This is an optimization exercise on Yosys and OpenROAD, whose aim is small area and a short achievable clock period, not a production implementation.
RTL that was checked went through simulation tests only; none was proved equivalent to the original.
Not every run is shown, and edits may drop behaviour that the tests do not exercise.
For runs 7 to 11, 15 and 16, only the layout was checked, not whether the RTL still works.

## flow/design.v in outline (module list and top-level ports)
// module HarmonicMean: 57 lines
// module hm_divrow: 694 lines
// module hm_mul16lo: 418 lines
// module hm_sum4: 15 lines
module HarmonicMean (
    input wire clk,
    input wire reset,
    input wire [15:0] data1,
    input wire [15:0] data2,
    input wire [15:0] data3,
    input wire [15:0] data4,
    input wire data_valid1,
    input wire data_valid2,
    input wire data_valid3,
    input wire data_valid4,
    output wire [15:0] harmonic_mean,
    output reg data_ready
);
  // ...
==> flow/flow/run.sh <==
#!/bin/bash
# Standard synthesis, then full-adder polarity clean-up on its netlist, then the
# standard layout from that netlist. Each tool's output goes to its own log here.
set -euo pipefail
R=orfs/results/$FLOW_PLATFORM/HarmonicMean/base
bash standard.sh synth > synth.log 2>&1
cp $R/1_2_yosys.v 1_2_yosys.standard.v
python3 flow/fapol.py 1_2_yosys.standard.v $R/1_2_yosys.v > fapol.log 2>&1
bash standard.sh finish SETUP_SLACK_MARGIN=26 "BUFFER_PORTS_ARGS=-buffer_cell sky130_fd_sc_hd__buf_2" > layout.log 2>&1
==> flow/flow/fapol.py <==
#!/usr/bin/env python3
"""Flips the polarity of full-adder cells in a Yosys netlist to remove inverters.

A full adder is self-dual: fa(~a, ~b, ~c) = (~cout, ~sum). Flipping one takes the
complements of its inputs (reusing inverters already there) and complements its
outputs (absorbing the inverters on them). A flip is kept when it lowers the
inverter count. usage: fapol.py in.v out.v
"""
import re, sys
from collections import defaultdict

src = open(sys.argv[1]).read()
mod_m = re.search(r'^module\s+(\w+)\s*\((.*?)\);', src, re.S | re.M)
body_start = mod_m.end()
end_idx = src.rindex('endmodule')
body = src[body_start:end_idx]

inst_re = re.compile(r'^\s*(sky130_fd_sc_hd__\w+)\s+(\S+)\s*\((.*?)\);', re.S | re.M)
pin_re = re.compile(r'\.(\w+)\(([^()]*)\)')
insts = {}
order = []
for m in inst_re.finditer(body):
    typ, name, pins = m.group(1), m.group(2), m.group(3)
    insts[name] = {'type': typ, 'pins': {p: n.strip() for p, n in pin_re.findall(pins)}}
    order.append(name)
other = inst_re.sub('', body)  # declarations and assigns
assert 'assign' not in other or True
ports_out = set()
for m in re.finditer(r'^\s*output\s+(\[\d+:\d+\]\s+)?(\S+)\s*;', body, re.M):
    rng, nm = m.group(1), m.group(2)
    if rng:
        a, b = map(int, re.findall(r'\d+', rng))
        for i in range(min(a, b), max(a, b) + 1):
            ports_out.add(f'{nm}[{i}]')
    else:
        ports_out.add(nm)
assigns = re.findall(r'^\s*assign\s+(.*?)\s*=\s*(.*?);', other, re.M)
assign_nets = set()
for l, r in assigns:
    assign_nets.add(l.strip()); assign_nets.add(r.strip())

def is_inv(t): return re.fullmatch(r'sky130_fd_sc_hd__(clk)?inv_\d+', t) is not None
def is_fa(t): return re.fullmatch(r'sky130_fd_sc_hd__fa_\d+', t) is not None
OUTPINS = {'X', 'Y', 'Q', 'Q_N', 'COUT', 'SUM', 'HI', 'LO'}

def norm(n):
    return n.replace(' ', '')

def maps():
    drv, loads = {}, defaultdict(list)
    for nm, ins in insts.items():
        for p, n in ins['pins'].items():
            if not n: continue
            k = norm(n)
            if p in OUTPINS: drv[k] = (nm, p)
            else: loads[k].append((nm, p))
    return drv, loads

cnt = [0]
newwires = []
def fresh():
    cnt[0] += 1
    w = f'fapol_n{cnt[0]}'
    newwires.append(w)
    return w
def new_inv(a, y):
    cnt[0] += 1
    nm = f'fapol_i{cnt[0]}'
    insts[nm] = {'type': 'sky130_fd_sc_hd__inv_1', 'pins': {'A': a, 'Y': y}}
    return nm

def protected(n):
    return norm(n) in ports_out or norm(n) in assign_nets

def delta(f, drv, loads):
    ins = insts[f]['pins']
    d = 0
    seen = set()
    for p in ('A', 'B', 'CIN'):
        n = norm(ins[p])
        if n in seen: continue
        seen.add(n)
        dv = drv.get(n)
        if dv and is_inv(insts[dv[0]]['type']):
            ld = loads[n]
            if all(x[0] == f for x in ld) and not protected(n): d -= 1
        elif any(is_inv(insts[x[0]]['type']) for x in loads[n]):
            pass
        else:
            d += 1
    for p in ('SUM', 'COUT'):
        n = norm(ins.get(p, ''))
        if not n: continue
        ld = loads[n]
        k = [x for x in ld if is_inv(insts[x[0]]['type'])]
        rest = [x for x in ld if not is_inv(insts[x[0]]['type'])]
        d -= len([x for x in k if not protected(insts[x[0]]['pins']['Y'])])
        if rest or protected(n): d += 1
    return d

def flip(f, drv, loads):
    ins = insts[f]['pins']
    comp = {}
    for p in ('A', 'B', 'CIN'):
        n = norm(ins[p])
        if n in comp:
            ins[p] = comp[n]; continue
        dv = drv.get(n)
        if dv and is_inv(insts[dv[0]]['type']):
            c = insts[dv[0]]['pins']['A']
        else:
            invs = [x for x in loads[n] if is_inv(insts[x[0]]['type'])]
            if invs:
                c = insts[invs[0][0]]['pins']['Y']
            else:
                c = fresh(); new_inv(ins[p], c)
        comp[n] = c
        ins[p] = c
    for p in ('SUM', 'COUT'):
        n = ins.get(p, '')
        if not n or not n.strip(): continue
        nn = fresh()
        ins[p] = nn
        new_inv(nn, n)

def cleanup():
    changed = True
    while changed:
        changed = False
        drv, loads = maps()
        for nm in list(insts):
            ins = insts.get(nm)
            if ins is None or not is_inv(ins['type']): continue
            y = norm(ins['pins']['Y'])
            if not loads[y] and not protected(y):
                del insts[nm]; changed = True; continue
            a = norm(ins['pins']['A'])
            dv = drv.get(a)
            if dv and is_inv(insts[dv[0]]['type']) and not protected(y):
                m = insts[dv[0]]['pins']['A']
                for (ln, lp) in loads[y]:
                    insts[ln]['pins'][lp] = m
                del insts[nm]; changed = True
        if changed: continue
        # merge inverters on the same input
        byin = defaultdict(list)
        for nm, ins in insts.items():
            if is_inv(ins['type']): byin[norm(ins['pins']['A'])].append(nm)
        for a, lst in byin.items():
            if len(lst) < 2: continue
            keep = lst[0]
            ky = insts[keep]['pins']['Y']
            for nm in lst[1:]:
                y = norm(insts[nm]['pins']['Y'])
                if protected(y): continue
                for (ln, lp) in loads[y]:
                    insts[ln]['pins'][lp] = ky
                del insts[nm]; changed = True
            if changed: break

def ninv():
    return sum(1 for i in insts.values() if is_inv(i['type']))

cleanup()
before = ninv()
it = 0
while True:
    drv, loads = maps()
    best, bd = None, 0
    for nm, ins in insts.items():
        if is_fa(ins['type']):
            d = delta(nm, drv, loads)
            if d < bd: best, bd = nm, d
    if best is None: break
    flip(best, drv, loads)
    cleanup()
    it += 1
after = ninv()
print(f'fapol: {it} flips, inverters {before} -> {after}', file=sys.stderr)

# write out
def fmt(n):
    n = n.strip()
    return n + ' ' if n.startswith('\\') else n
used = set()
for ins in insts.values():
    for n in ins['pins'].values(): used.add(norm(n))
lines = []
decl = other
wires = ''.join(f'  wire {w};\n' for w in newwires if w in used)
out = src[:body_start] + decl.rstrip('\n') + '\n' + wires
for nm, ins in insts.items():
    pins = ',\n'.join(f'    .{p}({fmt(n)})' for p, n in ins['pins'].items())
    out += f'  {ins["type"]} {nm} (\n{pins}\n  );\n'
out += 'endmodule\n' + src[end_idx + len('endmodule'):].lstrip('\n')
open(sys.argv[2], 'w').write(out)
==> flow/standard.sh <==
#!/bin/bash
# synth_recipe.tcl (not shown) runs the flow's synth.tcl, then flattens the netlist and writes it again
# the make line also repeats each setting of config.mk as NAME=value (left out here)
make -C /OpenROAD-flow-scripts/flow DESIGN_CONFIG=/design/flow/config.mk WORK_HOME=/design/flow/orfs CLKGATE_MAP_FILE= SYNTH_SCRIPT=/design/flow/synth_recipe.tcl "${@:-finish}"
==> flow/config.mk <==
export PLATFORM = sky130hd
export DESIGN_NAME = HarmonicMean
export DESIGN_NICKNAME = HarmonicMean
export VERILOG_FILES = /design/flow/design.v
export SDC_FILE = /design/flow/constraint.sdc
export NUM_CORES = 4
export LEC_CHECK = 0
export ABC_AREA = 1
export CAP_MARGIN = 70
export CORE_MARGIN = 2
export CORE_UTILIZATION = 60
export PLACE_DENSITY = 0.7
export SLEW_MARGIN = 70
==> flow/constraint.sdc <==
create_clock -name core_clock -period 56.0 [get_ports {clk}]
set_input_delay 11.2000 -clock core_clock [delete_from_list [all_inputs] [get_ports {clk}]]
set_output_delay 11.2000 -clock core_clock [all_outputs]
set_load 0.01 [all_outputs]
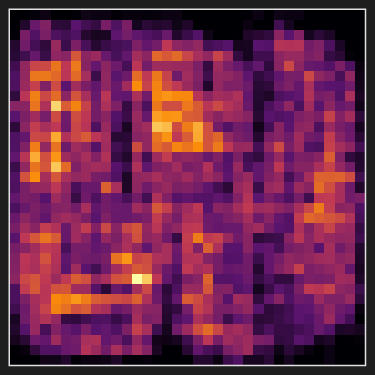
**Above:** run 1 (signal metal coverage by tile).
Scale: 2 px per um. 35 x 35 tiles, from black (low) to pale yellow (high), scaled to the fullest tile. Values are wire area over tile area, all layers added.
fullest tile: 0.81
nearly empty tiles: 6.4%
mean over tiles: 0.26

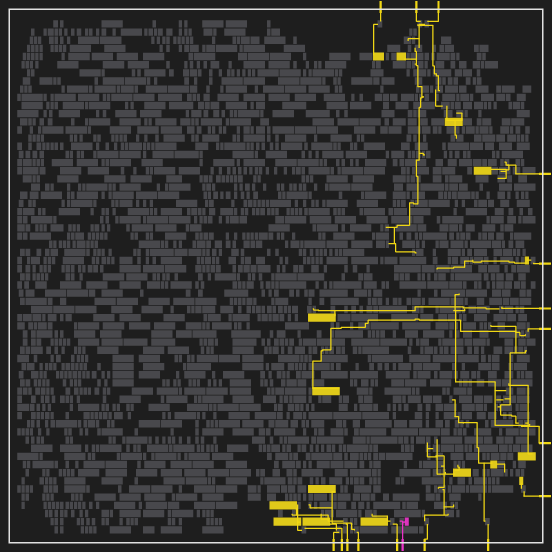
**Above:** run 1 (port wiring).
Scale: 3 px per um.
legend:
  yellow:
    port: harmonic_mean
    bits: 16
    direction: output
    end_cells: 16
    buffers: 22
    wire: 918 um
  magenta:
    port: reset
    bits: 1
    direction: input
    end_cells: 1
    buffers: 1
    wire: 9.30 um

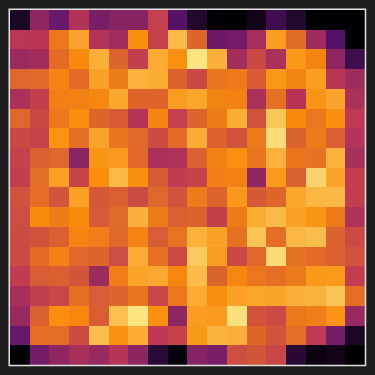
**Above:** run 1 (local utilization).
Scale: 2 px per um. 18 x 18 tiles, from black (low) to pale yellow (high), 0 to 100% covered.
tiles over 75% full: 27%
fullest tile: 95%
nearly empty tiles: 2.5%

==> impl_metrics.toml, run 1 <==
[cells_and_area]
largest_class = "multi-input gates"
final_cell_mix = "nand2_1, fa_1, inv_1"
multi_input_cells = 1897
final-clk-cell-share_pct = 0.734
design.seq.count = 40
nFillCells = 2594
final-nonclk-buf-share_pct = 4.68
drive_gt1_share_pct = 13.3
instances_no_fill = 2762
final_util_pct = 66.2
clock_buffers = 5
design_area_um2 = 19600
area_growth_pct = 8.79
layout.nets = 2941
antenna_cells = 0
inverters = 288
mostFrequentLayoutCell = "nand2_1"
buffers = 139
multi_input_area_share_pct = 81.2

[timing]
relSlewSlack_pct = 57.1
fin_skew_ns = 0
fin_ws_ns = 26.79
hold_viol = 0
clock.fmax_ghz = 0.0342
finalCritPeriodShare_pct = 52.2
rsz0062_at_grt = "yes"
slew_viol_final = 0
hold_ws_ns = 0.488
min_period_ns = 29.21
setup_viol = 0

[cts]
numClockSinks = 40
clockBufferDepth = 2
cts_resized = 26
postCtsHoldBufs = 0
cts_tree = "done"
cts_made_buffers = 5
postCtsSetupBuffers = 4
clk_latency_ns = 0.28
path_clk_slew_ns = 0.06

[hold_path]
whs_path_depth = 1
min_path_type = "flip-flop to flip-flop"

[routing]
routed.top_layer = "met4"
wirelength_met1_um = 18800
avgRoutedWirePerCell_um = 18.1
met2_length_um = 25200
drtAntennaViolNets = 0
drtIter0Drc = 1067
vias = 15800
wl_met3_um = 3230
drtPass1Iterations = 5
drc_errors = 0
via_per_inst = 5.73

[global_routing]
top_usage_layer = "met2"
grt_use_met2_pct = 58.7
met1_usage_pct = 39.4
antenna_found_initial = 0
overflow = 0
grt_max_degree = 44
grt_pass1_wl_um = 80500
grt_pass1_vias = 16100

[worst_setup_path]
crit_fanout = 14
critPathBufInv = 13
start_kind = "primary input"
critPathTopFamily = "adder cells"
worst_r2r_path_depth = 2
cpMaxStageDelayCell = "fa_1"
worstPathArrival_ns = 29.41
setup.worst_path.class = "primary input to flip-flop"
critPathCaptureType = "flip-flop"
crit_path_frequent_cell = "fa_1"
cp.depth = 86

[floorplan]
start_util_pct = 60.8
die-width_um = 177
io_pins = 87
taps = 390
num_rows = 63
core_um2 = 29600

[yosys]
synthesis.nets = 2868
ys_warn_count = 1
synth_cells = 2298
synth_area_per_cell_um2 = 7.85

[placement]
io_buffers = 86
place_hpwl_um = 40100
placed_cells = 2704
gp_congestion = 0.914

[status]
status = "timing/DRC/antenna clean"

[job]
max-cap-violations = 0
==> run 2, diff against run 1 <==
--- a/flow/config.mk
+++ b/flow/config.mk
@@ -6,8 +6,9 @@
 export NUM_CORES = 4
 export LEC_CHECK = 0
 export ABC_AREA = 1
-export CAP_MARGIN = 70
+export CAP_MARGIN = 20
 export CORE_MARGIN = 2
 export CORE_UTILIZATION = 60
+export CTS_BUF_LIST = sky130_fd_sc_hd__clkbuf_4 sky130_fd_sc_hd__clkbuf_8
 export PLACE_DENSITY = 0.7
-export SLEW_MARGIN = 70
+export SLEW_MARGIN = 20
==> impl_metrics.toml, run 2 <==
[hold_path]
min_path_type = "flip-flop to flip-flop"
whs_path_depth = 1

[timing]
clock.fmax_ghz = 0.0340
fin_skew_ns = 0
rsz0062_at_grt = "yes"
fin_ws_ns = 26.57
hold_ws_ns = 0.492
slew_viol_final = 0
relSlewSlack_pct = 36.0

[worst_setup_path]
start_kind = "primary input"
crit_fanout = 17
critPathBufInv = 12
worstPathArrival_ns = 29.58
setup.worst_path.class = "primary input to flip-flop"
critPathCaptureType = "flip-flop"

[cts]
clk_latency_ns = 0.30
clockBufferDepth = 2
numClockSinks = 40
postCtsSetupBuffers = 8
cts_tree = "done"
cts_made_buffers = 5

[routing]
drtAntennaViolNets = 0
drtPass1Iterations = 5
wl_met3_um = 3220
drc_errors = 0
avgRoutedWirePerCell_um = 18.4
via_per_inst = 5.78
drtIter0Drc = 1127

[cells_and_area]
antenna_cells = 0
inverters = 289
design.seq.count = 40
largest_class = "multi-input gates"
mostFrequentLayoutCell = "nand2_1"
final-nonclk-buf-share_pct = 4.47
nFillCells = 2631
area_growth_pct = 8.00
clock_buffers = 5
multi_input_cells = 1898
drive_gt1_share_pct = 12.5

[global_routing]
antenna_found_initial = 0
grt_pass1_vias = 16400
top_usage_layer = "met2"
grt_use_met2_pct = 59.5

[floorplan]
num_rows = 63
taps = 390
core_um2 = 29600
start_util_pct = 60.8

[status]
status = "timing/DRC/antenna clean"

[placement]
gp_congestion = 0.914
placed_cells = 2700

[yosys]
synth_area_per_cell_um2 = 7.85
ys_warn_count = 1
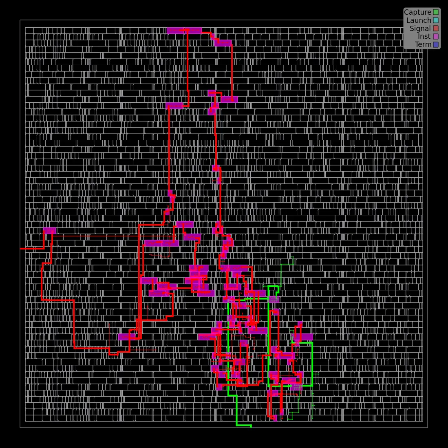
**Above:** run 2 (worst path highlighted).
setup TNS: 0 ns
Cell Count, Final, Fillers Out: 2758
Post-Route Utilization: 65.7%
min Tclk post-route: 29.43 ns

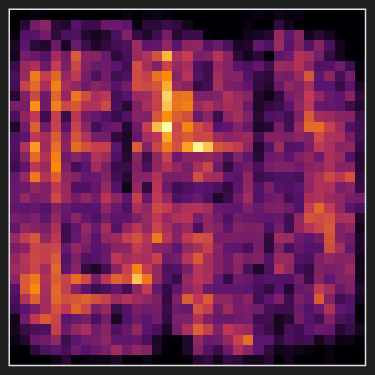
**Above:** run 2 (signal metal coverage by tile).
Scale: 2 px per um. 35 x 35 tiles, from black (low) to pale yellow (high), scaled to the fullest tile. Values are wire area over tile area, all layers added.
tiles over half the peak: 14%
densest ninth of the die: centre
nearly empty tiles: 7.1%
fullest tile: 0.87
mean over tiles: 0.27

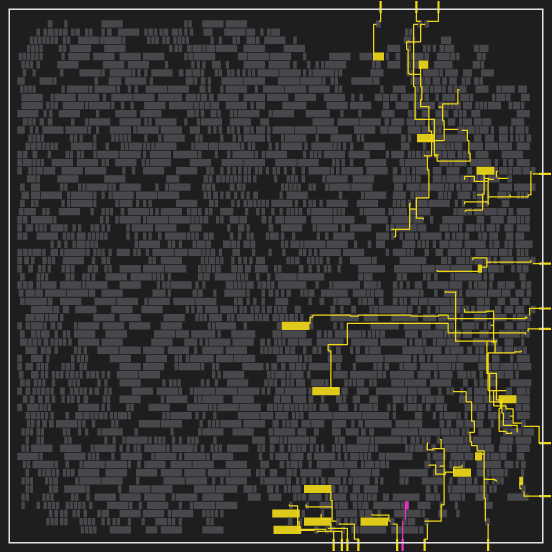
**Above:** run 2 (port wiring).
Scale: 3 px per um.
legend:
  magenta:
    port: reset
    bits: 1
    direction: input
    end_cells: 1
    buffers: 1
    wire: 11.6 um
  yellow:
    port: harmonic_mean
    bits: 16
    direction: output
    end_cells: 16
    buffers: 22
    wire: 1020 um

==> run 3, diff against run 2 <==
--- a/flow/flow/run.sh
+++ b/flow/flow/run.sh
@@ -6,4 +6,4 @@
 bash standard.sh synth > synth.log 2>&1
 cp $R/1_2_yosys.v 1_2_yosys.standard.v
 python3 flow/fapol.py 1_2_yosys.standard.v $R/1_2_yosys.v > fapol.log 2>&1
-bash standard.sh finish SETUP_SLACK_MARGIN=26 "BUFFER_PORTS_ARGS=-buffer_cell sky130_fd_sc_hd__buf_2" > layout.log 2>&1
+bash standard.sh finish SETUP_SLACK_MARGIN=26 > layout.log 2>&1
--- a/flow/config.mk
+++ b/flow/config.mk
@@ -8,7 +8,5 @@
 export ABC_AREA = 1
 export CAP_MARGIN = 20
 export CORE_MARGIN = 2
-export CORE_UTILIZATION = 60
-export CTS_BUF_LIST = sky130_fd_sc_hd__clkbuf_4 sky130_fd_sc_hd__clkbuf_8
-export PLACE_DENSITY = 0.7
+export CORE_UTILIZATION = 40
 export SLEW_MARGIN = 20
==> impl_metrics.toml, run 3 <==
[cts]
numClockSinks = 40
cts_resized = 40
clockBufferDepth = 2
cts_made_buffers = 5
postCtsSetupBuffers = 12
cts_tree = "done"
clk_latency_ns = 0.28

[worst_setup_path]
setup.worst_path.class = "primary input to flip-flop"
crit_fanout = 7
critPathBufInv = 15
worst_r2r_path_depth = 3
worstPathArrival_ns = 29.40
critPathCaptureType = "flip-flop"
start_kind = "primary input"

[cells_and_area]
nFillCells = 4314
final-clk-cell-share_pct = 0.896
antenna_cells = 0
multi_input_area_share_pct = 77.2
area_growth_pct = 14.6
clock_buffers = 5
mostFrequentLayoutCell = "nand2_1"
design.seq.count = 40
final-seq-area_um2 = 1010
largest_class = "multi-input gates"
drive_gt1_share_pct = 11.4
inverters = 290
multi_input_cells = 1899
final-nonclk-buf-share_pct = 7.97

[hold_path]
whs_path_depth = 2
min_path_type = "flip-flop to flip-flop"

[timing]
rsz0062_at_grt = "no"
fin_skew_ns = 0
hold_ws_ns = 0.504
clock.fmax_ghz = 0.0343
relSlewSlack_pct = 39.9
setup_tns_ns = 0
slew_viol_final = 0

[routing]
wirelength_met1_um = 21600
drc_errors = 0
drtAntennaViolNets = 0
drtIter0Drc = 884
drtPass1Iterations = 6
via_per_inst = 5.24
avgRoutedWirePerCell_um = 17.6
vias = 15700
wl_met3_um = 2780

[placement]
dp_slack_ns = 22.95
placed_cells = 2919
gp_congestion = 0.919
io_buffers = 86

[floorplan]
num_rows = 77
start_util_pct = 40.7
die_area_um2 = 46800
taps = 592
core_um2 = 44300

[global_routing]
grt_use_met2_pct = 41.4
grtUsageTotal_pct = 22.8
antenna_found_initial = 0
top_usage_layer = "met2"
grt_pass1_vias = 16200

[yosys]
synth_area_per_cell_um2 = 7.85
syn_area_um2 = 18000
ys_warn_count = 1

[status]
status = "timing/DRC/antenna clean"
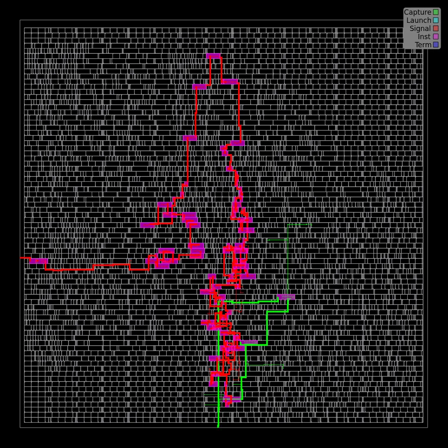
**Above:** run 3 (worst path highlighted).
Post-Route Utilization: 46.6%
min Tclk post-route: 29.18 ns
setup ws final: 26.82 ns
Cell Count, Final, Fillers Out: 3005

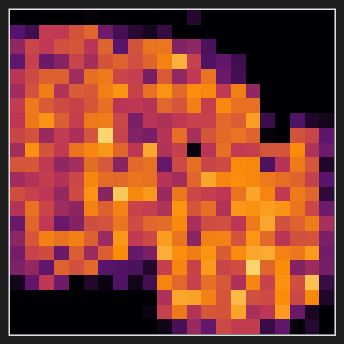
**Above:** run 3 (local utilization).
Scale: 1.5 px per um. 22 x 22 tiles, from black (low) to pale yellow (high), 0 to 100% covered.
emptiest ninth of the die: upper right
fullest tile: 91%
mean over tiles: 43%
nearly empty tiles: 21%
tiles over 75% full: 8.7%

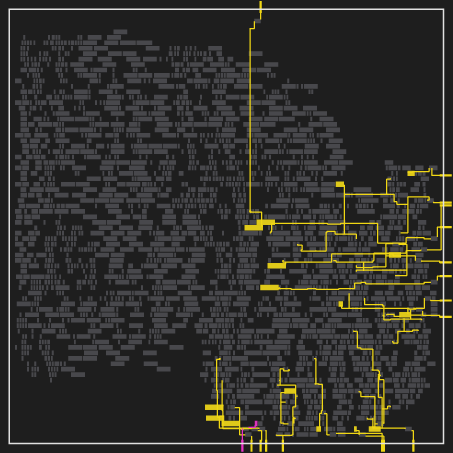
**Above:** run 3 (port wiring).
Scale: 2 px per um.
legend:
  yellow:
    port: harmonic_mean
    bits: 16
    direction: output
    end_cells: 16
    buffers: 24
    wire: 1390 um
  magenta:
    port: reset
    bits: 1
    direction: input
    end_cells: 1
    buffers: 1
    wire: 10.9 um

==> run 4, diff against run 3 <==
--- a/flow/config.mk
+++ b/flow/config.mk
@@ -6,7 +6,7 @@
 export NUM_CORES = 4
 export LEC_CHECK = 0
 export ABC_AREA = 1
-export CAP_MARGIN = 20
+export CAP_MARGIN = 70
 export CORE_MARGIN = 2
 export CORE_UTILIZATION = 40
-export SLEW_MARGIN = 20
+export SLEW_MARGIN = 70
==> impl_metrics.toml, run 4 <==
[cells_and_area]
design.seq.count = 40
final-nonclk-buf-share_pct = 7.06
inverters = 288
drive_gt1_share_pct = 12.8
buffers = 171
mostFrequentLayoutCell = "nand2_1"
antenna_cells = 0
layout.nets = 2972
nFillCells = 4398
multi_input_area_share_pct = 78.2
seq_share_pct = 4.94
final-seq-area_um2 = 1010
multiInputGateArea_um2 = 16100
clock_buffers = 6
final-clk-cell-share_pct = 0.750
multi_input_cells = 1896
instances_no_fill = 2995
area_growth_pct = 13.8
final_cell_mix = "nand2_1, fa_1, inv_1"
design_area_um2 = 20500
largest_class = "multi-input gates"

[global_routing]
grt_max_degree = 44
overflow = 0
grtUsageTotal_pct = 22.9
met1_usage_pct = 29.5
grt_use_met2_pct = 41.4
antenna_found_initial = 0
grt_pass1_wl_um = 85700
use_met3_pct = 1.22
grt_pass1_vias = 16600
top_usage_layer = "met2"

[timing]
fin_skew_ns = 0
setup_tns_ns = 0
relSlewSlack_pct = 65.9
rsz0062_at_grt = "yes"
hold_ws_ns = 0.510
worst_pin_slew_ns = 0.510
hold_viol = 0
finalCritPeriodShare_pct = 51.9
slew_viol_final = 0
clock.fmax_ghz = 0.0344
setup_viol = 0

[worst_setup_path]
required_ns = 56.22
setup.worst_path.class = "primary input to flip-flop"
worstPathArrival_ns = 29.26
worst_r2r_path_depth = 3
crit_fanout = 14
reg2reg_slack_ns = 54.89
crit_path_max_incr_delay_ns = 0.61
cp.depth = 88
critPathCaptureType = "flip-flop"
crit_path_frequent_cell = "nand2_1"
cpMaxStageDelayCell = "fa_2"
critPathBufInv = 14
start_kind = "primary input"
critPathTopFamily = "adder cells"

[routing]
routed_wl_um = 52800
drc_errors = 0
wl_met3_um = 2650
drtIter0Drc = 926
drtPass1Iterations = 5
met2_length_um = 26700
wirelength_met1_um = 21600
drtAntennaViolNets = 0
avgRoutedWirePerCell_um = 17.6
via_per_inst = 5.26
vias = 15800
routed.top_layer = "met4"

[placement]
placed_cells = 2923
dp_slack_ns = 24.56
place_area_um2 = 19400
gp_congestion = 0.919
io_buffers = 86
place_hpwl_um = 42400

[yosys]
synth_cells = 2298
synthesis.nets = 2868
ys_warn_count = 1
syn_area_um2 = 18000
synth_area_per_cell_um2 = 7.85

[cts]
cts_root_buf = "clkbuf_16"
cts_resized = 30
h-tree-depth = 2
numClockSinks = 40
postCtsHoldBufs = 0
postCtsSetupBuffers = 11
clockBufferDepth = 2
cts_tree = "done"
cts_made_buffers = 5
path_clk_slew_ns = 0.06
clk_latency_ns = 0.28

[floorplan]
core_um2 = 44300
io_pins = 87
die-width_um = 216
die_area_um2 = 46800
fp.dieH_um = 216
start_util_pct = 40.7
num_rows = 77
taps = 592

[hold_path]
min_path_type = "flip-flop to flip-flop"
whs_path_depth = 1

[job]
max-cap-violations = 0

[status]
status = "timing/DRC/antenna clean"
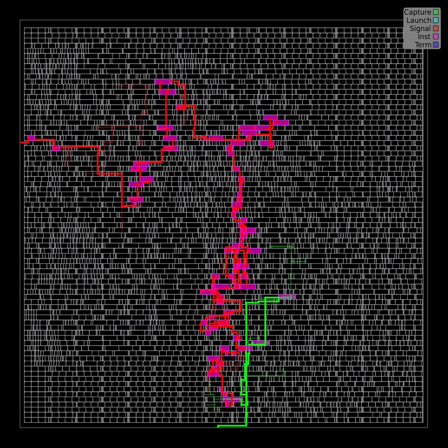
**Above:** run 4 (worst path highlighted).
Post-Route Utilization: 46.3%
setup ws final: 26.95 ns
min Tclk post-route: 29.05 ns

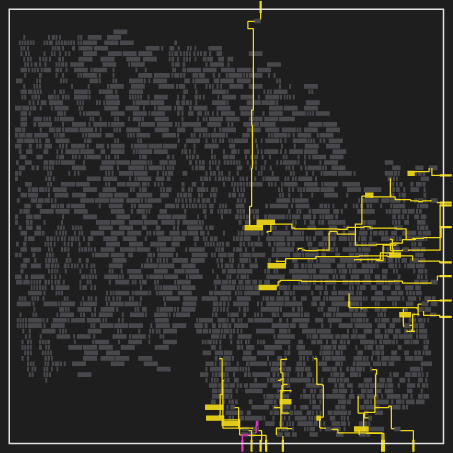
**Above:** run 4 (port wiring).
Scale: 2 px per um.
legend:
  magenta:
    port: reset
    bits: 1
    direction: input
    end_cells: 1
    buffers: 1
    wire: 11.0 um
  yellow:
    port: harmonic_mean
    bits: 16
    direction: output
    end_cells: 16
    buffers: 21
    wire: 1170 um

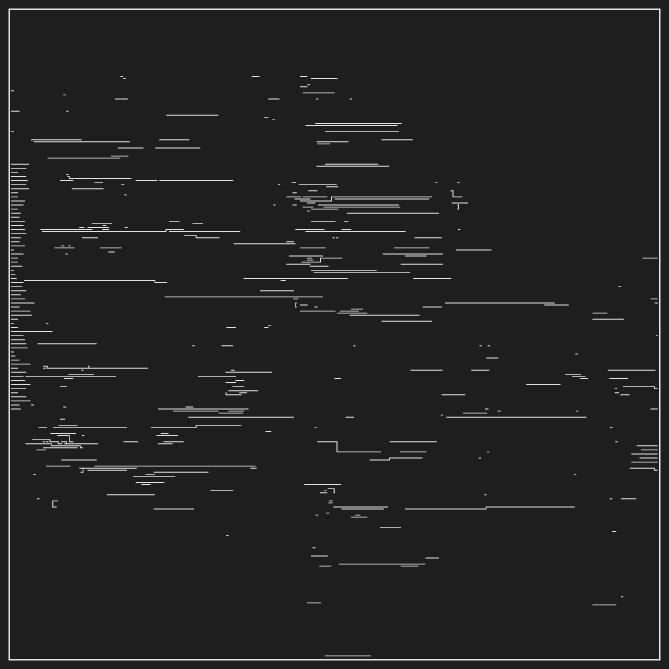
**Above:** run 4 (the metal 3 layer).
Scale: 3 px per um.
share of all routed wire: 5.0%
wire length on this layer: 2650 um
nets with wire on the layer: 233
main direction: horizontal
longest straight run: 53.4 um

==> run 5, diff against run 4 <==
--- a/flow/config.mk
+++ b/flow/config.mk
@@ -5,7 +5,7 @@
 export SDC_FILE = /design/flow/constraint.sdc
 export NUM_CORES = 4
 export LEC_CHECK = 0
-export ABC_AREA = 1
+export ABC_AREA = 0
 export CAP_MARGIN = 70
 export CORE_MARGIN = 2
 export CORE_UTILIZATION = 40
==> impl_metrics.toml, run 5 <==
[worst_setup_path]
crit_path_frequent_cell = "buf_6"
critPathBufInv = 28
setup.worst_path.class = "flip-flop to primary output"
worst_r2r_path_depth = 3
crit_path_max_incr_delay_ns = 0.67
crit_fanout = 6
start_kind = "flip-flop"
cp.depth = 114
critPathTopFamily = "compound AO/OA/AOI/OAI gates"
required_ns = 44.80
cpMaxStageDelayCell = "or4_2"
critPathCaptureType = "primary output"
reg2reg_slack_ns = 54.75
worstPathArrival_ns = 19.13

[cts]
clk_latency_ns = 0.29
numClockSinks = 40
postCtsHoldBufs = 0
postCtsSetupBuffers = 133
cts_resized = 142
cts_made_buffers = 5
path_clk_slew_ns = 0.06
cts_root_buf = "clkbuf_16"
cts_tree = "done"
clockBufferDepth = 2
h-tree-depth = 2

[global_routing]
grtUsageTotal_pct = 22.1
grt_max_degree = 43
overflow = 0
met1_usage_pct = 29.2
grt_pass1_wl_um = 82300
grt_pass1_vias = 15700
antenna_found_initial = 0
top_usage_layer = "met2"
use_met3_pct = 2.58

[timing]
worst_pin_slew_ns = 0.502
hold_viol = 0
slew_viol_final = 0
clock.fmax_ghz = 0.0330
finalCritPeriodShare_pct = 54.2
hold_ws_ns = 0.476
min_period_ns = 30.33
setup_tns_ns = 0
fin_skew_ns = 0
setup_viol = 0
relSlewSlack_pct = 66.5
rsz0062_at_grt = "yes"

[yosys]
synthesis.nets = 2448
synth_cells = 1878
ys_warn_count = 1
synth_area_per_cell_um2 = 9.56
syn_area_um2 = 18000

[floorplan]
die-width_um = 216
taps = 592
die_area_um2 = 46600
io_pins = 87
num_rows = 77
core_um2 = 44300
fp.dieH_um = 216
start_util_pct = 40.5

[cells_and_area]
buffers = 297
area_growth_pct = 23.9
antenna_cells = 0
instances_no_fill = 2713
design.seq.count = 40
final_cell_mix = "fa_1, and2_1, nand2_1"
seq_share_pct = 4.58
inverters = 152
layout.nets = 2690
clock_buffers = 5
design_area_um2 = 22300
drive_gt1_share_pct = 25.2
final-clk-cell-share_pct = 0.770
multi_input_cells = 1624
final-seq-area_um2 = 1020
multiInputGateArea_um2 = 17200
final-nonclk-buf-share_pct = 11.2
largest_class = "multi-input gates"
multi_input_area_share_pct = 77.4
mostFrequentLayoutCell = "fa_1"
nFillCells = 4034

[status]
status = "timing/DRC/antenna clean"

[placement]
placed_cells = 2511
place_area_um2 = 19600
place_hpwl_um = 38700
dp_slack_ns = 21.80
gp_congestion = 0.877

[routing]
routed_wl_um = 51600
wl_met3_um = 2450
vias = 14500
via_per_inst = 5.34
routed.top_layer = "met4"
avgRoutedWirePerCell_um = 19.0
drc_errors = 0
drtAntennaViolNets = 0
drtPass1Iterations = 5
wirelength_met1_um = 22300

[hold_path]
whs_path_depth = 2
min_path_type = "flip-flop to flip-flop"

[job]
max-cap-violations = 0
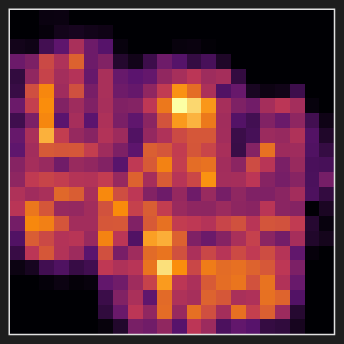
**Above:** run 5 (signal metal coverage by tile).
Scale: 1.5 px per um. 22 x 22 tiles, from black (low) to pale yellow (high), scaled to the fullest tile. Values are wire area over tile area, all layers added.
nearly empty tiles: 21%
emptiest ninth of the die: upper right
tiles over half the peak: 25%
mean over tiles: 0.17
fullest tile: 0.53

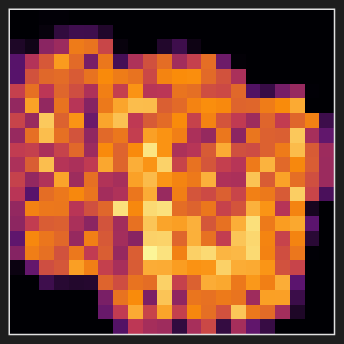
**Above:** run 5 (local utilization).
Scale: 1.5 px per um. 22 x 22 tiles, from black (low) to pale yellow (high), 0 to 100% covered.
tiles over 75% full: 17%
fullest tile: 98%
nearly empty tiles: 22%
mean over tiles: 46%
emptiest ninth of the die: upper right

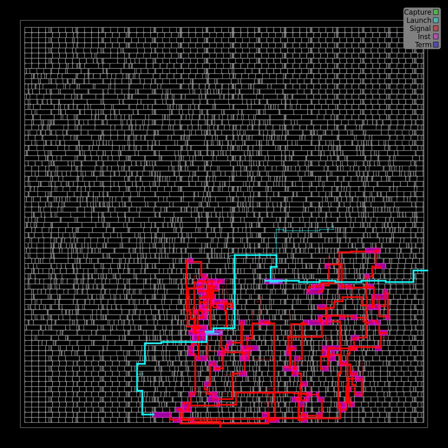
**Above:** run 5 (worst path highlighted).
setup ws final: 25.67 ns
Post-Route Utilization: 50.2%

==> run 6, diff against run 5 <==
--- a/flow/flow/run.sh
+++ b/flow/flow/run.sh
@@ -6,4 +6,4 @@
 bash standard.sh synth > synth.log 2>&1
 cp $R/1_2_yosys.v 1_2_yosys.standard.v
 python3 flow/fapol.py 1_2_yosys.standard.v $R/1_2_yosys.v > fapol.log 2>&1
-bash standard.sh finish SETUP_SLACK_MARGIN=26 > layout.log 2>&1
+bash standard.sh finish > layout.log 2>&1
--- a/flow/config.mk
+++ b/flow/config.mk
@@ -5,7 +5,7 @@
 export SDC_FILE = /design/flow/constraint.sdc
 export NUM_CORES = 4
 export LEC_CHECK = 0
-export ABC_AREA = 0
+export ABC_AREA = 1
 export CAP_MARGIN = 70
 export CORE_MARGIN = 2
 export CORE_UTILIZATION = 40
==> impl_metrics.toml, run 6 <==
[timing]
finalCritPeriodShare_pct = 56.8
setup_viol = 0
worst_pin_slew_ns = 0.433
min_period_ns = 31.82
rsz0062_at_grt = "no"
hold_viol = 0
clock.fmax_ghz = 0.0314
fin_skew_ns = 0
relSlewSlack_pct = 71.1
fin_ws_ns = 24.18
setup_tns_ns = 0

[yosys]
synth_cells = 2298
synthesis.nets = 2868
ys_warn_count = 1
synth_area_per_cell_um2 = 7.85
syn_area_um2 = 18000

[cells_and_area]
final-nonclk-buf-share_pct = 4.66
design_area_um2 = 19600
nFillCells = 4468
buffers = 111
instances_no_fill = 2931
final_cell_mix = "nand2_1, fa_1, inv_1"
largest_class = "multi-input gates"
design.seq.count = 40
final-seq-area_um2 = 1010
mostFrequentLayoutCell = "nand2_1"
inverters = 287
multiInputGateArea_um2 = 15700
final-clk-cell-share_pct = 0.787
multi_input_area_share_pct = 80.0
layout.nets = 2908
drive_gt1_share_pct = 6.54
seq_share_pct = 5.18
final_util_pct = 44.1
clock_buffers = 6
antenna_cells = 0
area_growth_pct = 8.45

[cts]
clk_latency_ns = 0.28
clockBufferDepth = 2
path_clk_slew_ns = 0.06
cts_made_buffers = 5
cts_root_buf = "clkbuf_16"
cts_resized = 0
postCtsSetupBuffers = 0
postCtsHoldBufs = 0
numClockSinks = 40
cts_tree = "done"
h-tree-depth = 2

[routing]
drtPass1Iterations = 5
wl_met3_um = 2020
wirelength_met1_um = 21800
routed.top_layer = "met4"
routed_wl_um = 51200
avgRoutedWirePerCell_um = 17.5
drc_errors = 0
via_per_inst = 5.25
vias = 15400
drtAntennaViolNets = 0

[status]
status = "timing/DRC/antenna clean"

[placement]
place_area_um2 = 19400
placed_cells = 2923
gp_congestion = 0.919
dp_slack_ns = 24.56
place_hpwl_um = 42400

[floorplan]
core_um2 = 44300
taps = 592
die_area_um2 = 46800
fp.dieH_um = 216
io_pins = 87
die-width_um = 216
num_rows = 77
start_util_pct = 40.7

[worst_setup_path]
critPathBufInv = 21
start_kind = "flip-flop"
crit_fanout = 23
critPathTopFamily = "compound AO/OA/AOI/OAI gates"
setup.worst_path.class = "flip-flop to primary output"
cp.depth = 126
worst_r2r_path_depth = 3
reg2reg_slack_ns = 54.89
critPathCaptureType = "primary output"
crit_path_max_incr_delay_ns = 0.66
required_ns = 44.80
worstPathArrival_ns = 20.62
crit_path_frequent_cell = "nand2_1"

[global_routing]
grt_pass1_vias = 16500
overflow = 0
antenna_found_initial = 0
use_met3_pct = 1.21
grtUsageTotal_pct = 22.8
top_usage_layer = "met2"
grt_pass1_wl_um = 85200
grt_max_degree = 44

[hold_path]
whs_path_depth = 1
min_path_type = "flip-flop to flip-flop"

[job]
max-cap-violations = 0
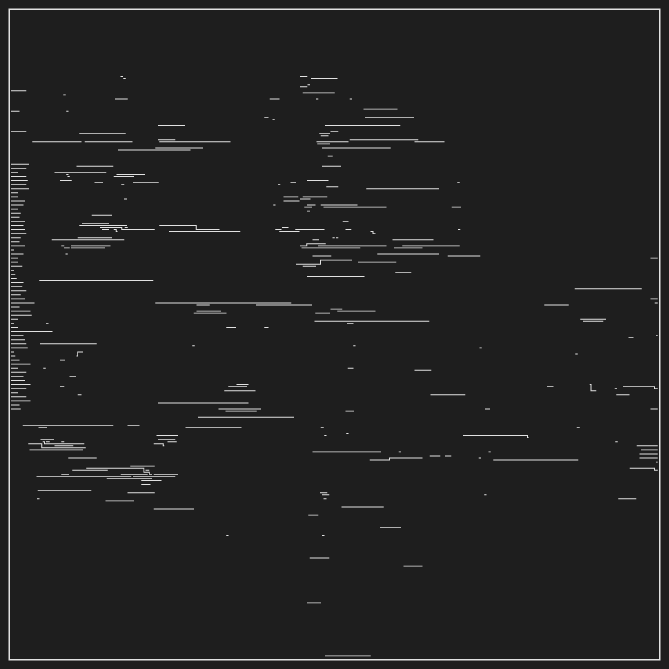
**Above:** run 6 (the metal 3 layer).
Scale: 3 px per um.
wire length on this layer: 2020 um
main direction: horizontal
nets with wire on the layer: 212
share of all routed wire: 3.9%

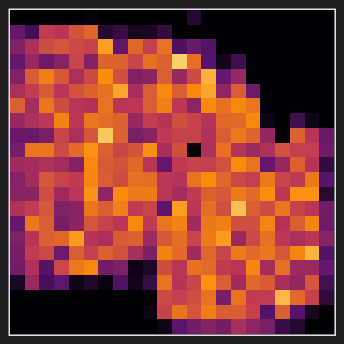
**Above:** run 6 (local utilization).
Scale: 1.5 px per um. 22 x 22 tiles, from black (low) to pale yellow (high), 0 to 100% covered.
nearly empty tiles: 20%
mean over tiles: 40%
emptiest ninth of the die: upper right
fullest tile: 90%
tiles over 75% full: 4.1%

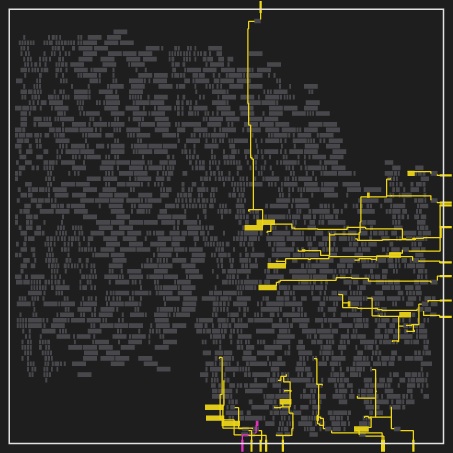
**Above:** run 6 (port wiring).
Scale: 2 px per um.
legend:
  magenta:
    port: reset
    bits: 1
    direction: input
    end_cells: 1
    buffers: 1
    wire: 11.0 um
  yellow:
    port: harmonic_mean
    bits: 16
    direction: output
    end_cells: 16
    buffers: 17
    wire: 1160 um

==> run 7, diff against run 6 <==
--- a/flow/design.v
+++ b/flow/design.v
@@ -18,18 +18,18 @@
 hm_mul16lo u_mn (.a(p12), .b(p34), .p(hm_num));
 hm_sum4 u_sum (.a(data1), .b(data2), .c(data3), .d(data4), .s(hm_den));
 wire all_valid = data_valid1 & data_valid2 & data_valid3 & data_valid4;
-wire [15:0] ra [9:16];
-wire [15:9] qa;
+wire [15:0] ra [10:16];
+wire [15:10] qa;
 assign ra[16] = hm_num;
 genvar i;
 generate
-    for (i = 15; i >= 9; i = i - 1) begin : rowa
+    for (i = 15; i >= 10; i = i - 1) begin : rowa
         hm_divrow #(.I(i)) u (.r(ra[i+1]), .d(hm_den), .q(qa[i]), .rn(ra[i]));
     end
 endgenerate
 reg [15:0] rem_q;
 reg [15:0] den_q;
-reg [15:9] qhi_q;
+reg [15:10] qhi_q;
 always @(posedge clk or posedge reset) begin
     if (reset) begin
         rem_q <= 16'd0;
@@ -38,18 +38,18 @@
         data_ready <= 1'b0;
     end else begin
         if (all_valid) begin
-            rem_q <= ra[9];
+            rem_q <= ra[10];
             den_q <= hm_den;
             qhi_q <= qa;
         end
         data_ready <= all_valid;
     end
 end
-wire [15:0] rb [0:9];
-wire [8:0] qb;
-assign rb[9] = rem_q;
+wire [15:0] rb [0:10];
+wire [9:0] qb;
+assign rb[10] = rem_q;
 generate
-    for (i = 8; i >= 0; i = i - 1) begin : rowb
+    for (i = 9; i >= 0; i = i - 1) begin : rowb
         hm_divrow #(.I(i)) u (.r(rb[i+1]), .d(den_q), .q(qb[i]), .rn(rb[i]));
     end
 endgenerate
--- a/flow/flow/run.sh
+++ b/flow/flow/run.sh
@@ -6,4 +6,4 @@
 bash standard.sh synth > synth.log 2>&1
 cp $R/1_2_yosys.v 1_2_yosys.standard.v
 python3 flow/fapol.py 1_2_yosys.standard.v $R/1_2_yosys.v > fapol.log 2>&1
-bash standard.sh finish > layout.log 2>&1
+bash standard.sh finish SETUP_SLACK_MARGIN=26 > layout.log 2>&1
==> impl_metrics.toml, run 7 <==
[yosys]
synth_area_per_cell_um2 = 7.78
ys_warn_count = 1
syn_area_um2 = 18200
synth_cells = 2333
synthesis.nets = 2903

[cells_and_area]
layout.nets = 3040
seq_share_pct = 4.65
design_area_um2 = 21200
final-nonclk-buf-share_pct = 7.86
multi_input_cells = 1902
mostFrequentLayoutCell = "nand2_1"
antenna_cells = 0
final-seq-area_um2 = 985
final_util_pct = 46.9
drive_gt1_share_pct = 16.8
multiInputGateArea_um2 = 16400
final-clk-cell-share_pct = 0.810
final_cell_mix = "nand2_1, fa_1, inv_1"
inverters = 316
area_growth_pct = 16.6
multi_input_area_share_pct = 77.4
design.seq.count = 39
nFillCells = 4420
clock_buffers = 5
largest_class = "multi-input gates"

[cts]
numClockSinks = 39
cts_resized = 33
postCtsSetupBuffers = 26
path_clk_slew_ns = 0.06
clk_latency_ns = 0.29
clockBufferDepth = 2
cts_root_buf = "clkbuf_16"
cts_tree = "done"
cts_made_buffers = 5
postCtsHoldBufs = 0
h-tree-depth = 2

[worst_setup_path]
required_ns = 44.80
worstPathArrival_ns = 18.11
reg2reg_slack_ns = 54.83
start_kind = "flip-flop"
crit_path_frequent_cell = "nand2_2"
crit_fanout = 7
critPathBufInv = 18
critPathCaptureType = "primary output"
critPathTopFamily = "compound AO/OA/AOI/OAI gates"
setup.worst_path.class = "flip-flop to primary output"
worst_r2r_path_depth = 3
crit_path_max_incr_delay_ns = 0.55

[floorplan]
core_um2 = 45100
die_area_um2 = 47100
start_util_pct = 40.3
die-width_um = 217
taps = 600
fp.dieH_um = 217
num_rows = 78
io_pins = 87

[timing]
relSlewSlack_pct = 65.7
finalCritPeriodShare_pct = 52.3
rsz0062_at_grt = "yes"
fin_skew_ns = 0
setup_viol = 0
clock.fmax_ghz = 0.0341
hold_viol = 0
fin_ws_ns = 26.69
worst_pin_slew_ns = 0.515
setup_tns_ns = 0

[global_routing]
use_met3_pct = 2.00
grtUsageTotal_pct = 22.7
antenna_found_initial = 0
overflow = 0
top_usage_layer = "met2"
grt_max_degree = 49
grt_pass1_wl_um = 84500
grt_pass1_vias = 16500

[status]
status = "timing/DRC/antenna clean"

[placement]
place_hpwl_um = 41900
placed_cells = 2959
place_area_um2 = 19400
dp_slack_ns = 23.97
gp_congestion = 0.906

[hold_path]
whs_path_depth = 2
min_path_type = "flip-flop to flip-flop"

[routing]
drc_errors = 0
met2_length_um = 27300
routed_wl_um = 54100
vias = 16000
routed.top_layer = "met4"
wirelength_met1_um = 22000
drtIter0Drc = 892
drtAntennaViolNets = 0
wl_met3_um = 2560
via_per_inst = 5.22
drtPass1Iterations = 5
avgRoutedWirePerCell_um = 17.6

[job]
max-cap-violations = 0
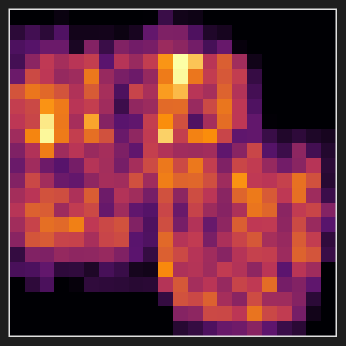
**Above:** run 7 (signal metal coverage by tile).
Scale: 1.5 px per um. 22 x 22 tiles, from black (low) to pale yellow (high), scaled to the fullest tile. Values are wire area over tile area, all layers added.
mean over tiles: 0.18
emptiest ninth of the die: upper right
fullest tile: 0.55
nearly empty tiles: 20%

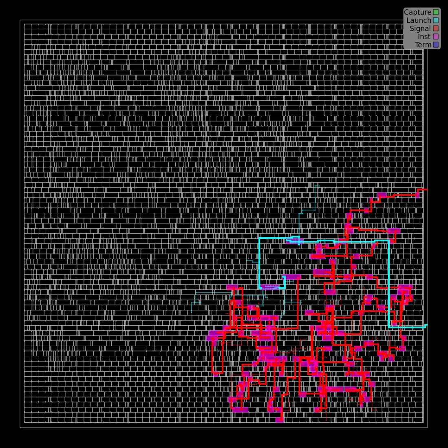
**Above:** run 7 (worst path highlighted).
min Tclk post-route: 29.31 ns
Cell Count, Final, Fillers Out: 3071

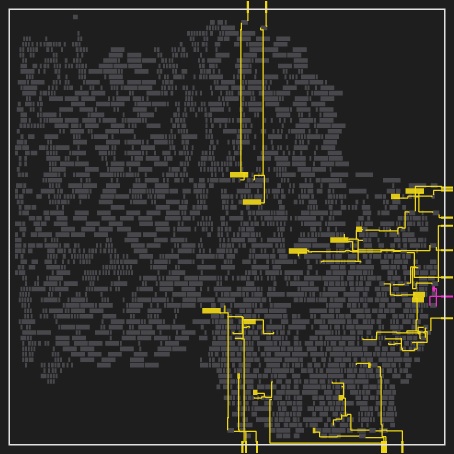
**Above:** run 7 (port wiring).
Scale: 2 px per um.
legend:
  yellow:
    port: harmonic_mean
    bits: 16
    direction: output
    end_cells: 16
    buffers: 24
    wire: 1240 um
  magenta:
    port: reset
    bits: 1
    direction: input
    end_cells: 1
    buffers: 1
    wire: 21.9 um

==> run 8: too many edits to list; what changed since run 7 <==
flow/design.v: 1184 -> 1201 lines; modules unchanged: 2
  HarmonicMean: edited, 57 -> 74 lines
  hm_divrow: edited, 694 -> 694 lines
==> module HarmonicMean as of run 8 <==
module HarmonicMean (
    input wire clk,
    input wire reset,
    input wire [15:0] data1,
    input wire [15:0] data2,
    input wire [15:0] data3,
    input wire [15:0] data4,
    input wire data_valid1,
    input wire data_valid2,
    input wire data_valid3,
    input wire data_valid4,
    output wire [15:0] harmonic_mean,
    output reg data_ready
);
wire [15:0] p12, p34, hm_num, hm_den;
hm_mul16lo u_m12 (.a(data1), .b(data2), .p(p12));
hm_mul16lo u_m34 (.a(data3), .b(data4), .p(p34));
hm_mul16lo u_mn (.a(p12), .b(p34), .p(hm_num));
hm_sum4 u_sum (.a(data1), .b(data2), .c(data3), .d(data4), .s(hm_den));
wire all_valid = data_valid1 & data_valid2 & data_valid3 & data_valid4;
wire [15:13] qa;
wire [15:0] a_r15;
hm_divrow #(.I(15)) u_a_row15 (.r(hm_num), .d(hm_den), .q(qa[15]), .rn(a_r15));
wire [15:0] a_r14;
hm_divrow #(.I(14)) u_a_row14 (.r(a_r15), .d(hm_den), .q(qa[14]), .rn(a_r14));
wire [15:0] a_r13;
hm_divrow #(.I(13)) u_a_row13 (.r(a_r14), .d(hm_den), .q(qa[13]), .rn(a_r13));
reg [15:0] rem_q;
reg [15:0] den_q;
reg [15:13] qhi_q;
always @(posedge clk or posedge reset) begin
    if (reset) begin
        rem_q <= 16'd0;
        den_q <= 16'd1;
        qhi_q <= 0;
        data_ready <= 1'b0;
    end else begin
        if (all_valid) begin
            rem_q <= a_r13;
            den_q <= hm_den;
            qhi_q <= qa;
        end
        data_ready <= all_valid;
    end
end
wire [12:0] qb;
wire [15:0] b_r12;
hm_divrow #(.I(12)) u_b_row12 (.r(rem_q), .d(den_q), .q(qb[12]), .rn(b_r12));
wire [15:0] b_r11;
hm_divrow #(.I(11)) u_b_row11 (.r(b_r12), .d(den_q), .q(qb[11]), .rn(b_r11));
wire [15:0] b_r10;
hm_divrow #(.I(10)) u_b_row10 (.r(b_r11), .d(den_q), .q(qb[10]), .rn(b_r10));
wire [15:0] b_r9;
hm_divrow #(.I(9)) u_b_row9 (.r(b_r10), .d(den_q), .q(qb[9]), .rn(b_r9));
wire [15:0] b_r8;
hm_divrow #(.I(8)) u_b_row8 (.r(b_r9), .d(den_q), .q(qb[8]), .rn(b_r8));
wire [15:0] b_r7;
hm_divrow #(.I(7)) u_b_row7 (.r(b_r8), .d(den_q), .q(qb[7]), .rn(b_r7));
wire [15:0] b_r6;
hm_divrow #(.I(6)) u_b_row6 (.r(b_r7), .d(den_q), .q(qb[6]), .rn(b_r6));
wire [15:0] b_r5;
hm_divrow #(.I(5)) u_b_row5 (.r(b_r6), .d(den_q), .q(qb[5]), .rn(b_r5));
wire [15:0] b_r4;
hm_divrow #(.I(4)) u_b_row4 (.r(b_r5), .d(den_q), .q(qb[4]), .rn(b_r4));
wire [15:0] b_r3;
hm_divrow #(.I(3)) u_b_row3 (.r(b_r4), .d(den_q), .q(qb[3]), .rn(b_r3));
wire [15:0] b_r2;
hm_divrow #(.I(2)) u_b_row2 (.r(b_r3), .d(den_q), .q(qb[2]), .rn(b_r2));
wire [15:0] b_r1;
hm_divrow #(.I(1)) u_b_row1 (.r(b_r2), .d(den_q), .q(qb[1]), .rn(b_r1));
wire [15:0] b_r0;
hm_divrow #(.I(0)) u_b_row0 (.r(b_r1), .d(den_q), .q(qb[0]), .rn(b_r0));
assign harmonic_mean = {qhi_q, qb};
endmodule
--- a/flow/flow/run.sh
+++ b/flow/flow/run.sh
@@ -7,3 +7,3 @@
 cp $R/1_2_yosys.v 1_2_yosys.standard.v
 python3 flow/fapol.py 1_2_yosys.standard.v $R/1_2_yosys.v > fapol.log 2>&1
-bash standard.sh finish SETUP_SLACK_MARGIN=26 > layout.log 2>&1
+bash standard.sh finish SETUP_SLACK_MARGIN=30 "BUFFER_PORTS_ARGS=-buffer_cell sky130_fd_sc_hd__buf_2" > layout.log 2>&1
--- a/flow/config.mk
+++ b/flow/config.mk
@@ -7,6 +7,6 @@
 export LEC_CHECK = 0
 export ABC_AREA = 1
-export CAP_MARGIN = 70
+export CAP_MARGIN = 20
 export CORE_MARGIN = 2
 export CORE_UTILIZATION = 40
-export SLEW_MARGIN = 70
+export SLEW_MARGIN = 20
==> impl_metrics.toml, run 8 <==
[cells_and_area]
nFillCells = 5108
antenna_cells = 0
largest_class = "multi-input gates"
final_cell_mix = "nand2_1, nand3_1, fa_1"
instances_no_fill = 3675
seq_share_pct = 4.29
multiInputGateArea_um2 = 17000
final-seq-area_um2 = 907
multi_input_area_share_pct = 80.4
design_area_um2 = 21100
area_growth_pct = 6.32
clock_buffers = 7
final-clk-cell-share_pct = 0.711
drive_gt1_share_pct = 11.6
layout.nets = 3417
inverters = 382
mostFrequentLayoutCell = "nand2_1"
final-nonclk-buf-share_pct = 3.73
final_util_pct = 43.2

[timing]
fin_skew_ns = 0
rsz0062_at_grt = "no"
finalCritPeriodShare_pct = 43.8
relSlewSlack_pct = 51.3
worst_pin_slew_ns = 0.726
clock.fmax_ghz = 0.0407
setup_viol = 0

[worst_setup_path]
crit_path_max_incr_delay_ns = 0.75
worstPathArrival_ns = 13.35
crit_fanout = 17
critPathTopFamily = "simple AND/OR/NAND/NOR gates"
start_kind = "flip-flop"
worst_r2r_path_depth = 3
required_ns = 44.80
reg2reg_slack_ns = 54.29
critPathCaptureType = "primary output"
crit_path_frequent_cell = "nand2_1"

[status]
status = "timing/DRC/antenna clean"

[global_routing]
grt_pass1_vias = 19600
antenna_found_initial = 0
overflow = 0
grt_max_degree = 37
top_usage_layer = "met2"

[cts]
path_clk_slew_ns = 0.06
cts_made_buffers = 5
numClockSinks = 36
postCtsHoldBufs = 0
clockBufferDepth = 2
cts_root_buf = "clkbuf_16"
h-tree-depth = 2
postCtsSetupBuffers = 0
clk_latency_ns = 0.28

[floorplan]
die_area_um2 = 51500
core_um2 = 49000
io_pins = 87
num_rows = 81
die-width_um = 227
start_util_pct = 40.6
taps = 664

[placement]
dp_slack_ns = 30.45
gp_congestion = 0.905
place_hpwl_um = 47000

[yosys]
syn_area_um2 = 19900
synth_cells = 2995
ys_warn_count = 1

[routing]
avgRoutedWirePerCell_um = 16.4
wirelength_met1_um = 25400
drtAntennaViolNets = 0
met2_length_um = 30200
wl_met3_um = 3240
routed.top_layer = "met4"
via_per_inst = 5.31
drtPass1Iterations = 6
drtIter0Drc = 1345
vias = 19500
routed_wl_um = 60400

[job]
max-cap-violations = 0

[hold_path]
whs_path_depth = 2
min_path_type = "flip-flop to flip-flop"
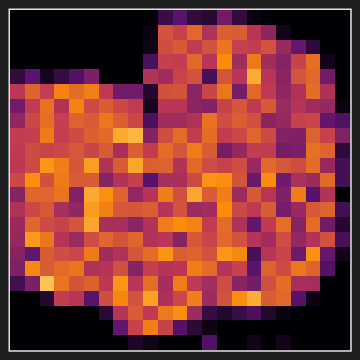
**Above:** run 8 (local utilization).
Scale: 1.5 px per um. 23 x 23 tiles, from black (low) to pale yellow (high), 0 to 100% covered.
tiles over 75% full: 4.7%
nearly empty tiles: 20%
emptiest ninth of the die: upper left
mean over tiles: 39%
fullest tile: 87%

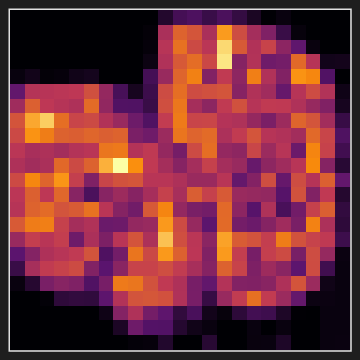
**Above:** run 8 (signal metal coverage by tile).
Scale: 1.5 px per um. 23 x 23 tiles, from black (low) to pale yellow (high), scaled to the fullest tile. Values are wire area over tile area, all layers added.
nearly empty tiles: 18%
emptiest ninth of the die: upper left
mean over tiles: 0.19
fullest tile: 0.54

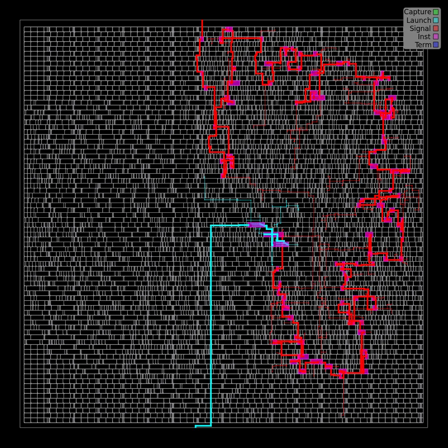
**Above:** run 8 (worst path highlighted).
min Tclk post-route: 24.55 ns
setup ws final: 31.45 ns

==> run 9, diff against run 8 <==
--- a/flow/flow/run.sh
+++ b/flow/flow/run.sh
@@ -6,4 +6,4 @@
 bash standard.sh synth > synth.log 2>&1
 cp $R/1_2_yosys.v 1_2_yosys.standard.v
 python3 flow/fapol.py 1_2_yosys.standard.v $R/1_2_yosys.v > fapol.log 2>&1
-bash standard.sh finish SETUP_SLACK_MARGIN=30 "BUFFER_PORTS_ARGS=-buffer_cell sky130_fd_sc_hd__buf_2" > layout.log 2>&1
+bash standard.sh finish SETUP_SLACK_MARGIN=32 "BUFFER_PORTS_ARGS=-buffer_cell sky130_fd_sc_hd__buf_2" > layout.log 2>&1
==> impl_metrics.toml, run 9 <==
[cts]
postCtsHoldBufs = 0
cts_made_buffers = 5
cts_root_buf = "clkbuf_16"
path_clk_slew_ns = 0.06
h-tree-depth = 2
numClockSinks = 36
postCtsSetupBuffers = 19

[worst_setup_path]
critPathTopFamily = "simple AND/OR/NAND/NOR gates"
worstPathArrival_ns = 12.46
start_kind = "flip-flop"
required_ns = 44.80
crit_path_frequent_cell = "nand2_1"
crit_path_max_incr_delay_ns = 0.37
worst_r2r_path_depth = 4
critPathCaptureType = "primary output"
crit_fanout = 12

[cells_and_area]
final-clk-cell-share_pct = 0.643
final-nonclk-buf-share_pct = 6.90
area_growth_pct = 17.5
multiInputGateArea_um2 = 18300
largest_class = "multi-input gates"
design_area_um2 = 23300
seq_share_pct = 3.93
final-seq-area_um2 = 917
mostFrequentLayoutCell = "nand2_1"
clock_buffers = 7
inverters = 387
nFillCells = 4916
final_cell_mix = "nand2_1, fa_1, inv_1"
antenna_cells = 0

[routing]
routed.top_layer = "met4"
met2_length_um = 32400
routed_wl_um = 64300
wl_met3_um = 3720
wirelength_met1_um = 26300
vias = 20300
drtAntennaViolNets = 0
via_per_inst = 5.37
drtPass1Iterations = 7
avgRoutedWirePerCell_um = 17.0

[global_routing]
top_usage_layer = "met2"
antenna_found_initial = 0
grt_pass1_vias = 19900
grt_max_degree = 37
overflow = 0

[timing]
fin_skew_ns = 0
rsz0062_at_grt = "yes"
setup_viol = 0
relSlewSlack_pct = 39.5
finalCritPeriodShare_pct = 42.3
clock.fmax_ghz = 0.0423

[floorplan]
num_rows = 81
start_util_pct = 40.6
die_area_um2 = 51500
core_um2 = 49000
die-width_um = 227

[hold_path]
whs_path_depth = 2
min_path_type = "flip-flop to flip-flop"

[job]
max-cap-violations = 0

[yosys]
syn_area_um2 = 19900
ys_warn_count = 1
synth_cells = 2995

[status]
status = "timing/DRC/antenna clean"
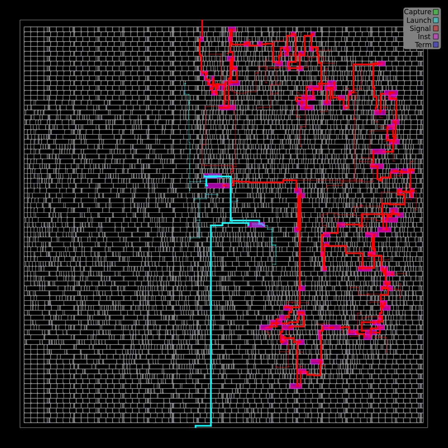
**Above:** run 9 (worst path highlighted).
min Tclk post-route: 23.66 ns
Cell Count, Final, Fillers Out: 3773
setup ws final: 32.34 ns
Post-Route Utilization: 47.7%

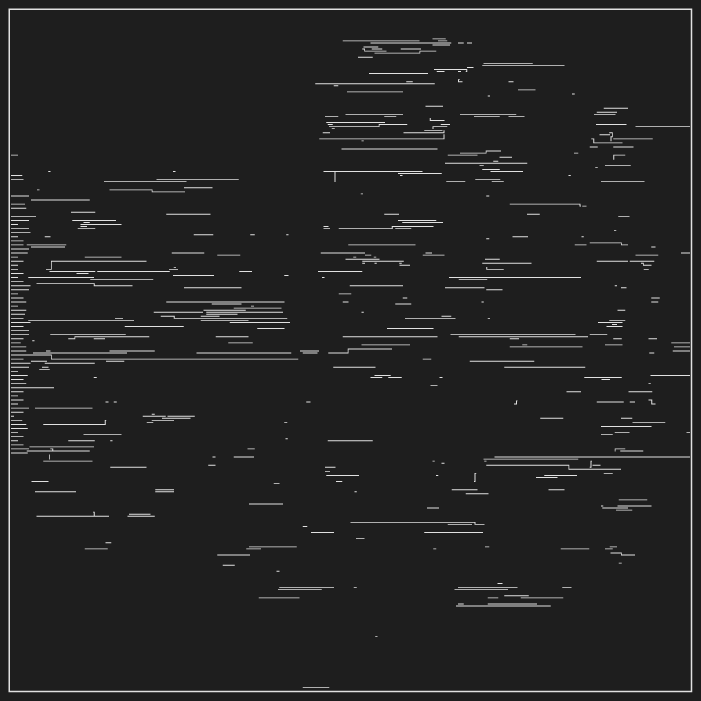
**Above:** run 9 (the metal 3 layer).
Scale: 3 px per um.
nets with wire on the layer: 284
longest straight run: 82.1 um
main direction: horizontal
wire length on this layer: 3720 um
share of all routed wire: 5.8%

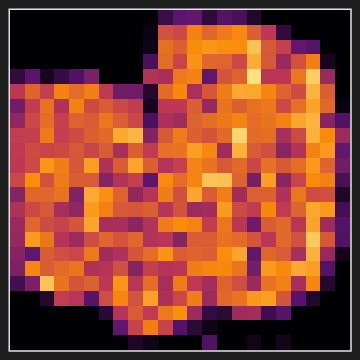
**Above:** run 9 (local utilization).
Scale: 1.5 px per um. 23 x 23 tiles, from black (low) to pale yellow (high), 0 to 100% covered.
nearly empty tiles: 20%
emptiest ninth of the die: upper left
tiles over 75% full: 10%
fullest tile: 94%
mean over tiles: 44%

==> run 10, diff against run 9 <==
--- a/flow/design.v
+++ b/flow/design.v
@@ -18,16 +18,14 @@
 hm_mul16lo u_mn (.a(p12), .b(p34), .p(hm_num));
 hm_sum4 u_sum (.a(data1), .b(data2), .c(data3), .d(data4), .s(hm_den));
 wire all_valid = data_valid1 & data_valid2 & data_valid3 & data_valid4;
-wire [15:13] qa;
+wire [15:14] qa;
 wire [15:0] a_r15;
 hm_divrow #(.I(15)) u_a_row15 (.r(hm_num), .d(hm_den), .q(qa[15]), .rn(a_r15));
 wire [15:0] a_r14;
 hm_divrow #(.I(14)) u_a_row14 (.r(a_r15), .d(hm_den), .q(qa[14]), .rn(a_r14));
-wire [15:0] a_r13;
-hm_divrow #(.I(13)) u_a_row13 (.r(a_r14), .d(hm_den), .q(qa[13]), .rn(a_r13));
 reg [15:0] rem_q;
 reg [15:0] den_q;
-reg [15:13] qhi_q;
+reg [15:14] qhi_q;
 always @(posedge clk or posedge reset) begin
     if (reset) begin
         rem_q <= 16'd0;
@@ -36,16 +34,18 @@
         data_ready <= 1'b0;
     end else begin
         if (all_valid) begin
-            rem_q <= a_r13;
+            rem_q <= a_r14;
             den_q <= hm_den;
             qhi_q <= qa;
         end
         data_ready <= all_valid;
     end
 end
-wire [12:0] qb;
+wire [13:0] qb;
+wire [15:0] b_r13;
+hm_divrow #(.I(13)) u_b_row13 (.r(rem_q), .d(den_q), .q(qb[13]), .rn(b_r13));
 wire [15:0] b_r12;
-hm_divrow #(.I(12)) u_b_row12 (.r(rem_q), .d(den_q), .q(qb[12]), .rn(b_r12));
+hm_divrow #(.I(12)) u_b_row12 (.r(b_r13), .d(den_q), .q(qb[12]), .rn(b_r12));
 wire [15:0] b_r11;
 hm_divrow #(.I(11)) u_b_row11 (.r(b_r12), .d(den_q), .q(qb[11]), .rn(b_r11));
 wire [15:0] b_r10;
--- a/flow/flow/run.sh
+++ b/flow/flow/run.sh
@@ -6,4 +6,4 @@
 bash standard.sh synth > synth.log 2>&1
 cp $R/1_2_yosys.v 1_2_yosys.standard.v
 python3 flow/fapol.py 1_2_yosys.standard.v $R/1_2_yosys.v > fapol.log 2>&1
-bash standard.sh finish SETUP_SLACK_MARGIN=32 "BUFFER_PORTS_ARGS=-buffer_cell sky130_fd_sc_hd__buf_2" > layout.log 2>&1
+bash standard.sh finish SETUP_SLACK_MARGIN=30 "BUFFER_PORTS_ARGS=-buffer_cell sky130_fd_sc_hd__buf_2" > layout.log 2>&1
==> impl_metrics.toml, run 10 <==
[job]
max-cap-violations = 0

[yosys]
synthesis.nets = 3393
syn_area_um2 = 21100
synth_cells = 2986
ys_warn_count = 1
synth_area_per_cell_um2 = 7.07

[routing]
wl_met3_um = 3410
drtAntennaViolNets = 0
met2_length_um = 29700
drc_errors = 0
drtIter0Drc = 1321
drtPass1Iterations = 7
via_per_inst = 5.18
vias = 19200
wirelength_met1_um = 27400
avgRoutedWirePerCell_um = 16.6
routed_wl_um = 61500
routed.top_layer = "met4"

[cells_and_area]
multi_input_area_share_pct = 80.2
clock_buffers = 6
final-seq-area_um2 = 888
drive_gt1_share_pct = 18.7
buffers = 147
final_cell_mix = "nand2_1, inv_1, nand3_1"
instances_no_fill = 3713
area_growth_pct = 5.86
design_area_um2 = 22400
design.seq.count = 35
layout.nets = 3431
final-nonclk-buf-share_pct = 4.41
antenna_cells = 0
seq_share_pct = 3.97
final-clk-cell-share_pct = 0.778
final_util_pct = 42.7
mostFrequentLayoutCell = "nand2_1"
inverters = 390
largest_class = "multi-input gates"
nFillCells = 5549
multi_input_cells = 2445
multiInputGateArea_um2 = 17900

[cts]
cts_root_buf = "clkbuf_16"
cts_made_buffers = 5
postCtsSetupBuffers = 0
path_clk_slew_ns = 0.06
numClockSinks = 35
h-tree-depth = 2
clk_latency_ns = 0.28
cts_resized = 1
postCtsHoldBufs = 0
clockBufferDepth = 2
cts_tree = "done"

[timing]
finalCritPeriodShare_pct = 44.1
setup_tns_ns = 0
worst_pin_slew_ns = 1.07
hold_viol = 0
fin_skew_ns = 0
relSlewSlack_pct = 28.8
min_period_ns = 24.70
hold_ws_ns = 0.556
rsz0062_at_grt = "no"
clock.fmax_ghz = 0.0405
fin_ws_ns = 31.30
slew_viol_final = 0
setup_viol = 0

[worst_setup_path]
setup.worst_path.class = "flip-flop to primary output"
cp.depth = 116
critPathTopFamily = "simple AND/OR/NAND/NOR gates"
worst_r2r_path_depth = 3
required_ns = 44.80
start_kind = "flip-flop"
crit_path_max_incr_delay_ns = 0.39
cpMaxStageDelayCell = "dfrtp_1"
crit_fanout = 15
worstPathArrival_ns = 13.50
reg2reg_slack_ns = 54.10
crit_path_frequent_cell = "nand2_1"
critPathCaptureType = "primary output"
critPathBufInv = 18

[placement]
dp_slack_ns = 30.33
place_area_um2 = 21500
placed_cells = 3655
place_hpwl_um = 47600
gp_congestion = 0.855
io_buffers = 86

[floorplan]
taps = 688
start_util_pct = 40.4
fp.dieH_um = 234
die_area_um2 = 54700
die-width_um = 234
num_rows = 84
io_pins = 87
core_um2 = 52300

[global_routing]
antenna_found_initial = 0
grt_use_met2_pct = 38.9
grt_max_degree = 43
grt_pass1_vias = 18800
grtUsageTotal_pct = 22.5
use_met3_pct = 1.14
grt_pass1_wl_um = 98500
overflow = 0
met1_usage_pct = 31.1
top_usage_layer = "met2"

[hold_path]
whs_path_depth = 2
min_path_type = "flip-flop to flip-flop"

[status]
status = "timing/DRC/antenna clean"
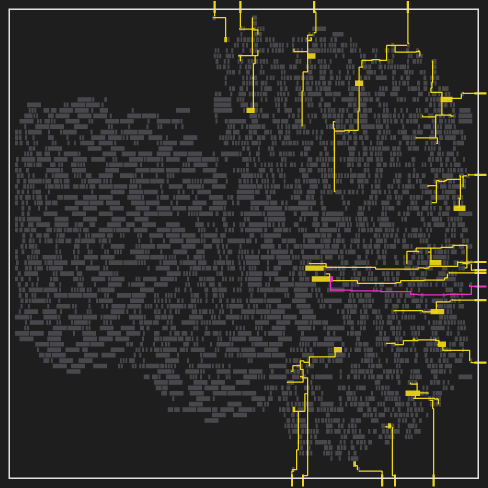
**Above:** run 10 (port wiring).
Scale: 2 px per um.
legend:
  magenta:
    port: reset
    bits: 1
    direction: input
    end_cells: 1
    buffers: 1
    wire: 87.4 um
  yellow:
    port: harmonic_mean
    bits: 16
    direction: output
    end_cells: 16
    buffers: 17
    wire: 1130 um

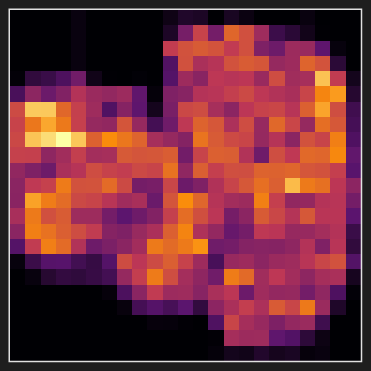
**Above:** run 10 (signal metal coverage by tile).
Scale: 1.5 px per um. 23 x 23 tiles, from black (low) to pale yellow (high), scaled to the fullest tile. Values are wire area over tile area, all layers added.
tiles over half the peak: 31%
nearly empty tiles: 23%
densest ninth of the die: middle left
emptiest ninth of the die: lower left
fullest tile: 0.52

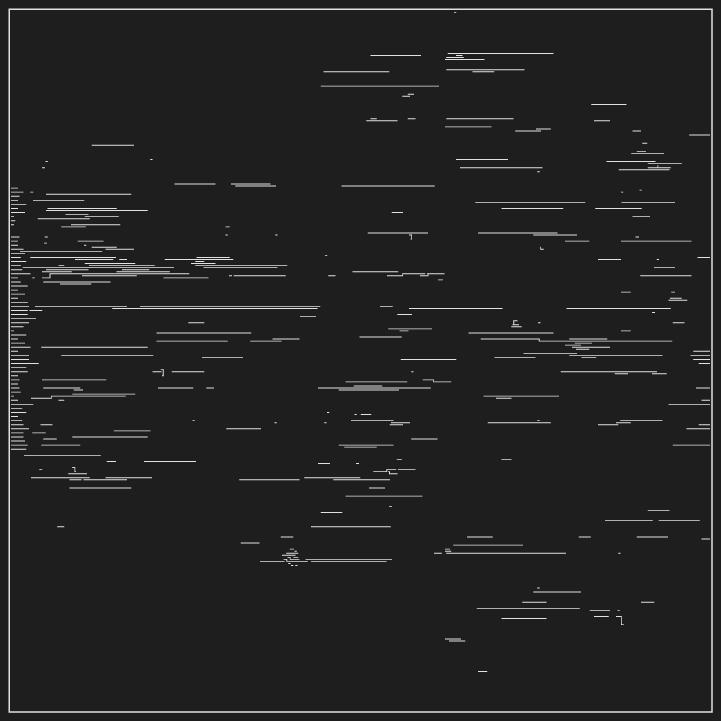
**Above:** run 10 (the metal 3 layer).
Scale: 3 px per um.
wire length on this layer: 3410 um
longest straight run: 68.1 um
main direction: horizontal
share of all routed wire: 5.5%

## Run 11: large edit since run 10, in outline
flow/design.v: 1201 -> 1455 lines; modules unchanged: 2
  HarmonicMean: edited, 74 -> 74 lines
  hm_divrow: edited, 694 -> 948 lines
==> module HarmonicMean as of run 11 <==
module HarmonicMean (
    input wire clk,
    input wire reset,
    input wire [15:0] data1,
    input wire [15:0] data2,
    input wire [15:0] data3,
    input wire [15:0] data4,
    input wire data_valid1,
    input wire data_valid2,
    input wire data_valid3,
    input wire data_valid4,
    output wire [15:0] harmonic_mean,
    output reg data_ready
);
wire [15:0] p12, p34, hm_num, hm_den;
hm_mul16lo u_m12 (.a(data1), .b(data2), .p(p12));
hm_mul16lo u_m34 (.a(data3), .b(data4), .p(p34));
hm_mul16lo u_mn (.a(p12), .b(p34), .p(hm_num));
hm_sum4 u_sum (.a(data1), .b(data2), .c(data3), .d(data4), .s(hm_den));
wire all_valid = data_valid1 & data_valid2 & data_valid3 & data_valid4;
wire [15:12] qa;
wire [15:0] a_r15;
hm_divrow #(.I(15)) u_a_row15 (.r(hm_num), .d(hm_den), .q(qa[15]), .rn(a_r15));
wire [15:0] a_r14;
hm_divrow #(.I(14)) u_a_row14 (.r(a_r15), .d(hm_den), .q(qa[14]), .rn(a_r14));
wire [15:0] a_r13;
hm_divrow #(.I(13)) u_a_row13 (.r(a_r14), .d(hm_den), .q(qa[13]), .rn(a_r13));
wire [15:0] a_r12;
hm_divrow #(.I(12)) u_a_row12 (.r(a_r13), .d(hm_den), .q(qa[12]), .rn(a_r12));
reg [15:0] rem_q;
reg [15:0] den_q;
reg [15:12] qhi_q;
always @(posedge clk or posedge reset) begin
    if (reset) begin
        rem_q <= 16'd0;
        den_q <= 16'd1;
        qhi_q <= 0;
        data_ready <= 1'b0;
    end else begin
        if (all_valid) begin
            rem_q <= a_r12;
            den_q <= hm_den;
            qhi_q <= qa;
        end
        data_ready <= all_valid;
    end
end
wire [11:0] qb;
wire [15:0] b_r11;
hm_divrow #(.I(11)) u_b_row11 (.r(rem_q), .d(den_q), .q(qb[11]), .rn(b_r11));
wire [15:0] b_r10;
hm_divrow #(.I(10)) u_b_row10 (.r(b_r11), .d(den_q), .q(qb[10]), .rn(b_r10));
wire [15:0] b_r9;
hm_divrow #(.I(9)) u_b_row9 (.r(b_r10), .d(den_q), .q(qb[9]), .rn(b_r9));
wire [15:0] b_r8;
hm_divrow #(.I(8)) u_b_row8 (.r(b_r9), .d(den_q), .q(qb[8]), .rn(b_r8));
wire [15:0] b_r7;
hm_divrow #(.I(7)) u_b_row7 (.r(b_r8), .d(den_q), .q(qb[7]), .rn(b_r7));
wire [15:0] b_r6;
hm_divrow #(.I(6)) u_b_row6 (.r(b_r7), .d(den_q), .q(qb[6]), .rn(b_r6));
wire [15:0] b_r5;
hm_divrow #(.I(5)) u_b_row5 (.r(b_r6), .d(den_q), .q(qb[5]), .rn(b_r5));
wire [15:0] b_r4;
hm_divrow #(.I(4)) u_b_row4 (.r(b_r5), .d(den_q), .q(qb[4]), .rn(b_r4));
wire [15:0] b_r3;
hm_divrow #(.I(3)) u_b_row3 (.r(b_r4), .d(den_q), .q(qb[3]), .rn(b_r3));
wire [15:0] b_r2;
hm_divrow #(.I(2)) u_b_row2 (.r(b_r3), .d(den_q), .q(qb[2]), .rn(b_r2));
wire [15:0] b_r1;
hm_divrow #(.I(1)) u_b_row1 (.r(b_r2), .d(den_q), .q(qb[1]), .rn(b_r1));
wire [15:0] b_r0;
hm_divrow #(.I(0)) u_b_row0 (.r(b_r1), .d(den_q), .q(qb[0]), .rn(b_r0));
assign harmonic_mean = {qhi_q, qb};
endmodule
==> impl_metrics.toml, run 11 <==
[job]
max-cap-violations = 0

[cells_and_area]
final_util_pct = 47.3
clock_buffers = 5
inverters = 308
seq_share_pct = 4.51
nFillCells = 4348
largest_class = "multi-input gates"
instances_no_fill = 3135
design_area_um2 = 20800
design.seq.count = 37

[worst_setup_path]
setup.worst_path.class = "flip-flop to primary output"
critPathTopFamily = "simple AND/OR/NAND/NOR gates"
required_ns = 44.80
critPathCaptureType = "primary output"
cpMaxStageDelayCell = "dfstp_4"
worstPathArrival_ns = 14.88

[placement]
place_hpwl_um = 40300

[cts]
cts_resized = 99
cts_made_buffers = 5
h-tree-depth = 2
postCtsSetupBuffers = 43
cts_tree = "done"
numClockSinks = 37

[yosys]
synth_cells = 2419
ys_warn_count = 1

[routing]
routed.top_layer = "met4"
vias = 16300
avgRoutedWirePerCell_um = 17.3
via_per_inst = 5.21
routed_wl_um = 54100
drtAntennaViolNets = 0
met2_length_um = 27200
drc_errors = 0

[timing]
setup_viol = 0
fin_ws_ns = 29.92
worst_pin_slew_ns = 0.867
clock.fmax_ghz = 0.0383
fin_skew_ns = 0

[hold_path]
whs_path_depth = 2
min_path_type = "flip-flop to flip-flop"

[global_routing]
grt_use_met2_pct = 41.2
grt_pass1_wl_um = 85100
grtUsageTotal_pct = 23.0
met1_usage_pct = 29.2
grt_pass1_vias = 16500
antenna_found_initial = 0
overflow = 0

[status]
status = "timing/DRC/antenna clean"

[floorplan]
die-width_um = 215
core_um2 = 44000
num_rows = 77
io_pins = 87
start_util_pct = 40.3
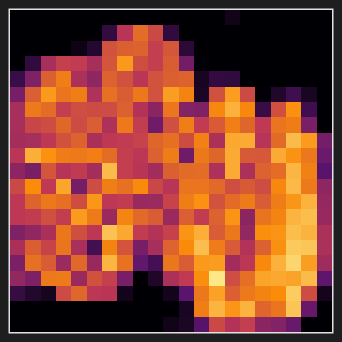
**Above:** run 11 (local utilization).
Scale: 1.5 px per um. 21 x 21 tiles, from black (low) to pale yellow (high), 0 to 100% covered.
emptiest ninth of the die: upper right
mean over tiles: 44%
nearly empty tiles: 22%
tiles over 75% full: 13%
fullest tile: 95%

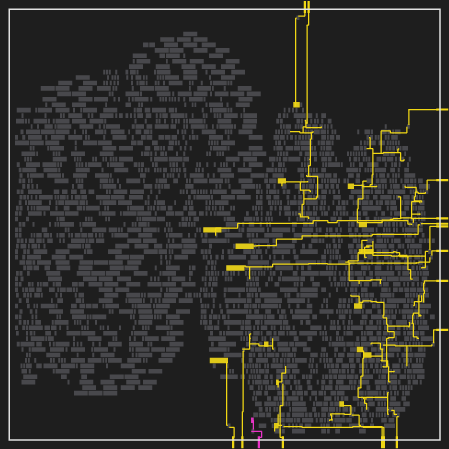
**Above:** run 11 (port wiring).
Scale: 2 px per um.
legend:
  magenta:
    port: reset
    bits: 1
    direction: input
    end_cells: 1
    buffers: 1
    wire: 15.0 um
  yellow:
    port: harmonic_mean
    bits: 16
    direction: output
    end_cells: 16
    buffers: 26
    wire: 1550 um

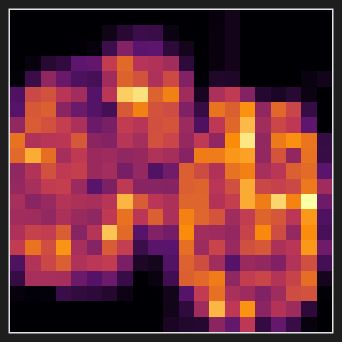
**Above:** run 11 (signal metal coverage by tile).
Scale: 1.5 px per um. 21 x 21 tiles, from black (low) to pale yellow (high), scaled to the fullest tile. Values are wire area over tile area, all layers added.
emptiest ninth of the die: upper right
mean over tiles: 0.19
densest ninth of the die: middle right
nearly empty tiles: 21%
fullest tile: 0.56
tiles over half the peak: 30%

--- run 12: outline of the changes from run 11 ---
flow/design.v: 1455 -> 1147 lines; modules unchanged: 2
  HarmonicMean: edited, 74 -> 74 lines
  hm_divrow: edited, 948 -> 640 lines
==> module HarmonicMean as of run 12 <==
module HarmonicMean (
    input wire clk,
    input wire reset,
    input wire [15:0] data1,
    input wire [15:0] data2,
    input wire [15:0] data3,
    input wire [15:0] data4,
    input wire data_valid1,
    input wire data_valid2,
    input wire data_valid3,
    input wire data_valid4,
    output wire [15:0] harmonic_mean,
    output reg data_ready
);
wire [15:0] p12, p34, hm_num, hm_den;
hm_mul16lo u_m12 (.a(data1), .b(data2), .p(p12));
hm_mul16lo u_m34 (.a(data3), .b(data4), .p(p34));
hm_mul16lo u_mn (.a(p12), .b(p34), .p(hm_num));
hm_sum4 u_sum (.a(data1), .b(data2), .c(data3), .d(data4), .s(hm_den));
wire all_valid = data_valid1 & data_valid2 & data_valid3 & data_valid4;
wire [15:13] qa;
wire [15:0] a_r15;
hm_divrow #(.I(15)) u_a_row15 (.r(hm_num), .d(hm_den), .q(qa[15]), .rn(a_r15));
wire [15:0] a_r14;
hm_divrow #(.I(14)) u_a_row14 (.r(a_r15), .d(hm_den), .q(qa[14]), .rn(a_r14));
wire [15:0] a_r13;
hm_divrow #(.I(13)) u_a_row13 (.r(a_r14), .d(hm_den), .q(qa[13]), .rn(a_r13));
reg [15:0] rem_q;
reg [15:0] den_q;
reg [15:13] qhi_q;
always @(posedge clk or posedge reset) begin
    if (reset) begin
        rem_q <= 16'd0;
        den_q <= 16'd1;
        qhi_q <= 0;
        data_ready <= 1'b0;
    end else begin
        if (all_valid) begin
            rem_q <= a_r13;
            den_q <= hm_den;
            qhi_q <= qa;
        end
        data_ready <= all_valid;
    end
end
wire [12:0] qb;
wire [15:0] b_r12;
hm_divrow #(.I(12)) u_b_row12 (.r(rem_q), .d(den_q), .q(qb[12]), .rn(b_r12));
wire [15:0] b_r11;
hm_divrow #(.I(11)) u_b_row11 (.r(b_r12), .d(den_q), .q(qb[11]), .rn(b_r11));
wire [15:0] b_r10;
hm_divrow #(.I(10)) u_b_row10 (.r(b_r11), .d(den_q), .q(qb[10]), .rn(b_r10));
wire [15:0] b_r9;
hm_divrow #(.I(9)) u_b_row9 (.r(b_r10), .d(den_q), .q(qb[9]), .rn(b_r9));
wire [15:0] b_r8;
hm_divrow #(.I(8)) u_b_row8 (.r(b_r9), .d(den_q), .q(qb[8]), .rn(b_r8));
wire [15:0] b_r7;
hm_divrow #(.I(7)) u_b_row7 (.r(b_r8), .d(den_q), .q(qb[7]), .rn(b_r7));
wire [15:0] b_r6;
hm_divrow #(.I(6)) u_b_row6 (.r(b_r7), .d(den_q), .q(qb[6]), .rn(b_r6));
wire [15:0] b_r5;
hm_divrow #(.I(5)) u_b_row5 (.r(b_r6), .d(den_q), .q(qb[5]), .rn(b_r5));
wire [15:0] b_r4;
hm_divrow #(.I(4)) u_b_row4 (.r(b_r5), .d(den_q), .q(qb[4]), .rn(b_r4));
wire [15:0] b_r3;
hm_divrow #(.I(3)) u_b_row3 (.r(b_r4), .d(den_q), .q(qb[3]), .rn(b_r3));
wire [15:0] b_r2;
hm_divrow #(.I(2)) u_b_row2 (.r(b_r3), .d(den_q), .q(qb[2]), .rn(b_r2));
wire [15:0] b_r1;
hm_divrow #(.I(1)) u_b_row1 (.r(b_r2), .d(den_q), .q(qb[1]), .rn(b_r1));
wire [15:0] b_r0;
hm_divrow #(.I(0)) u_b_row0 (.r(b_r1), .d(den_q), .q(qb[0]), .rn(b_r0));
assign harmonic_mean = {qhi_q, qb};
endmodule
--- a/flow/flow/run.sh
+++ b/flow/flow/run.sh
@@ -7,3 +7,3 @@
 cp $R/1_2_yosys.v 1_2_yosys.standard.v
 python3 flow/fapol.py 1_2_yosys.standard.v $R/1_2_yosys.v > fapol.log 2>&1
-bash standard.sh finish SETUP_SLACK_MARGIN=30 "BUFFER_PORTS_ARGS=-buffer_cell sky130_fd_sc_hd__buf_2" > layout.log 2>&1
+bash standard.sh finish SETUP_SLACK_MARGIN=28 "BUFFER_PORTS_ARGS=-buffer_cell sky130_fd_sc_hd__buf_2" > layout.log 2>&1
==> impl_metrics.toml, run 12 <==
[status]
status = "timing/DRC/antenna clean"

[job]
max-cap-violations = 0

[cells_and_area]
clock_buffers = 7
inverters = 372
final-clk-cell-share_pct = 0.877
instances_no_fill = 3566
seq_share_pct = 4.33
antenna_cells = 1
design_area_um2 = 20800
final_util_pct = 41.7
largest_class = "multi-input gates"
design.seq.count = 36
nFillCells = 5185

[hold_path]
min_path_type = "flip-flop to flip-flop"
whs_path_depth = 2

[global_routing]
grt_use_met2_pct = 41.4
grt_pass1_wl_um = 96600
met1_usage_pct = 28.2
use_met3_pct = 1.78
grtUsageTotal_pct = 22.6
antenna_found_initial = 0
grt_pass1_vias = 19200
overflow = 0

[worst_setup_path]
crit_path_frequent_cell = "nand2_2"
required_ns = 44.80
cpMaxStageDelayCell = "dfstp_2"
setup.worst_path.class = "flip-flop to primary output"
critPathBufInv = 12
worstPathArrival_ns = 14.66
critPathTopFamily = "simple AND/OR/NAND/NOR gates"
reg2reg_slack_ns = 54.65
critPathCaptureType = "primary output"
start_kind = "flip-flop"

[routing]
vias = 18900
routed_wl_um = 58900
drtAntennaViolNets = 0
avgRoutedWirePerCell_um = 16.5
via_per_inst = 5.30
met2_length_um = 29500
routed.top_layer = "met4"
wl_met3_um = 2860
drc_errors = 0

[floorplan]
die_area_um2 = 52200
start_util_pct = 40.3
io_pins = 87
die-width_um = 228
core_um2 = 50000
num_rows = 82

[timing]
setup_viol = 0
worst_pin_slew_ns = 1.08
hold_ws_ns = 0.504
clock.fmax_ghz = 0.0387
fin_ws_ns = 30.14
slew_viol_final = 0
fin_skew_ns = 0
min_period_ns = 25.86

[cts]
numClockSinks = 36
clockBufferDepth = 2
postCtsSetupBuffers = 0
cts_tree = "done"
cts_resized = 0
postCtsHoldBufs = 0
cts_made_buffers = 5
h-tree-depth = 2

[placement]
place_area_um2 = 20700
place_hpwl_um = 47100
dp_slack_ns = 30.57

[yosys]
synth_cells = 2900
ys_warn_count = 1
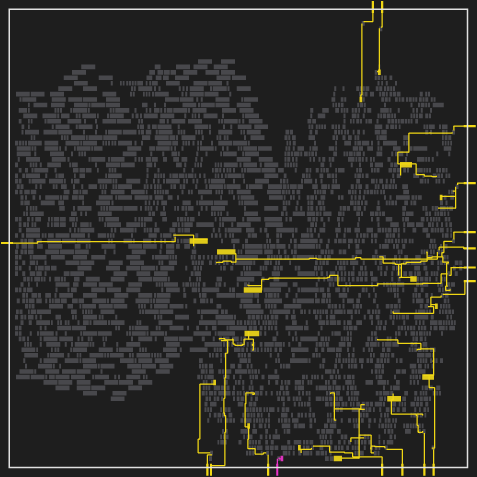
**Above:** run 12 (port wiring).
Scale: 2 px per um.
legend:
  magenta:
    port: reset
    bits: 1
    direction: input
    end_cells: 1
    buffers: 1
    wire: 5.30 um
  yellow:
    port: harmonic_mean
    bits: 16
    direction: output
    end_cells: 16
    buffers: 16
    wire: 1290 um

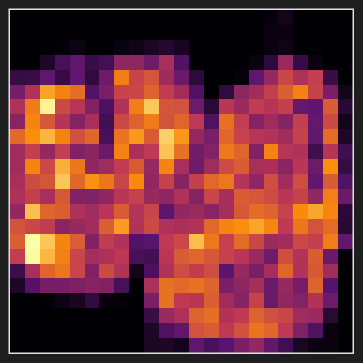
**Above:** run 12 (signal metal coverage by tile).
Scale: 1.5 px per um. 23 x 23 tiles, from black (low) to pale yellow (high), scaled to the fullest tile. Values are wire area over tile area, all layers added.
tiles over half the peak: 34%
fullest tile: 0.51
emptiest ninth of the die: upper right
nearly empty tiles: 21%
mean over tiles: 0.18

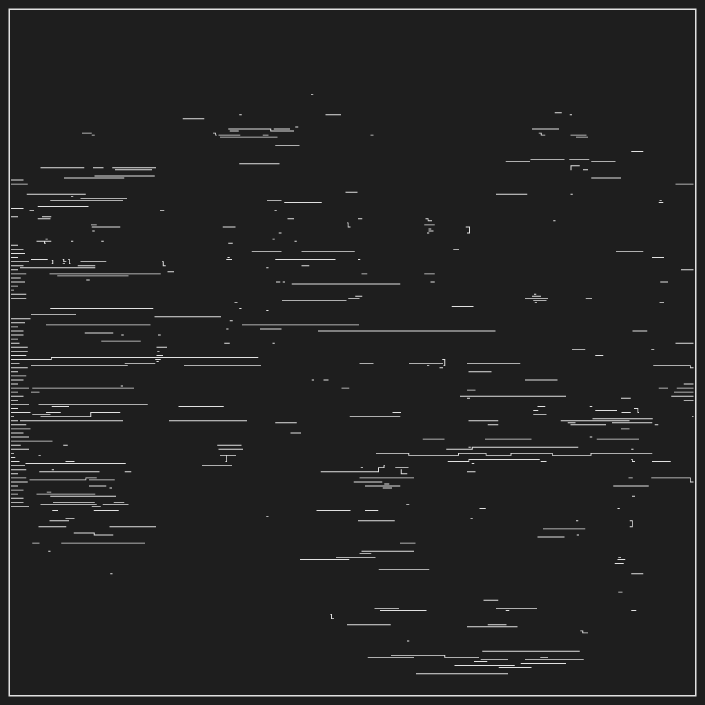
**Above:** run 12 (the metal 3 layer).
Scale: 3 px per um.
wire length on this layer: 2860 um
longest straight run: 68.8 um
nets with wire on the layer: 252
share of all routed wire: 4.9%

==> run 13, diff against run 12 <==
--- a/flow/flow/run.sh
+++ b/flow/flow/run.sh
@@ -6,4 +6,4 @@
 bash standard.sh synth > synth.log 2>&1
 cp $R/1_2_yosys.v 1_2_yosys.standard.v
 python3 flow/fapol.py 1_2_yosys.standard.v $R/1_2_yosys.v > fapol.log 2>&1
-bash standard.sh finish SETUP_SLACK_MARGIN=28 "BUFFER_PORTS_ARGS=-buffer_cell sky130_fd_sc_hd__buf_2" > layout.log 2>&1
+bash standard.sh finish SETUP_SLACK_MARGIN=31 "BUFFER_PORTS_ARGS=-buffer_cell sky130_fd_sc_hd__buf_2" > layout.log 2>&1
==> impl_metrics.toml, run 13 <==
[cells_and_area]
design_area_um2 = 22300
final_util_pct = 44.7
final_cell_mix = "nand2_1, fa_1, inv_1, nand3_1, nor2_1"
final-seq-area_um2 = 918
buffers = 189
final-clk-cell-share_pct = 0.818
clock_buffers = 7
instances_no_fill = 3660
antenna_cells = 0
design.seq.count = 36
seq_share_pct = 4.11
largest_class = "multi-input gates"
multi_input_area_share_pct = 78.6
final-nonclk-buf-share_pct = 5.71
drive_gt1_share_pct = 18.8
multi_input_cells = 2381
layout.nets = 3394
inverters = 374
mostFrequentLayoutCell = "nand2_1"
nFillCells = 5099
area_growth_pct = 10.9

[floorplan]
start_util_pct = 40.3
num_rows = 82
taps = 672
io_pins = 87
die_area_um2 = 52200
die-width_um = 228
core_um2 = 50000
fp.dieH_um = 228

[global_routing]
top_usage_layer = "met2"
overflow = 0
antenna_found_initial = 0
grtUsageTotal_pct = 22.7
use_met3_pct = 1.76
grt_max_degree = 41
grt_pass1_wl_um = 96900
met1_usage_pct = 28.4
grt_use_met2_pct = 41.6
grt_pass1_vias = 19200

[routing]
via_per_inst = 5.32
avgRoutedWirePerCell_um = 16.8
met2_length_um = 30900
drc_errors = 0
routed.top_layer = "met4"
drtAntennaViolNets = 0
routed_wl_um = 61600
vias = 19500
wl_met3_um = 3410
drtPass1Iterations = 6
wirelength_met1_um = 25800
drtIter0Drc = 1254

[worst_setup_path]
cpMaxStageDelayCell = "dfrtp_1"
critPathCaptureType = "primary output"
required_ns = 44.80
critPathBufInv = 14
worstPathArrival_ns = 13.06
reg2reg_slack_ns = 54.61
worst_r2r_path_depth = 4
setup.worst_path.class = "flip-flop to primary output"
start_kind = "flip-flop"
critPathTopFamily = "simple AND/OR/NAND/NOR gates"
crit_path_frequent_cell = "nand2_1"

[timing]
worst_pin_slew_ns = 0.768
hold_ws_ns = 0.512
fin_ws_ns = 31.74
fin_skew_ns = 0
rsz0062_at_grt = "no"
slew_viol_final = 0
setup_tns_ns = 0
clock.fmax_ghz = 0.0412
relSlewSlack_pct = 48.6
min_period_ns = 24.26
setup_viol = 0
finalCritPeriodShare_pct = 43.3

[status]
status = "timing/DRC/antenna clean"

[yosys]
syn_area_um2 = 20100
ys_warn_count = 1
synthesis.nets = 3307
synth_cells = 2900

[cts]
postCtsHoldBufs = 0
clk_latency_ns = 0.27
path_clk_slew_ns = 0.06
cts_tree = "done"
clockBufferDepth = 2
cts_root_buf = "clkbuf_16"
numClockSinks = 36
h-tree-depth = 2
postCtsSetupBuffers = 3
cts_made_buffers = 5
cts_resized = 16

[hold_path]
whs_path_depth = 2
min_path_type = "flip-flop to flip-flop"

[placement]
gp_congestion = 0.879
io_buffers = 86
place_hpwl_um = 47100
placed_cells = 3557
dp_slack_ns = 30.57
place_area_um2 = 20700

[job]
max-cap-violations = 0
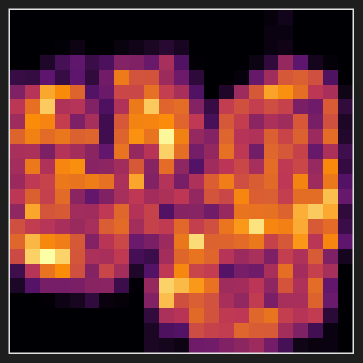
**Above:** run 13 (signal metal coverage by tile).
Scale: 1.5 px per um. 23 x 23 tiles, from black (low) to pale yellow (high), scaled to the fullest tile. Values are wire area over tile area, all layers added.
mean over tiles: 0.19
tiles over half the peak: 37%
fullest tile: 0.51
nearly empty tiles: 21%

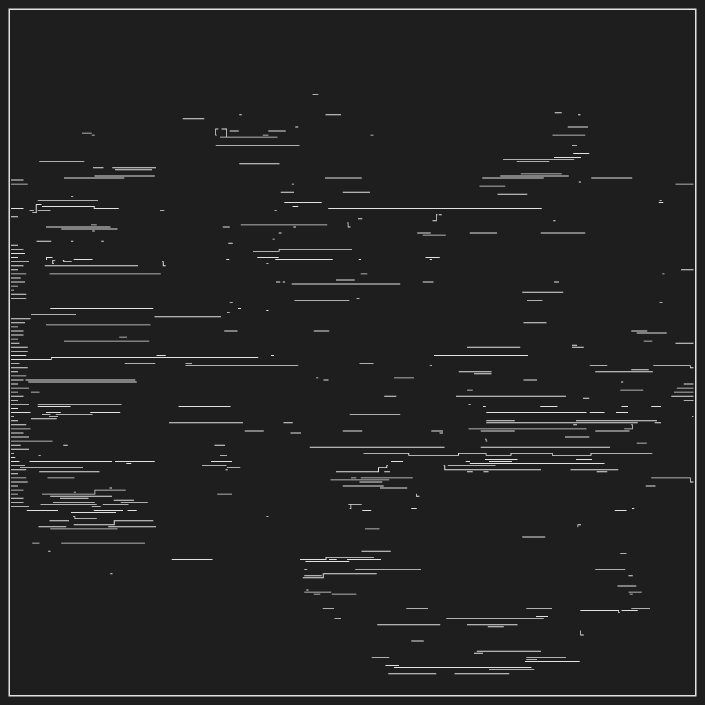
**Above:** run 13 (the metal 3 layer).
Scale: 3 px per um.
nets with wire on the layer: 264
main direction: horizontal
share of all routed wire: 5.5%

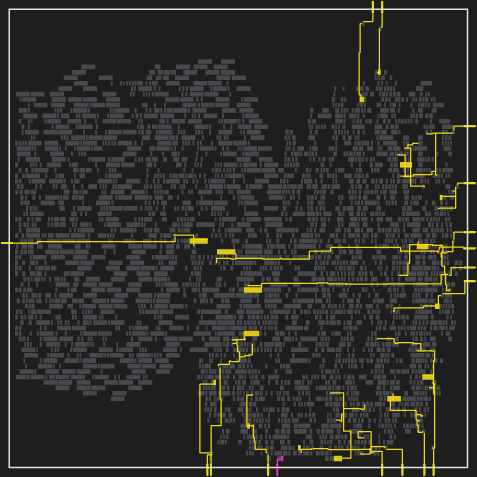
**Above:** run 13 (port wiring).
Scale: 2 px per um.
legend:
  magenta:
    port: reset
    bits: 1
    direction: input
    end_cells: 1
    buffers: 1
    wire: 5.30 um
  yellow:
    port: harmonic_mean
    bits: 16
    direction: output
    end_cells: 16
    buffers: 21
    wire: 1310 um

==> run 14, diff against run 13 <==
--- a/flow/flow/run.sh
+++ b/flow/flow/run.sh
@@ -6,4 +6,4 @@
 bash standard.sh synth > synth.log 2>&1
 cp $R/1_2_yosys.v 1_2_yosys.standard.v
 python3 flow/fapol.py 1_2_yosys.standard.v $R/1_2_yosys.v > fapol.log 2>&1
-bash standard.sh finish SETUP_SLACK_MARGIN=31 "BUFFER_PORTS_ARGS=-buffer_cell sky130_fd_sc_hd__buf_2" > layout.log 2>&1
+bash standard.sh finish SETUP_SLACK_MARGIN=30 "BUFFER_PORTS_ARGS=-buffer_cell sky130_fd_sc_hd__buf_2" > layout.log 2>&1
==> impl_metrics.toml, run 14 <==
[floorplan]
taps = 672
die-width_um = 228
start_util_pct = 40.3
fp.dieH_um = 228
num_rows = 82
core_um2 = 50000
io_pins = 87
die_area_um2 = 52200

[cts]
path_clk_slew_ns = 0.06
numClockSinks = 36
cts_tree = "done"
postCtsHoldBufs = 0
postCtsSetupBuffers = 0
clockBufferDepth = 2
cts_root_buf = "clkbuf_16"
cts_made_buffers = 5
cts_resized = 0
h-tree-depth = 2
clk_latency_ns = 0.27

[global_routing]
grt_pass1_vias = 19200
grt_max_degree = 41
use_met3_pct = 1.78
antenna_found_initial = 0
grt_use_met2_pct = 41.4
top_usage_layer = "met2"
overflow = 0
grtUsageTotal_pct = 22.6
grt_pass1_wl_um = 96600
met1_usage_pct = 28.2

[routing]
met2_length_um = 29800
vias = 19000
drtIter0Drc = 1225
drtAntennaViolNets = 0
avgRoutedWirePerCell_um = 16.6
routed.top_layer = "met4"
drtPass1Iterations = 6
wirelength_met1_um = 25000
wl_met3_um = 3070
via_per_inst = 5.31
routed_wl_um = 59500
drc_errors = 0

[cells_and_area]
final-clk-cell-share_pct = 0.865
inverters = 372
design.seq.count = 36
design_area_um2 = 21100
final-nonclk-buf-share_pct = 3.21
multiInputGateArea_um2 = 17000
seq_share_pct = 4.33
largest_class = "multi-input gates"
instances_no_fill = 3578
multi_input_area_share_pct = 80.6
nFillCells = 5166
final_cell_mix = "nand2_1, nand3_1, fa_1"
clock_buffers = 7
final-seq-area_um2 = 913
layout.nets = 3311
antenna_cells = 1
buffers = 117
multi_input_cells = 2372
final_util_pct = 42.2
area_growth_pct = 4.83
mostFrequentLayoutCell = "nand2_1"
drive_gt1_share_pct = 13.8

[placement]
gp_congestion = 0.879
dp_slack_ns = 30.57
io_buffers = 86
place_hpwl_um = 47100
place_area_um2 = 20700
placed_cells = 3557

[timing]
hold_ws_ns = 0.512
relSlewSlack_pct = 40.4
hold_viol = 0
rsz0062_at_grt = "no"
min_period_ns = 24.59
worst_pin_slew_ns = 0.889
finalCritPeriodShare_pct = 43.9
fin_ws_ns = 31.41
clock.fmax_ghz = 0.0407
setup_viol = 0
fin_skew_ns = 0
slew_viol_final = 0
setup_tns_ns = 0

[worst_setup_path]
worstPathArrival_ns = 13.39
crit_path_max_incr_delay_ns = 0.42
critPathBufInv = 10
critPathTopFamily = "simple AND/OR/NAND/NOR gates"
crit_path_frequent_cell = "nand2_1"
critPathCaptureType = "primary output"
start_kind = "flip-flop"
required_ns = 44.80
cp.depth = 114
cpMaxStageDelayCell = "nor3b_4"
crit_fanout = 23
reg2reg_slack_ns = 54.65
worst_r2r_path_depth = 4
setup.worst_path.class = "flip-flop to primary output"

[yosys]
synth_cells = 2900
synth_area_per_cell_um2 = 6.94
synthesis.nets = 3307
syn_area_um2 = 20100
ys_warn_count = 1

[job]
max-cap-violations = 0

[hold_path]
min_path_type = "flip-flop to flip-flop"
whs_path_depth = 2

[status]
status = "timing/DRC/antenna clean"
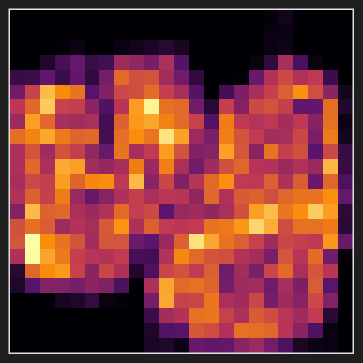
**Above:** run 14 (signal metal coverage by tile).
Scale: 1.5 px per um. 23 x 23 tiles, from black (low) to pale yellow (high), scaled to the fullest tile. Values are wire area over tile area, all layers added.
fullest tile: 0.49
tiles over half the peak: 38%
mean over tiles: 0.18

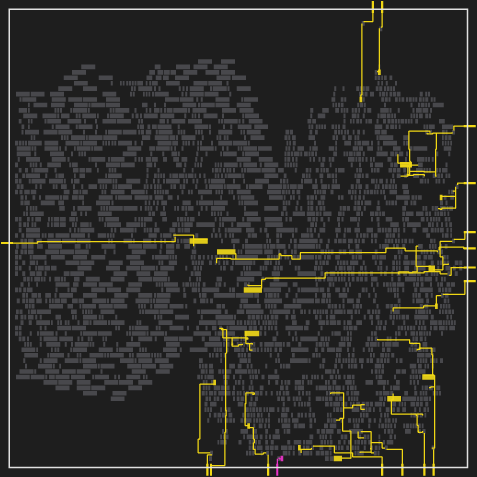
**Above:** run 14 (port wiring).
Scale: 2 px per um.
legend:
  magenta:
    port: reset
    bits: 1
    direction: input
    end_cells: 1
    buffers: 1
    wire: 5.30 um
  yellow:
    port: harmonic_mean
    bits: 16
    direction: output
    end_cells: 16
    buffers: 18
    wire: 1310 um

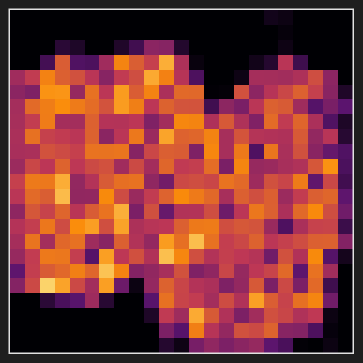
**Above:** run 14 (local utilization).
Scale: 1.5 px per um. 23 x 23 tiles, from black (low) to pale yellow (high), 0 to 100% covered.
nearly empty tiles: 22%
mean over tiles: 39%
tiles over 75% full: 4.7%
emptiest ninth of the die: upper right

==> run 15, diff against run 14 <==
--- a/flow/design.v
+++ b/flow/design.v
@@ -18,16 +18,14 @@
 hm_mul16lo u_mn (.a(p12), .b(p34), .p(hm_num));
 hm_sum4 u_sum (.a(data1), .b(data2), .c(data3), .d(data4), .s(hm_den));
 wire all_valid = data_valid1 & data_valid2 & data_valid3 & data_valid4;
-wire [15:13] qa;
+wire [15:14] qa;
 wire [15:0] a_r15;
 hm_divrow #(.I(15)) u_a_row15 (.r(hm_num), .d(hm_den), .q(qa[15]), .rn(a_r15));
 wire [15:0] a_r14;
 hm_divrow #(.I(14)) u_a_row14 (.r(a_r15), .d(hm_den), .q(qa[14]), .rn(a_r14));
-wire [15:0] a_r13;
-hm_divrow #(.I(13)) u_a_row13 (.r(a_r14), .d(hm_den), .q(qa[13]), .rn(a_r13));
 reg [15:0] rem_q;
 reg [15:0] den_q;
-reg [15:13] qhi_q;
+reg [15:14] qhi_q;
 always @(posedge clk or posedge reset) begin
     if (reset) begin
         rem_q <= 16'd0;
@@ -36,16 +34,18 @@
         data_ready <= 1'b0;
     end else begin
         if (all_valid) begin
-            rem_q <= a_r13;
+            rem_q <= a_r14;
             den_q <= hm_den;
             qhi_q <= qa;
         end
         data_ready <= all_valid;
     end
 end
-wire [12:0] qb;
+wire [13:0] qb;
+wire [15:0] b_r13;
+hm_divrow #(.I(13)) u_b_row13 (.r(rem_q), .d(den_q), .q(qb[13]), .rn(b_r13));
 wire [15:0] b_r12;
-hm_divrow #(.I(12)) u_b_row12 (.r(rem_q), .d(den_q), .q(qb[12]), .rn(b_r12));
+hm_divrow #(.I(12)) u_b_row12 (.r(b_r13), .d(den_q), .q(qb[12]), .rn(b_r12));
 wire [15:0] b_r11;
 hm_divrow #(.I(11)) u_b_row11 (.r(b_r12), .d(den_q), .q(qb[11]), .rn(b_r11));
 wire [15:0] b_r10;
==> impl_metrics.toml, run 15 <==
[status]
status = "timing/DRC/antenna clean"

[cells_and_area]
multi_input_cells = 2351
area_growth_pct = 8.72
antenna_cells = 0
design_area_um2 = 21500
drive_gt1_share_pct = 15.5
final-seq-area_um2 = 885
multiInputGateArea_um2 = 17200
design.seq.count = 35
inverters = 364
clock_buffers = 5
buffers = 151
mostFrequentLayoutCell = "nand2_1"

[worst_setup_path]
critPathCaptureType = "primary output"
worst_r2r_path_depth = 3
crit_path_frequent_cell = "nand2_1"
worstPathArrival_ns = 13.79
cpMaxStageDelayCell = "dfrtp_2"
cp.depth = 110
crit_path_max_incr_delay_ns = 0.46
setup.worst_path.class = "flip-flop to primary output"
crit_fanout = 9
start_kind = "flip-flop"
critPathBufInv = 9

[floorplan]
start_util_pct = 40.4
core_um2 = 48800
io_pins = 87
die-width_um = 226

[timing]
setup_tns_ns = 0
hold_viol = 0
worst_pin_slew_ns = 0.954
slew_viol_final = 0
finalCritPeriodShare_pct = 44.6
setup_viol = 0
rsz0062_at_grt = "no"
fin_skew_ns = 0

[job]
max-cap-violations = 0

[yosys]
synth_area_per_cell_um2 = 6.90
syn_area_um2 = 19800
synthesis.nets = 3269

[cts]
cts_tree = "done"
clk_latency_ns = 0.29
path_clk_slew_ns = 0.06
cts_made_buffers = 5
postCtsSetupBuffers = 0

[routing]
vias = 19000
drtIter0Drc = 1319
drc_errors = 0
wirelength_met1_um = 25100
via_per_inst = 5.32
drtPass1Iterations = 5
drtAntennaViolNets = 0

[placement]
dp_slack_ns = 29.91
place_hpwl_um = 45900
place_area_um2 = 20300
io_buffers = 86
placed_cells = 3511

[hold_path]
min_path_type = "flip-flop to flip-flop"

[global_routing]
grtUsageTotal_pct = 23.2
overflow = 0
met1_usage_pct = 29.7
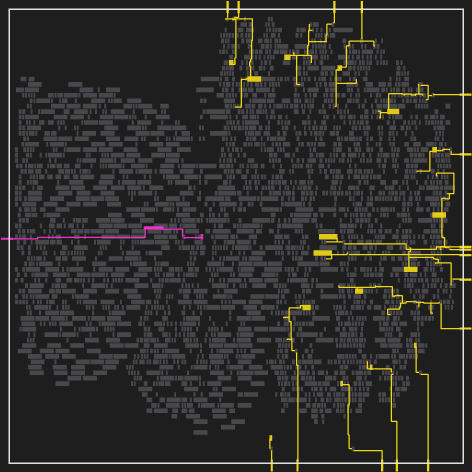
**Above:** run 15 (port wiring).
Scale: 2 px per um.
legend:
  yellow:
    port: harmonic_mean
    bits: 16
    direction: output
    end_cells: 16
    buffers: 17
    wire: 1030 um
  magenta:
    port: reset
    bits: 1
    direction: input
    end_cells: 1
    buffers: 1
    wire: 105 um

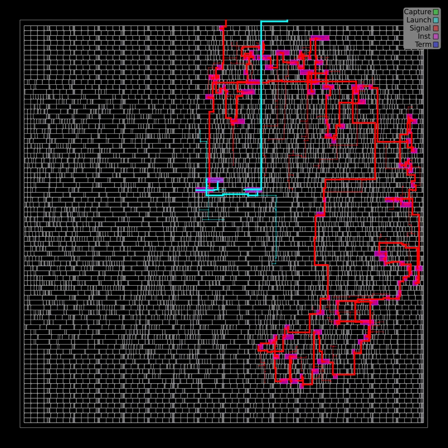
**Above:** run 15 (worst path highlighted).
setup ws final: 31.01 ns
Post-Route Utilization: 44.0%
Cell Count, Final, Fillers Out: 3573
min Tclk post-route: 24.99 ns

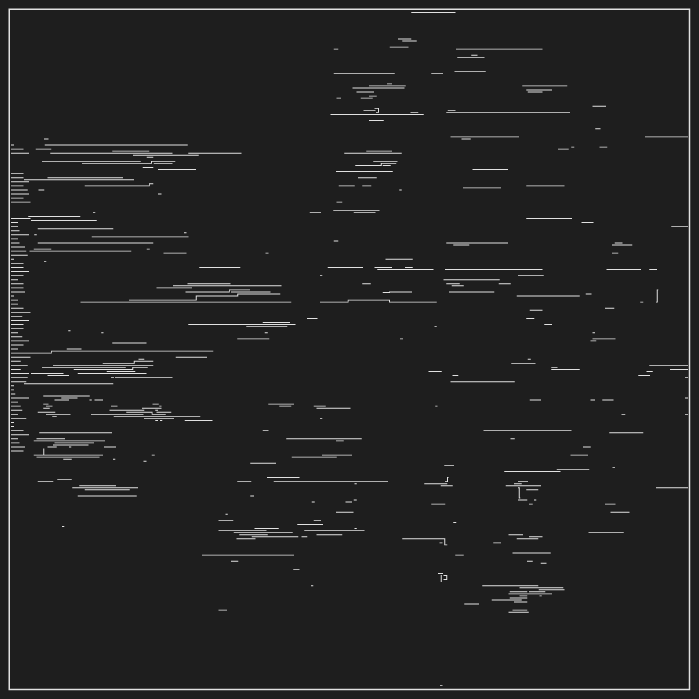
**Above:** run 15 (the metal 3 layer).
Scale: 3 px per um.
longest straight run: 69.9 um
nets with wire on the layer: 260

==> run 16, diff against run 15 <==
--- a/flow/design.v
+++ b/flow/design.v
@@ -18,14 +18,18 @@
 hm_mul16lo u_mn (.a(p12), .b(p34), .p(hm_num));
 hm_sum4 u_sum (.a(data1), .b(data2), .c(data3), .d(data4), .s(hm_den));
 wire all_valid = data_valid1 & data_valid2 & data_valid3 & data_valid4;
-wire [15:14] qa;
+wire [15:12] qa;
 wire [15:0] a_r15;
 hm_divrow #(.I(15)) u_a_row15 (.r(hm_num), .d(hm_den), .q(qa[15]), .rn(a_r15));
 wire [15:0] a_r14;
 hm_divrow #(.I(14)) u_a_row14 (.r(a_r15), .d(hm_den), .q(qa[14]), .rn(a_r14));
+wire [15:0] a_r13;
+hm_divrow #(.I(13)) u_a_row13 (.r(a_r14), .d(hm_den), .q(qa[13]), .rn(a_r13));
+wire [15:0] a_r12;
+hm_divrow #(.I(12)) u_a_row12 (.r(a_r13), .d(hm_den), .q(qa[12]), .rn(a_r12));
 reg [15:0] rem_q;
 reg [15:0] den_q;
-reg [15:14] qhi_q;
+reg [15:12] qhi_q;
 always @(posedge clk or posedge reset) begin
     if (reset) begin
         rem_q <= 16'd0;
@@ -34,20 +38,16 @@
         data_ready <= 1'b0;
     end else begin
         if (all_valid) begin
-            rem_q <= a_r14;
+            rem_q <= a_r12;
             den_q <= hm_den;
             qhi_q <= qa;
         end
         data_ready <= all_valid;
     end
 end
-wire [13:0] qb;
-wire [15:0] b_r13;
-hm_divrow #(.I(13)) u_b_row13 (.r(rem_q), .d(den_q), .q(qb[13]), .rn(b_r13));
-wire [15:0] b_r12;
-hm_divrow #(.I(12)) u_b_row12 (.r(b_r13), .d(den_q), .q(qb[12]), .rn(b_r12));
+wire [11:0] qb;
 wire [15:0] b_r11;
-hm_divrow #(.I(11)) u_b_row11 (.r(b_r12), .d(den_q), .q(qb[11]), .rn(b_r11));
+hm_divrow #(.I(11)) u_b_row11 (.r(rem_q), .d(den_q), .q(qb[11]), .rn(b_r11));
 wire [15:0] b_r10;
 hm_divrow #(.I(10)) u_b_row10 (.r(b_r11), .d(den_q), .q(qb[10]), .rn(b_r10));
 wire [15:0] b_r9;
==> flow/flow/run.sh (replaced) <==
#!/bin/bash
# Synthesis: the standard script (synth_recipe.tcl's steps) with one change,
# ABC's mapping script (flow/abc_map.script). Then full-adder polarity clean-up
# on its netlist, then the standard layout from that netlist, with timing repair
# aimed past the required slack. Each tool's output goes to its own log here.
set -euo pipefail
R=orfs/results/$FLOW_PLATFORM/HarmonicMean/base
export MY_ABC_SCRIPT=$PWD/flow/abc_map.script
bash standard.sh synth SYNTH_SCRIPT=$PWD/flow/synth.tcl > synth.log 2>&1
cp $R/1_2_yosys.v 1_2_yosys.synth.v
python3 flow/fapol.py 1_2_yosys.synth.v $R/1_2_yosys.v > fapol.log 2>&1
bash standard.sh finish SETUP_SLACK_MARGIN=30 "BUFFER_PORTS_ARGS=-buffer_cell sky130_fd_sc_hd__buf_2" > layout.log 2>&1
==> flow/flow/abc_map.script (new file) <==
strash
dch
map -a
topo
stime -c
buffer -c
upsize -c
dnsize -c
==> flow/flow/synth.tcl (new file) <==
proc synth {args} { yosys synth -nofsm -noshare {*}$args }
proc abc {args} {
  set i [lsearch -exact $args -script]
  if {$i >= 0 && [info exists ::env(MY_ABC_SCRIPT)] && $::env(MY_ABC_SCRIPT) ne ""} {
    lset args [expr {$i + 1}] $::env(MY_ABC_SCRIPT)
  }
  yosys abc {*}$args
}
source $::env(SCRIPTS_DIR)/synth.tcl
# left out here: clear keep_hierarchy, flatten, clean up, hide names made inside functions, write 1_2_yosys.v
==> impl_metrics.toml, run 16 <==
[routing]
routed_wl_um = 52300
drc_errors = 0
wl_met3_um = 3010
vias = 15300
drtIter0Drc = 864
wirelength_met1_um = 21100
routed.top_layer = "met4"
via_per_inst = 5.20
met2_length_um = 26300
drtPass1Iterations = 5
drtAntennaViolNets = 0

[cells_and_area]
nFillCells = 4047
design_area_um2 = 20600
antenna_cells = 0
multi_input_area_share_pct = 76.9
final-nonclk-buf-share_pct = 8.45
area_growth_pct = 18.7
inverters = 278
drive_gt1_share_pct = 26.0
seq_share_pct = 4.59
buffers = 249
final-seq-area_um2 = 945
design.seq.count = 37
clock_buffers = 6
multiInputGateArea_um2 = 15800
final-clk-cell-share_pct = 0.858
mostFrequentLayoutCell = "nor2_1"
multi_input_cells = 1780

[worst_setup_path]
critPathBufInv = 30
setup.worst_path.class = "flip-flop to primary output"
worst_r2r_path_depth = 2
crit_path_max_incr_delay_ns = 0.54
cpMaxStageDelayCell = "dfrtp_1"
worstPathArrival_ns = 16.97
required_ns = 44.80
crit_fanout = 7
cp.depth = 126
critPathCaptureType = "primary output"
reg2reg_slack_ns = 54.42
crit_path_frequent_cell = "nand2_2"
critPathTopFamily = "compound AO/OA/AOI/OAI gates"
start_kind = "flip-flop"

[global_routing]
antenna_found_initial = 0
top_usage_layer = "met2"
met1_usage_pct = 29.4
grt_pass1_wl_um = 81800
grt_pass1_vias = 15900
use_met3_pct = 2.29
grtUsageTotal_pct = 23.1
grt_max_degree = 69
grt_use_met2_pct = 41.0
overflow = 0

[floorplan]
fp.dieH_um = 212
start_util_pct = 40.4
die-width_um = 212
taps = 585
die_area_um2 = 45000
core_um2 = 42900
io_pins = 87

[yosys]
syn_area_um2 = 17300
synth_area_per_cell_um2 = 7.96
synthesis.nets = 2586
ys_warn_count = 1

[timing]
finalCritPeriodShare_pct = 50.3
slew_viol_final = 0
fin_skew_ns = 0
setup_tns_ns = 0
setup_viol = 0
rsz0062_at_grt = "yes"
hold_viol = 0
clock.fmax_ghz = 0.0355
relSlewSlack_pct = 47.3
worst_pin_slew_ns = 0.784
hold_ws_ns = 0.504

[placement]
place_area_um2 = 17900
dp_slack_ns = 25.67
io_buffers = 86
placed_cells = 2776
place_hpwl_um = 39300

[cts]
h-tree-depth = 2
clk_latency_ns = 0.28
cts_root_buf = "clkbuf_16"
path_clk_slew_ns = 0.06
postCtsSetupBuffers = 78
cts_resized = 114
postCtsHoldBufs = 0
cts_tree = "done"
numClockSinks = 37
cts_made_buffers = 5

[status]
status = "timing/DRC/antenna clean"

[job]
max-cap-violations = 0

[hold_path]
min_path_type = "flip-flop to flip-flop"
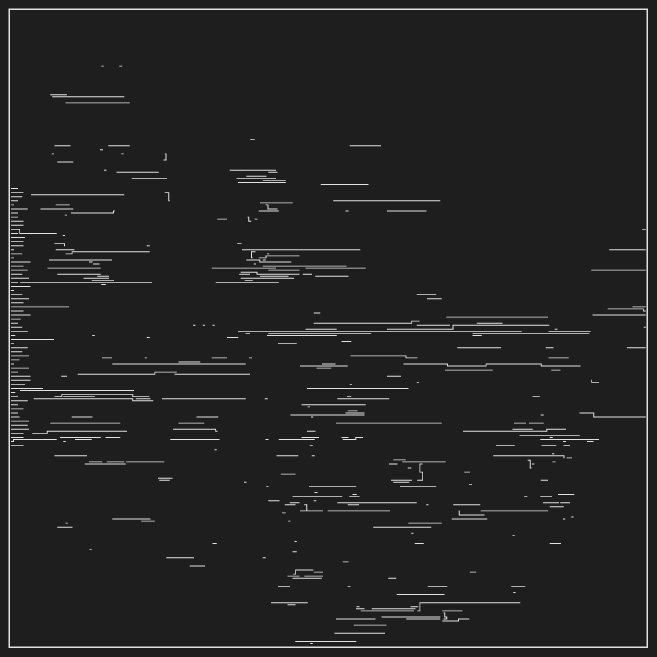
**Above:** run 16 (the metal 3 layer).
Scale: 3 px per um.
wire length on this layer: 3010 um
longest straight run: 94.3 um

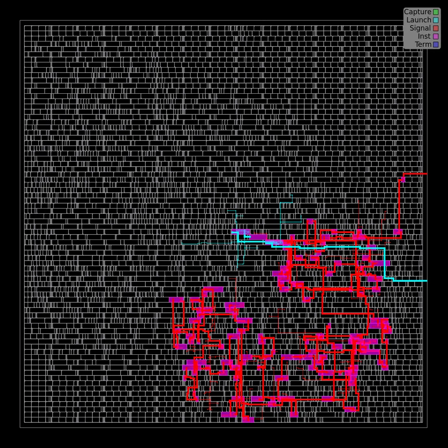
**Above:** run 16 (worst path highlighted).
min Tclk post-route: 28.17 ns
Cell Count, Final, Fillers Out: 2937
setup ws final: 27.83 ns
Post-Route Utilization: 48.0%

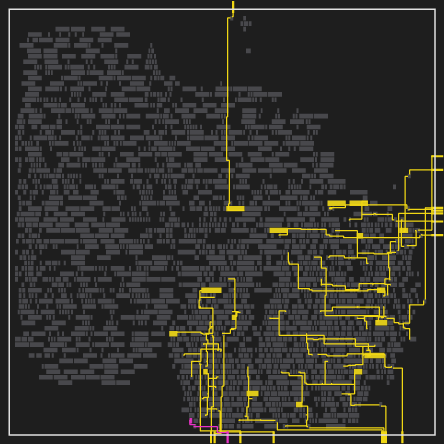
**Above:** run 16 (port wiring).
Scale: 2 px per um.
legend:
  magenta:
    port: reset
    bits: 1
    direction: input
    end_cells: 1
    buffers: 1
    wire: 25.6 um
  yellow:
    port: harmonic_mean
    bits: 16
    direction: output
    end_cells: 16
    buffers: 30
    wire: 1880 um


==> layout pictures side by side <==
Worst path highlighted.
Plate I
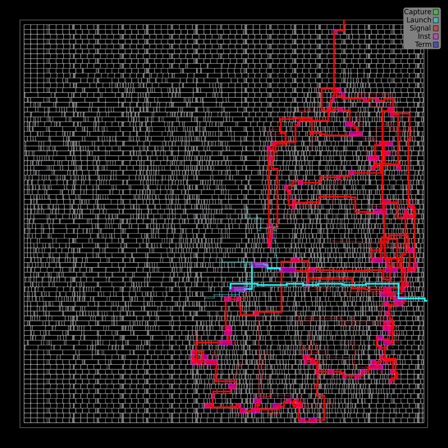
Plate II
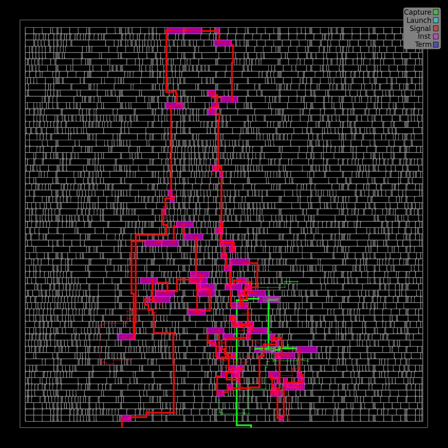
Plate III
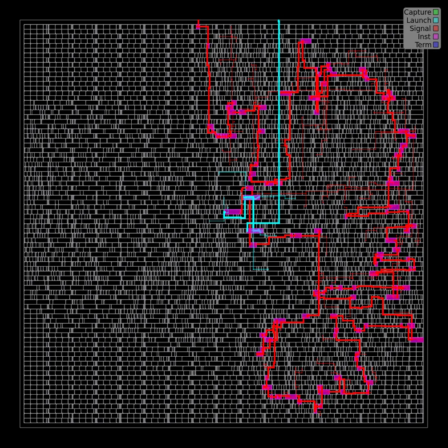
The one with the fewest cells is Plate II.
The one with the highest utilization is Plate II.
For run 1, see Plate II.
For run 14, see Plate I.
For run 10, see Plate III.


==> screenshots <==
Port wiring.
Scale: 2 px per um.
picture 1
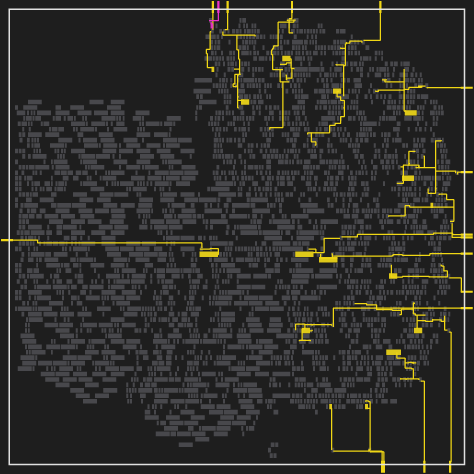
picture 2
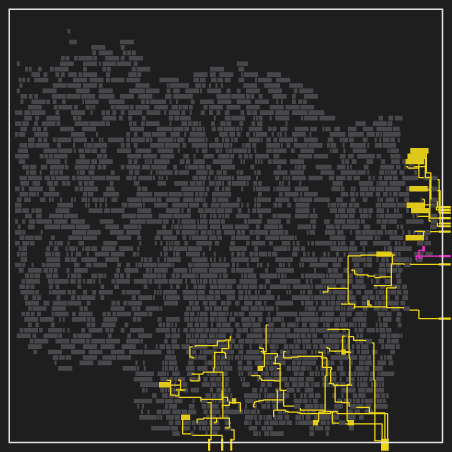
- picture 1 = run 8
- picture 2 = run 5
The one with the most cells is picture 1.

## re-timing with driven ports
Ports are ideal in the flow. The routed layouts listed here were re-timed in OpenROAD. Step 1 sets driving cells, clkbuf_16 on the clock port and buf_2 on the other inputs (assumed; they add their load-dependent delay and slew). Step 2, shift: input delay + t, output delay - t, t = (earliest + latest rising clock arrival at the registers) / 2. This alone moves slack from input paths to output paths. Three values: no drivers, after step 1, after step 2; two values: the first two.
| run | t (ns) | slack for setup (ns) | worst register clock-pin slew, ns |
|---|---|---|---|
| run 1 | 0.310 | 26.791 / 26.772 / 26.462 | 0.06 / 0.06 |
| run 2 | 0.327 | 26.566 / 26.540 / 26.213 | 0.08 / 0.08 |
| run 3 | 0.326 | 26.819 / 26.836 / 26.510 | 0.06 / 0.06 |
| run 4 | 0.321 | 26.955 / 26.968 / 26.647 | 0.06 / 0.06 |
| run 5 | 0.332 | 25.671 / 25.633 / 25.965 | 0.06 / 0.06 |
| run 6 | 0.320 | 24.177 / 24.139 / 24.459 | 0.06 / 0.06 |
| run 7 | 0.332 | 26.686 / 26.639 / 26.841 | 0.07 / 0.07 |
| run 8 | 0.324 | 31.447 / 31.400 / 31.724 | 0.06 / 0.06 |
| run 9 | 0.329 | 32.339 / 32.290 / 32.470 | 0.06 / 0.06 |
| run 10 | 0.328 | 31.302 / 31.255 / 31.583 | 0.06 / 0.06 |
| run 11 | 0.319 | 29.921 / 29.884 / 30.203 | 0.06 / 0.06 |
| run 12 | 0.320 | 30.144 / 30.098 / 30.418 | 0.06 / 0.06 |
| run 13 | 0.320 | 31.740 / 31.694 / 32.014 | 0.06 / 0.06 |
| run 14 | 0.321 | 31.408 / 31.361 / 31.682 | 0.06 / 0.06 |
| run 15 | 0.331 | 31.012 / 30.968 / 31.298 | 0.06 / 0.06 |
| run 16 | 0.323 | 27.827 / 27.785 / 28.108 | 0.06 / 0.06 |
After both steps setup and hold are still met in every run listed. For run 2, which loses most, drivers alone change the setup slack by -0.026 ns; drivers and shift together by -0.353 ns.
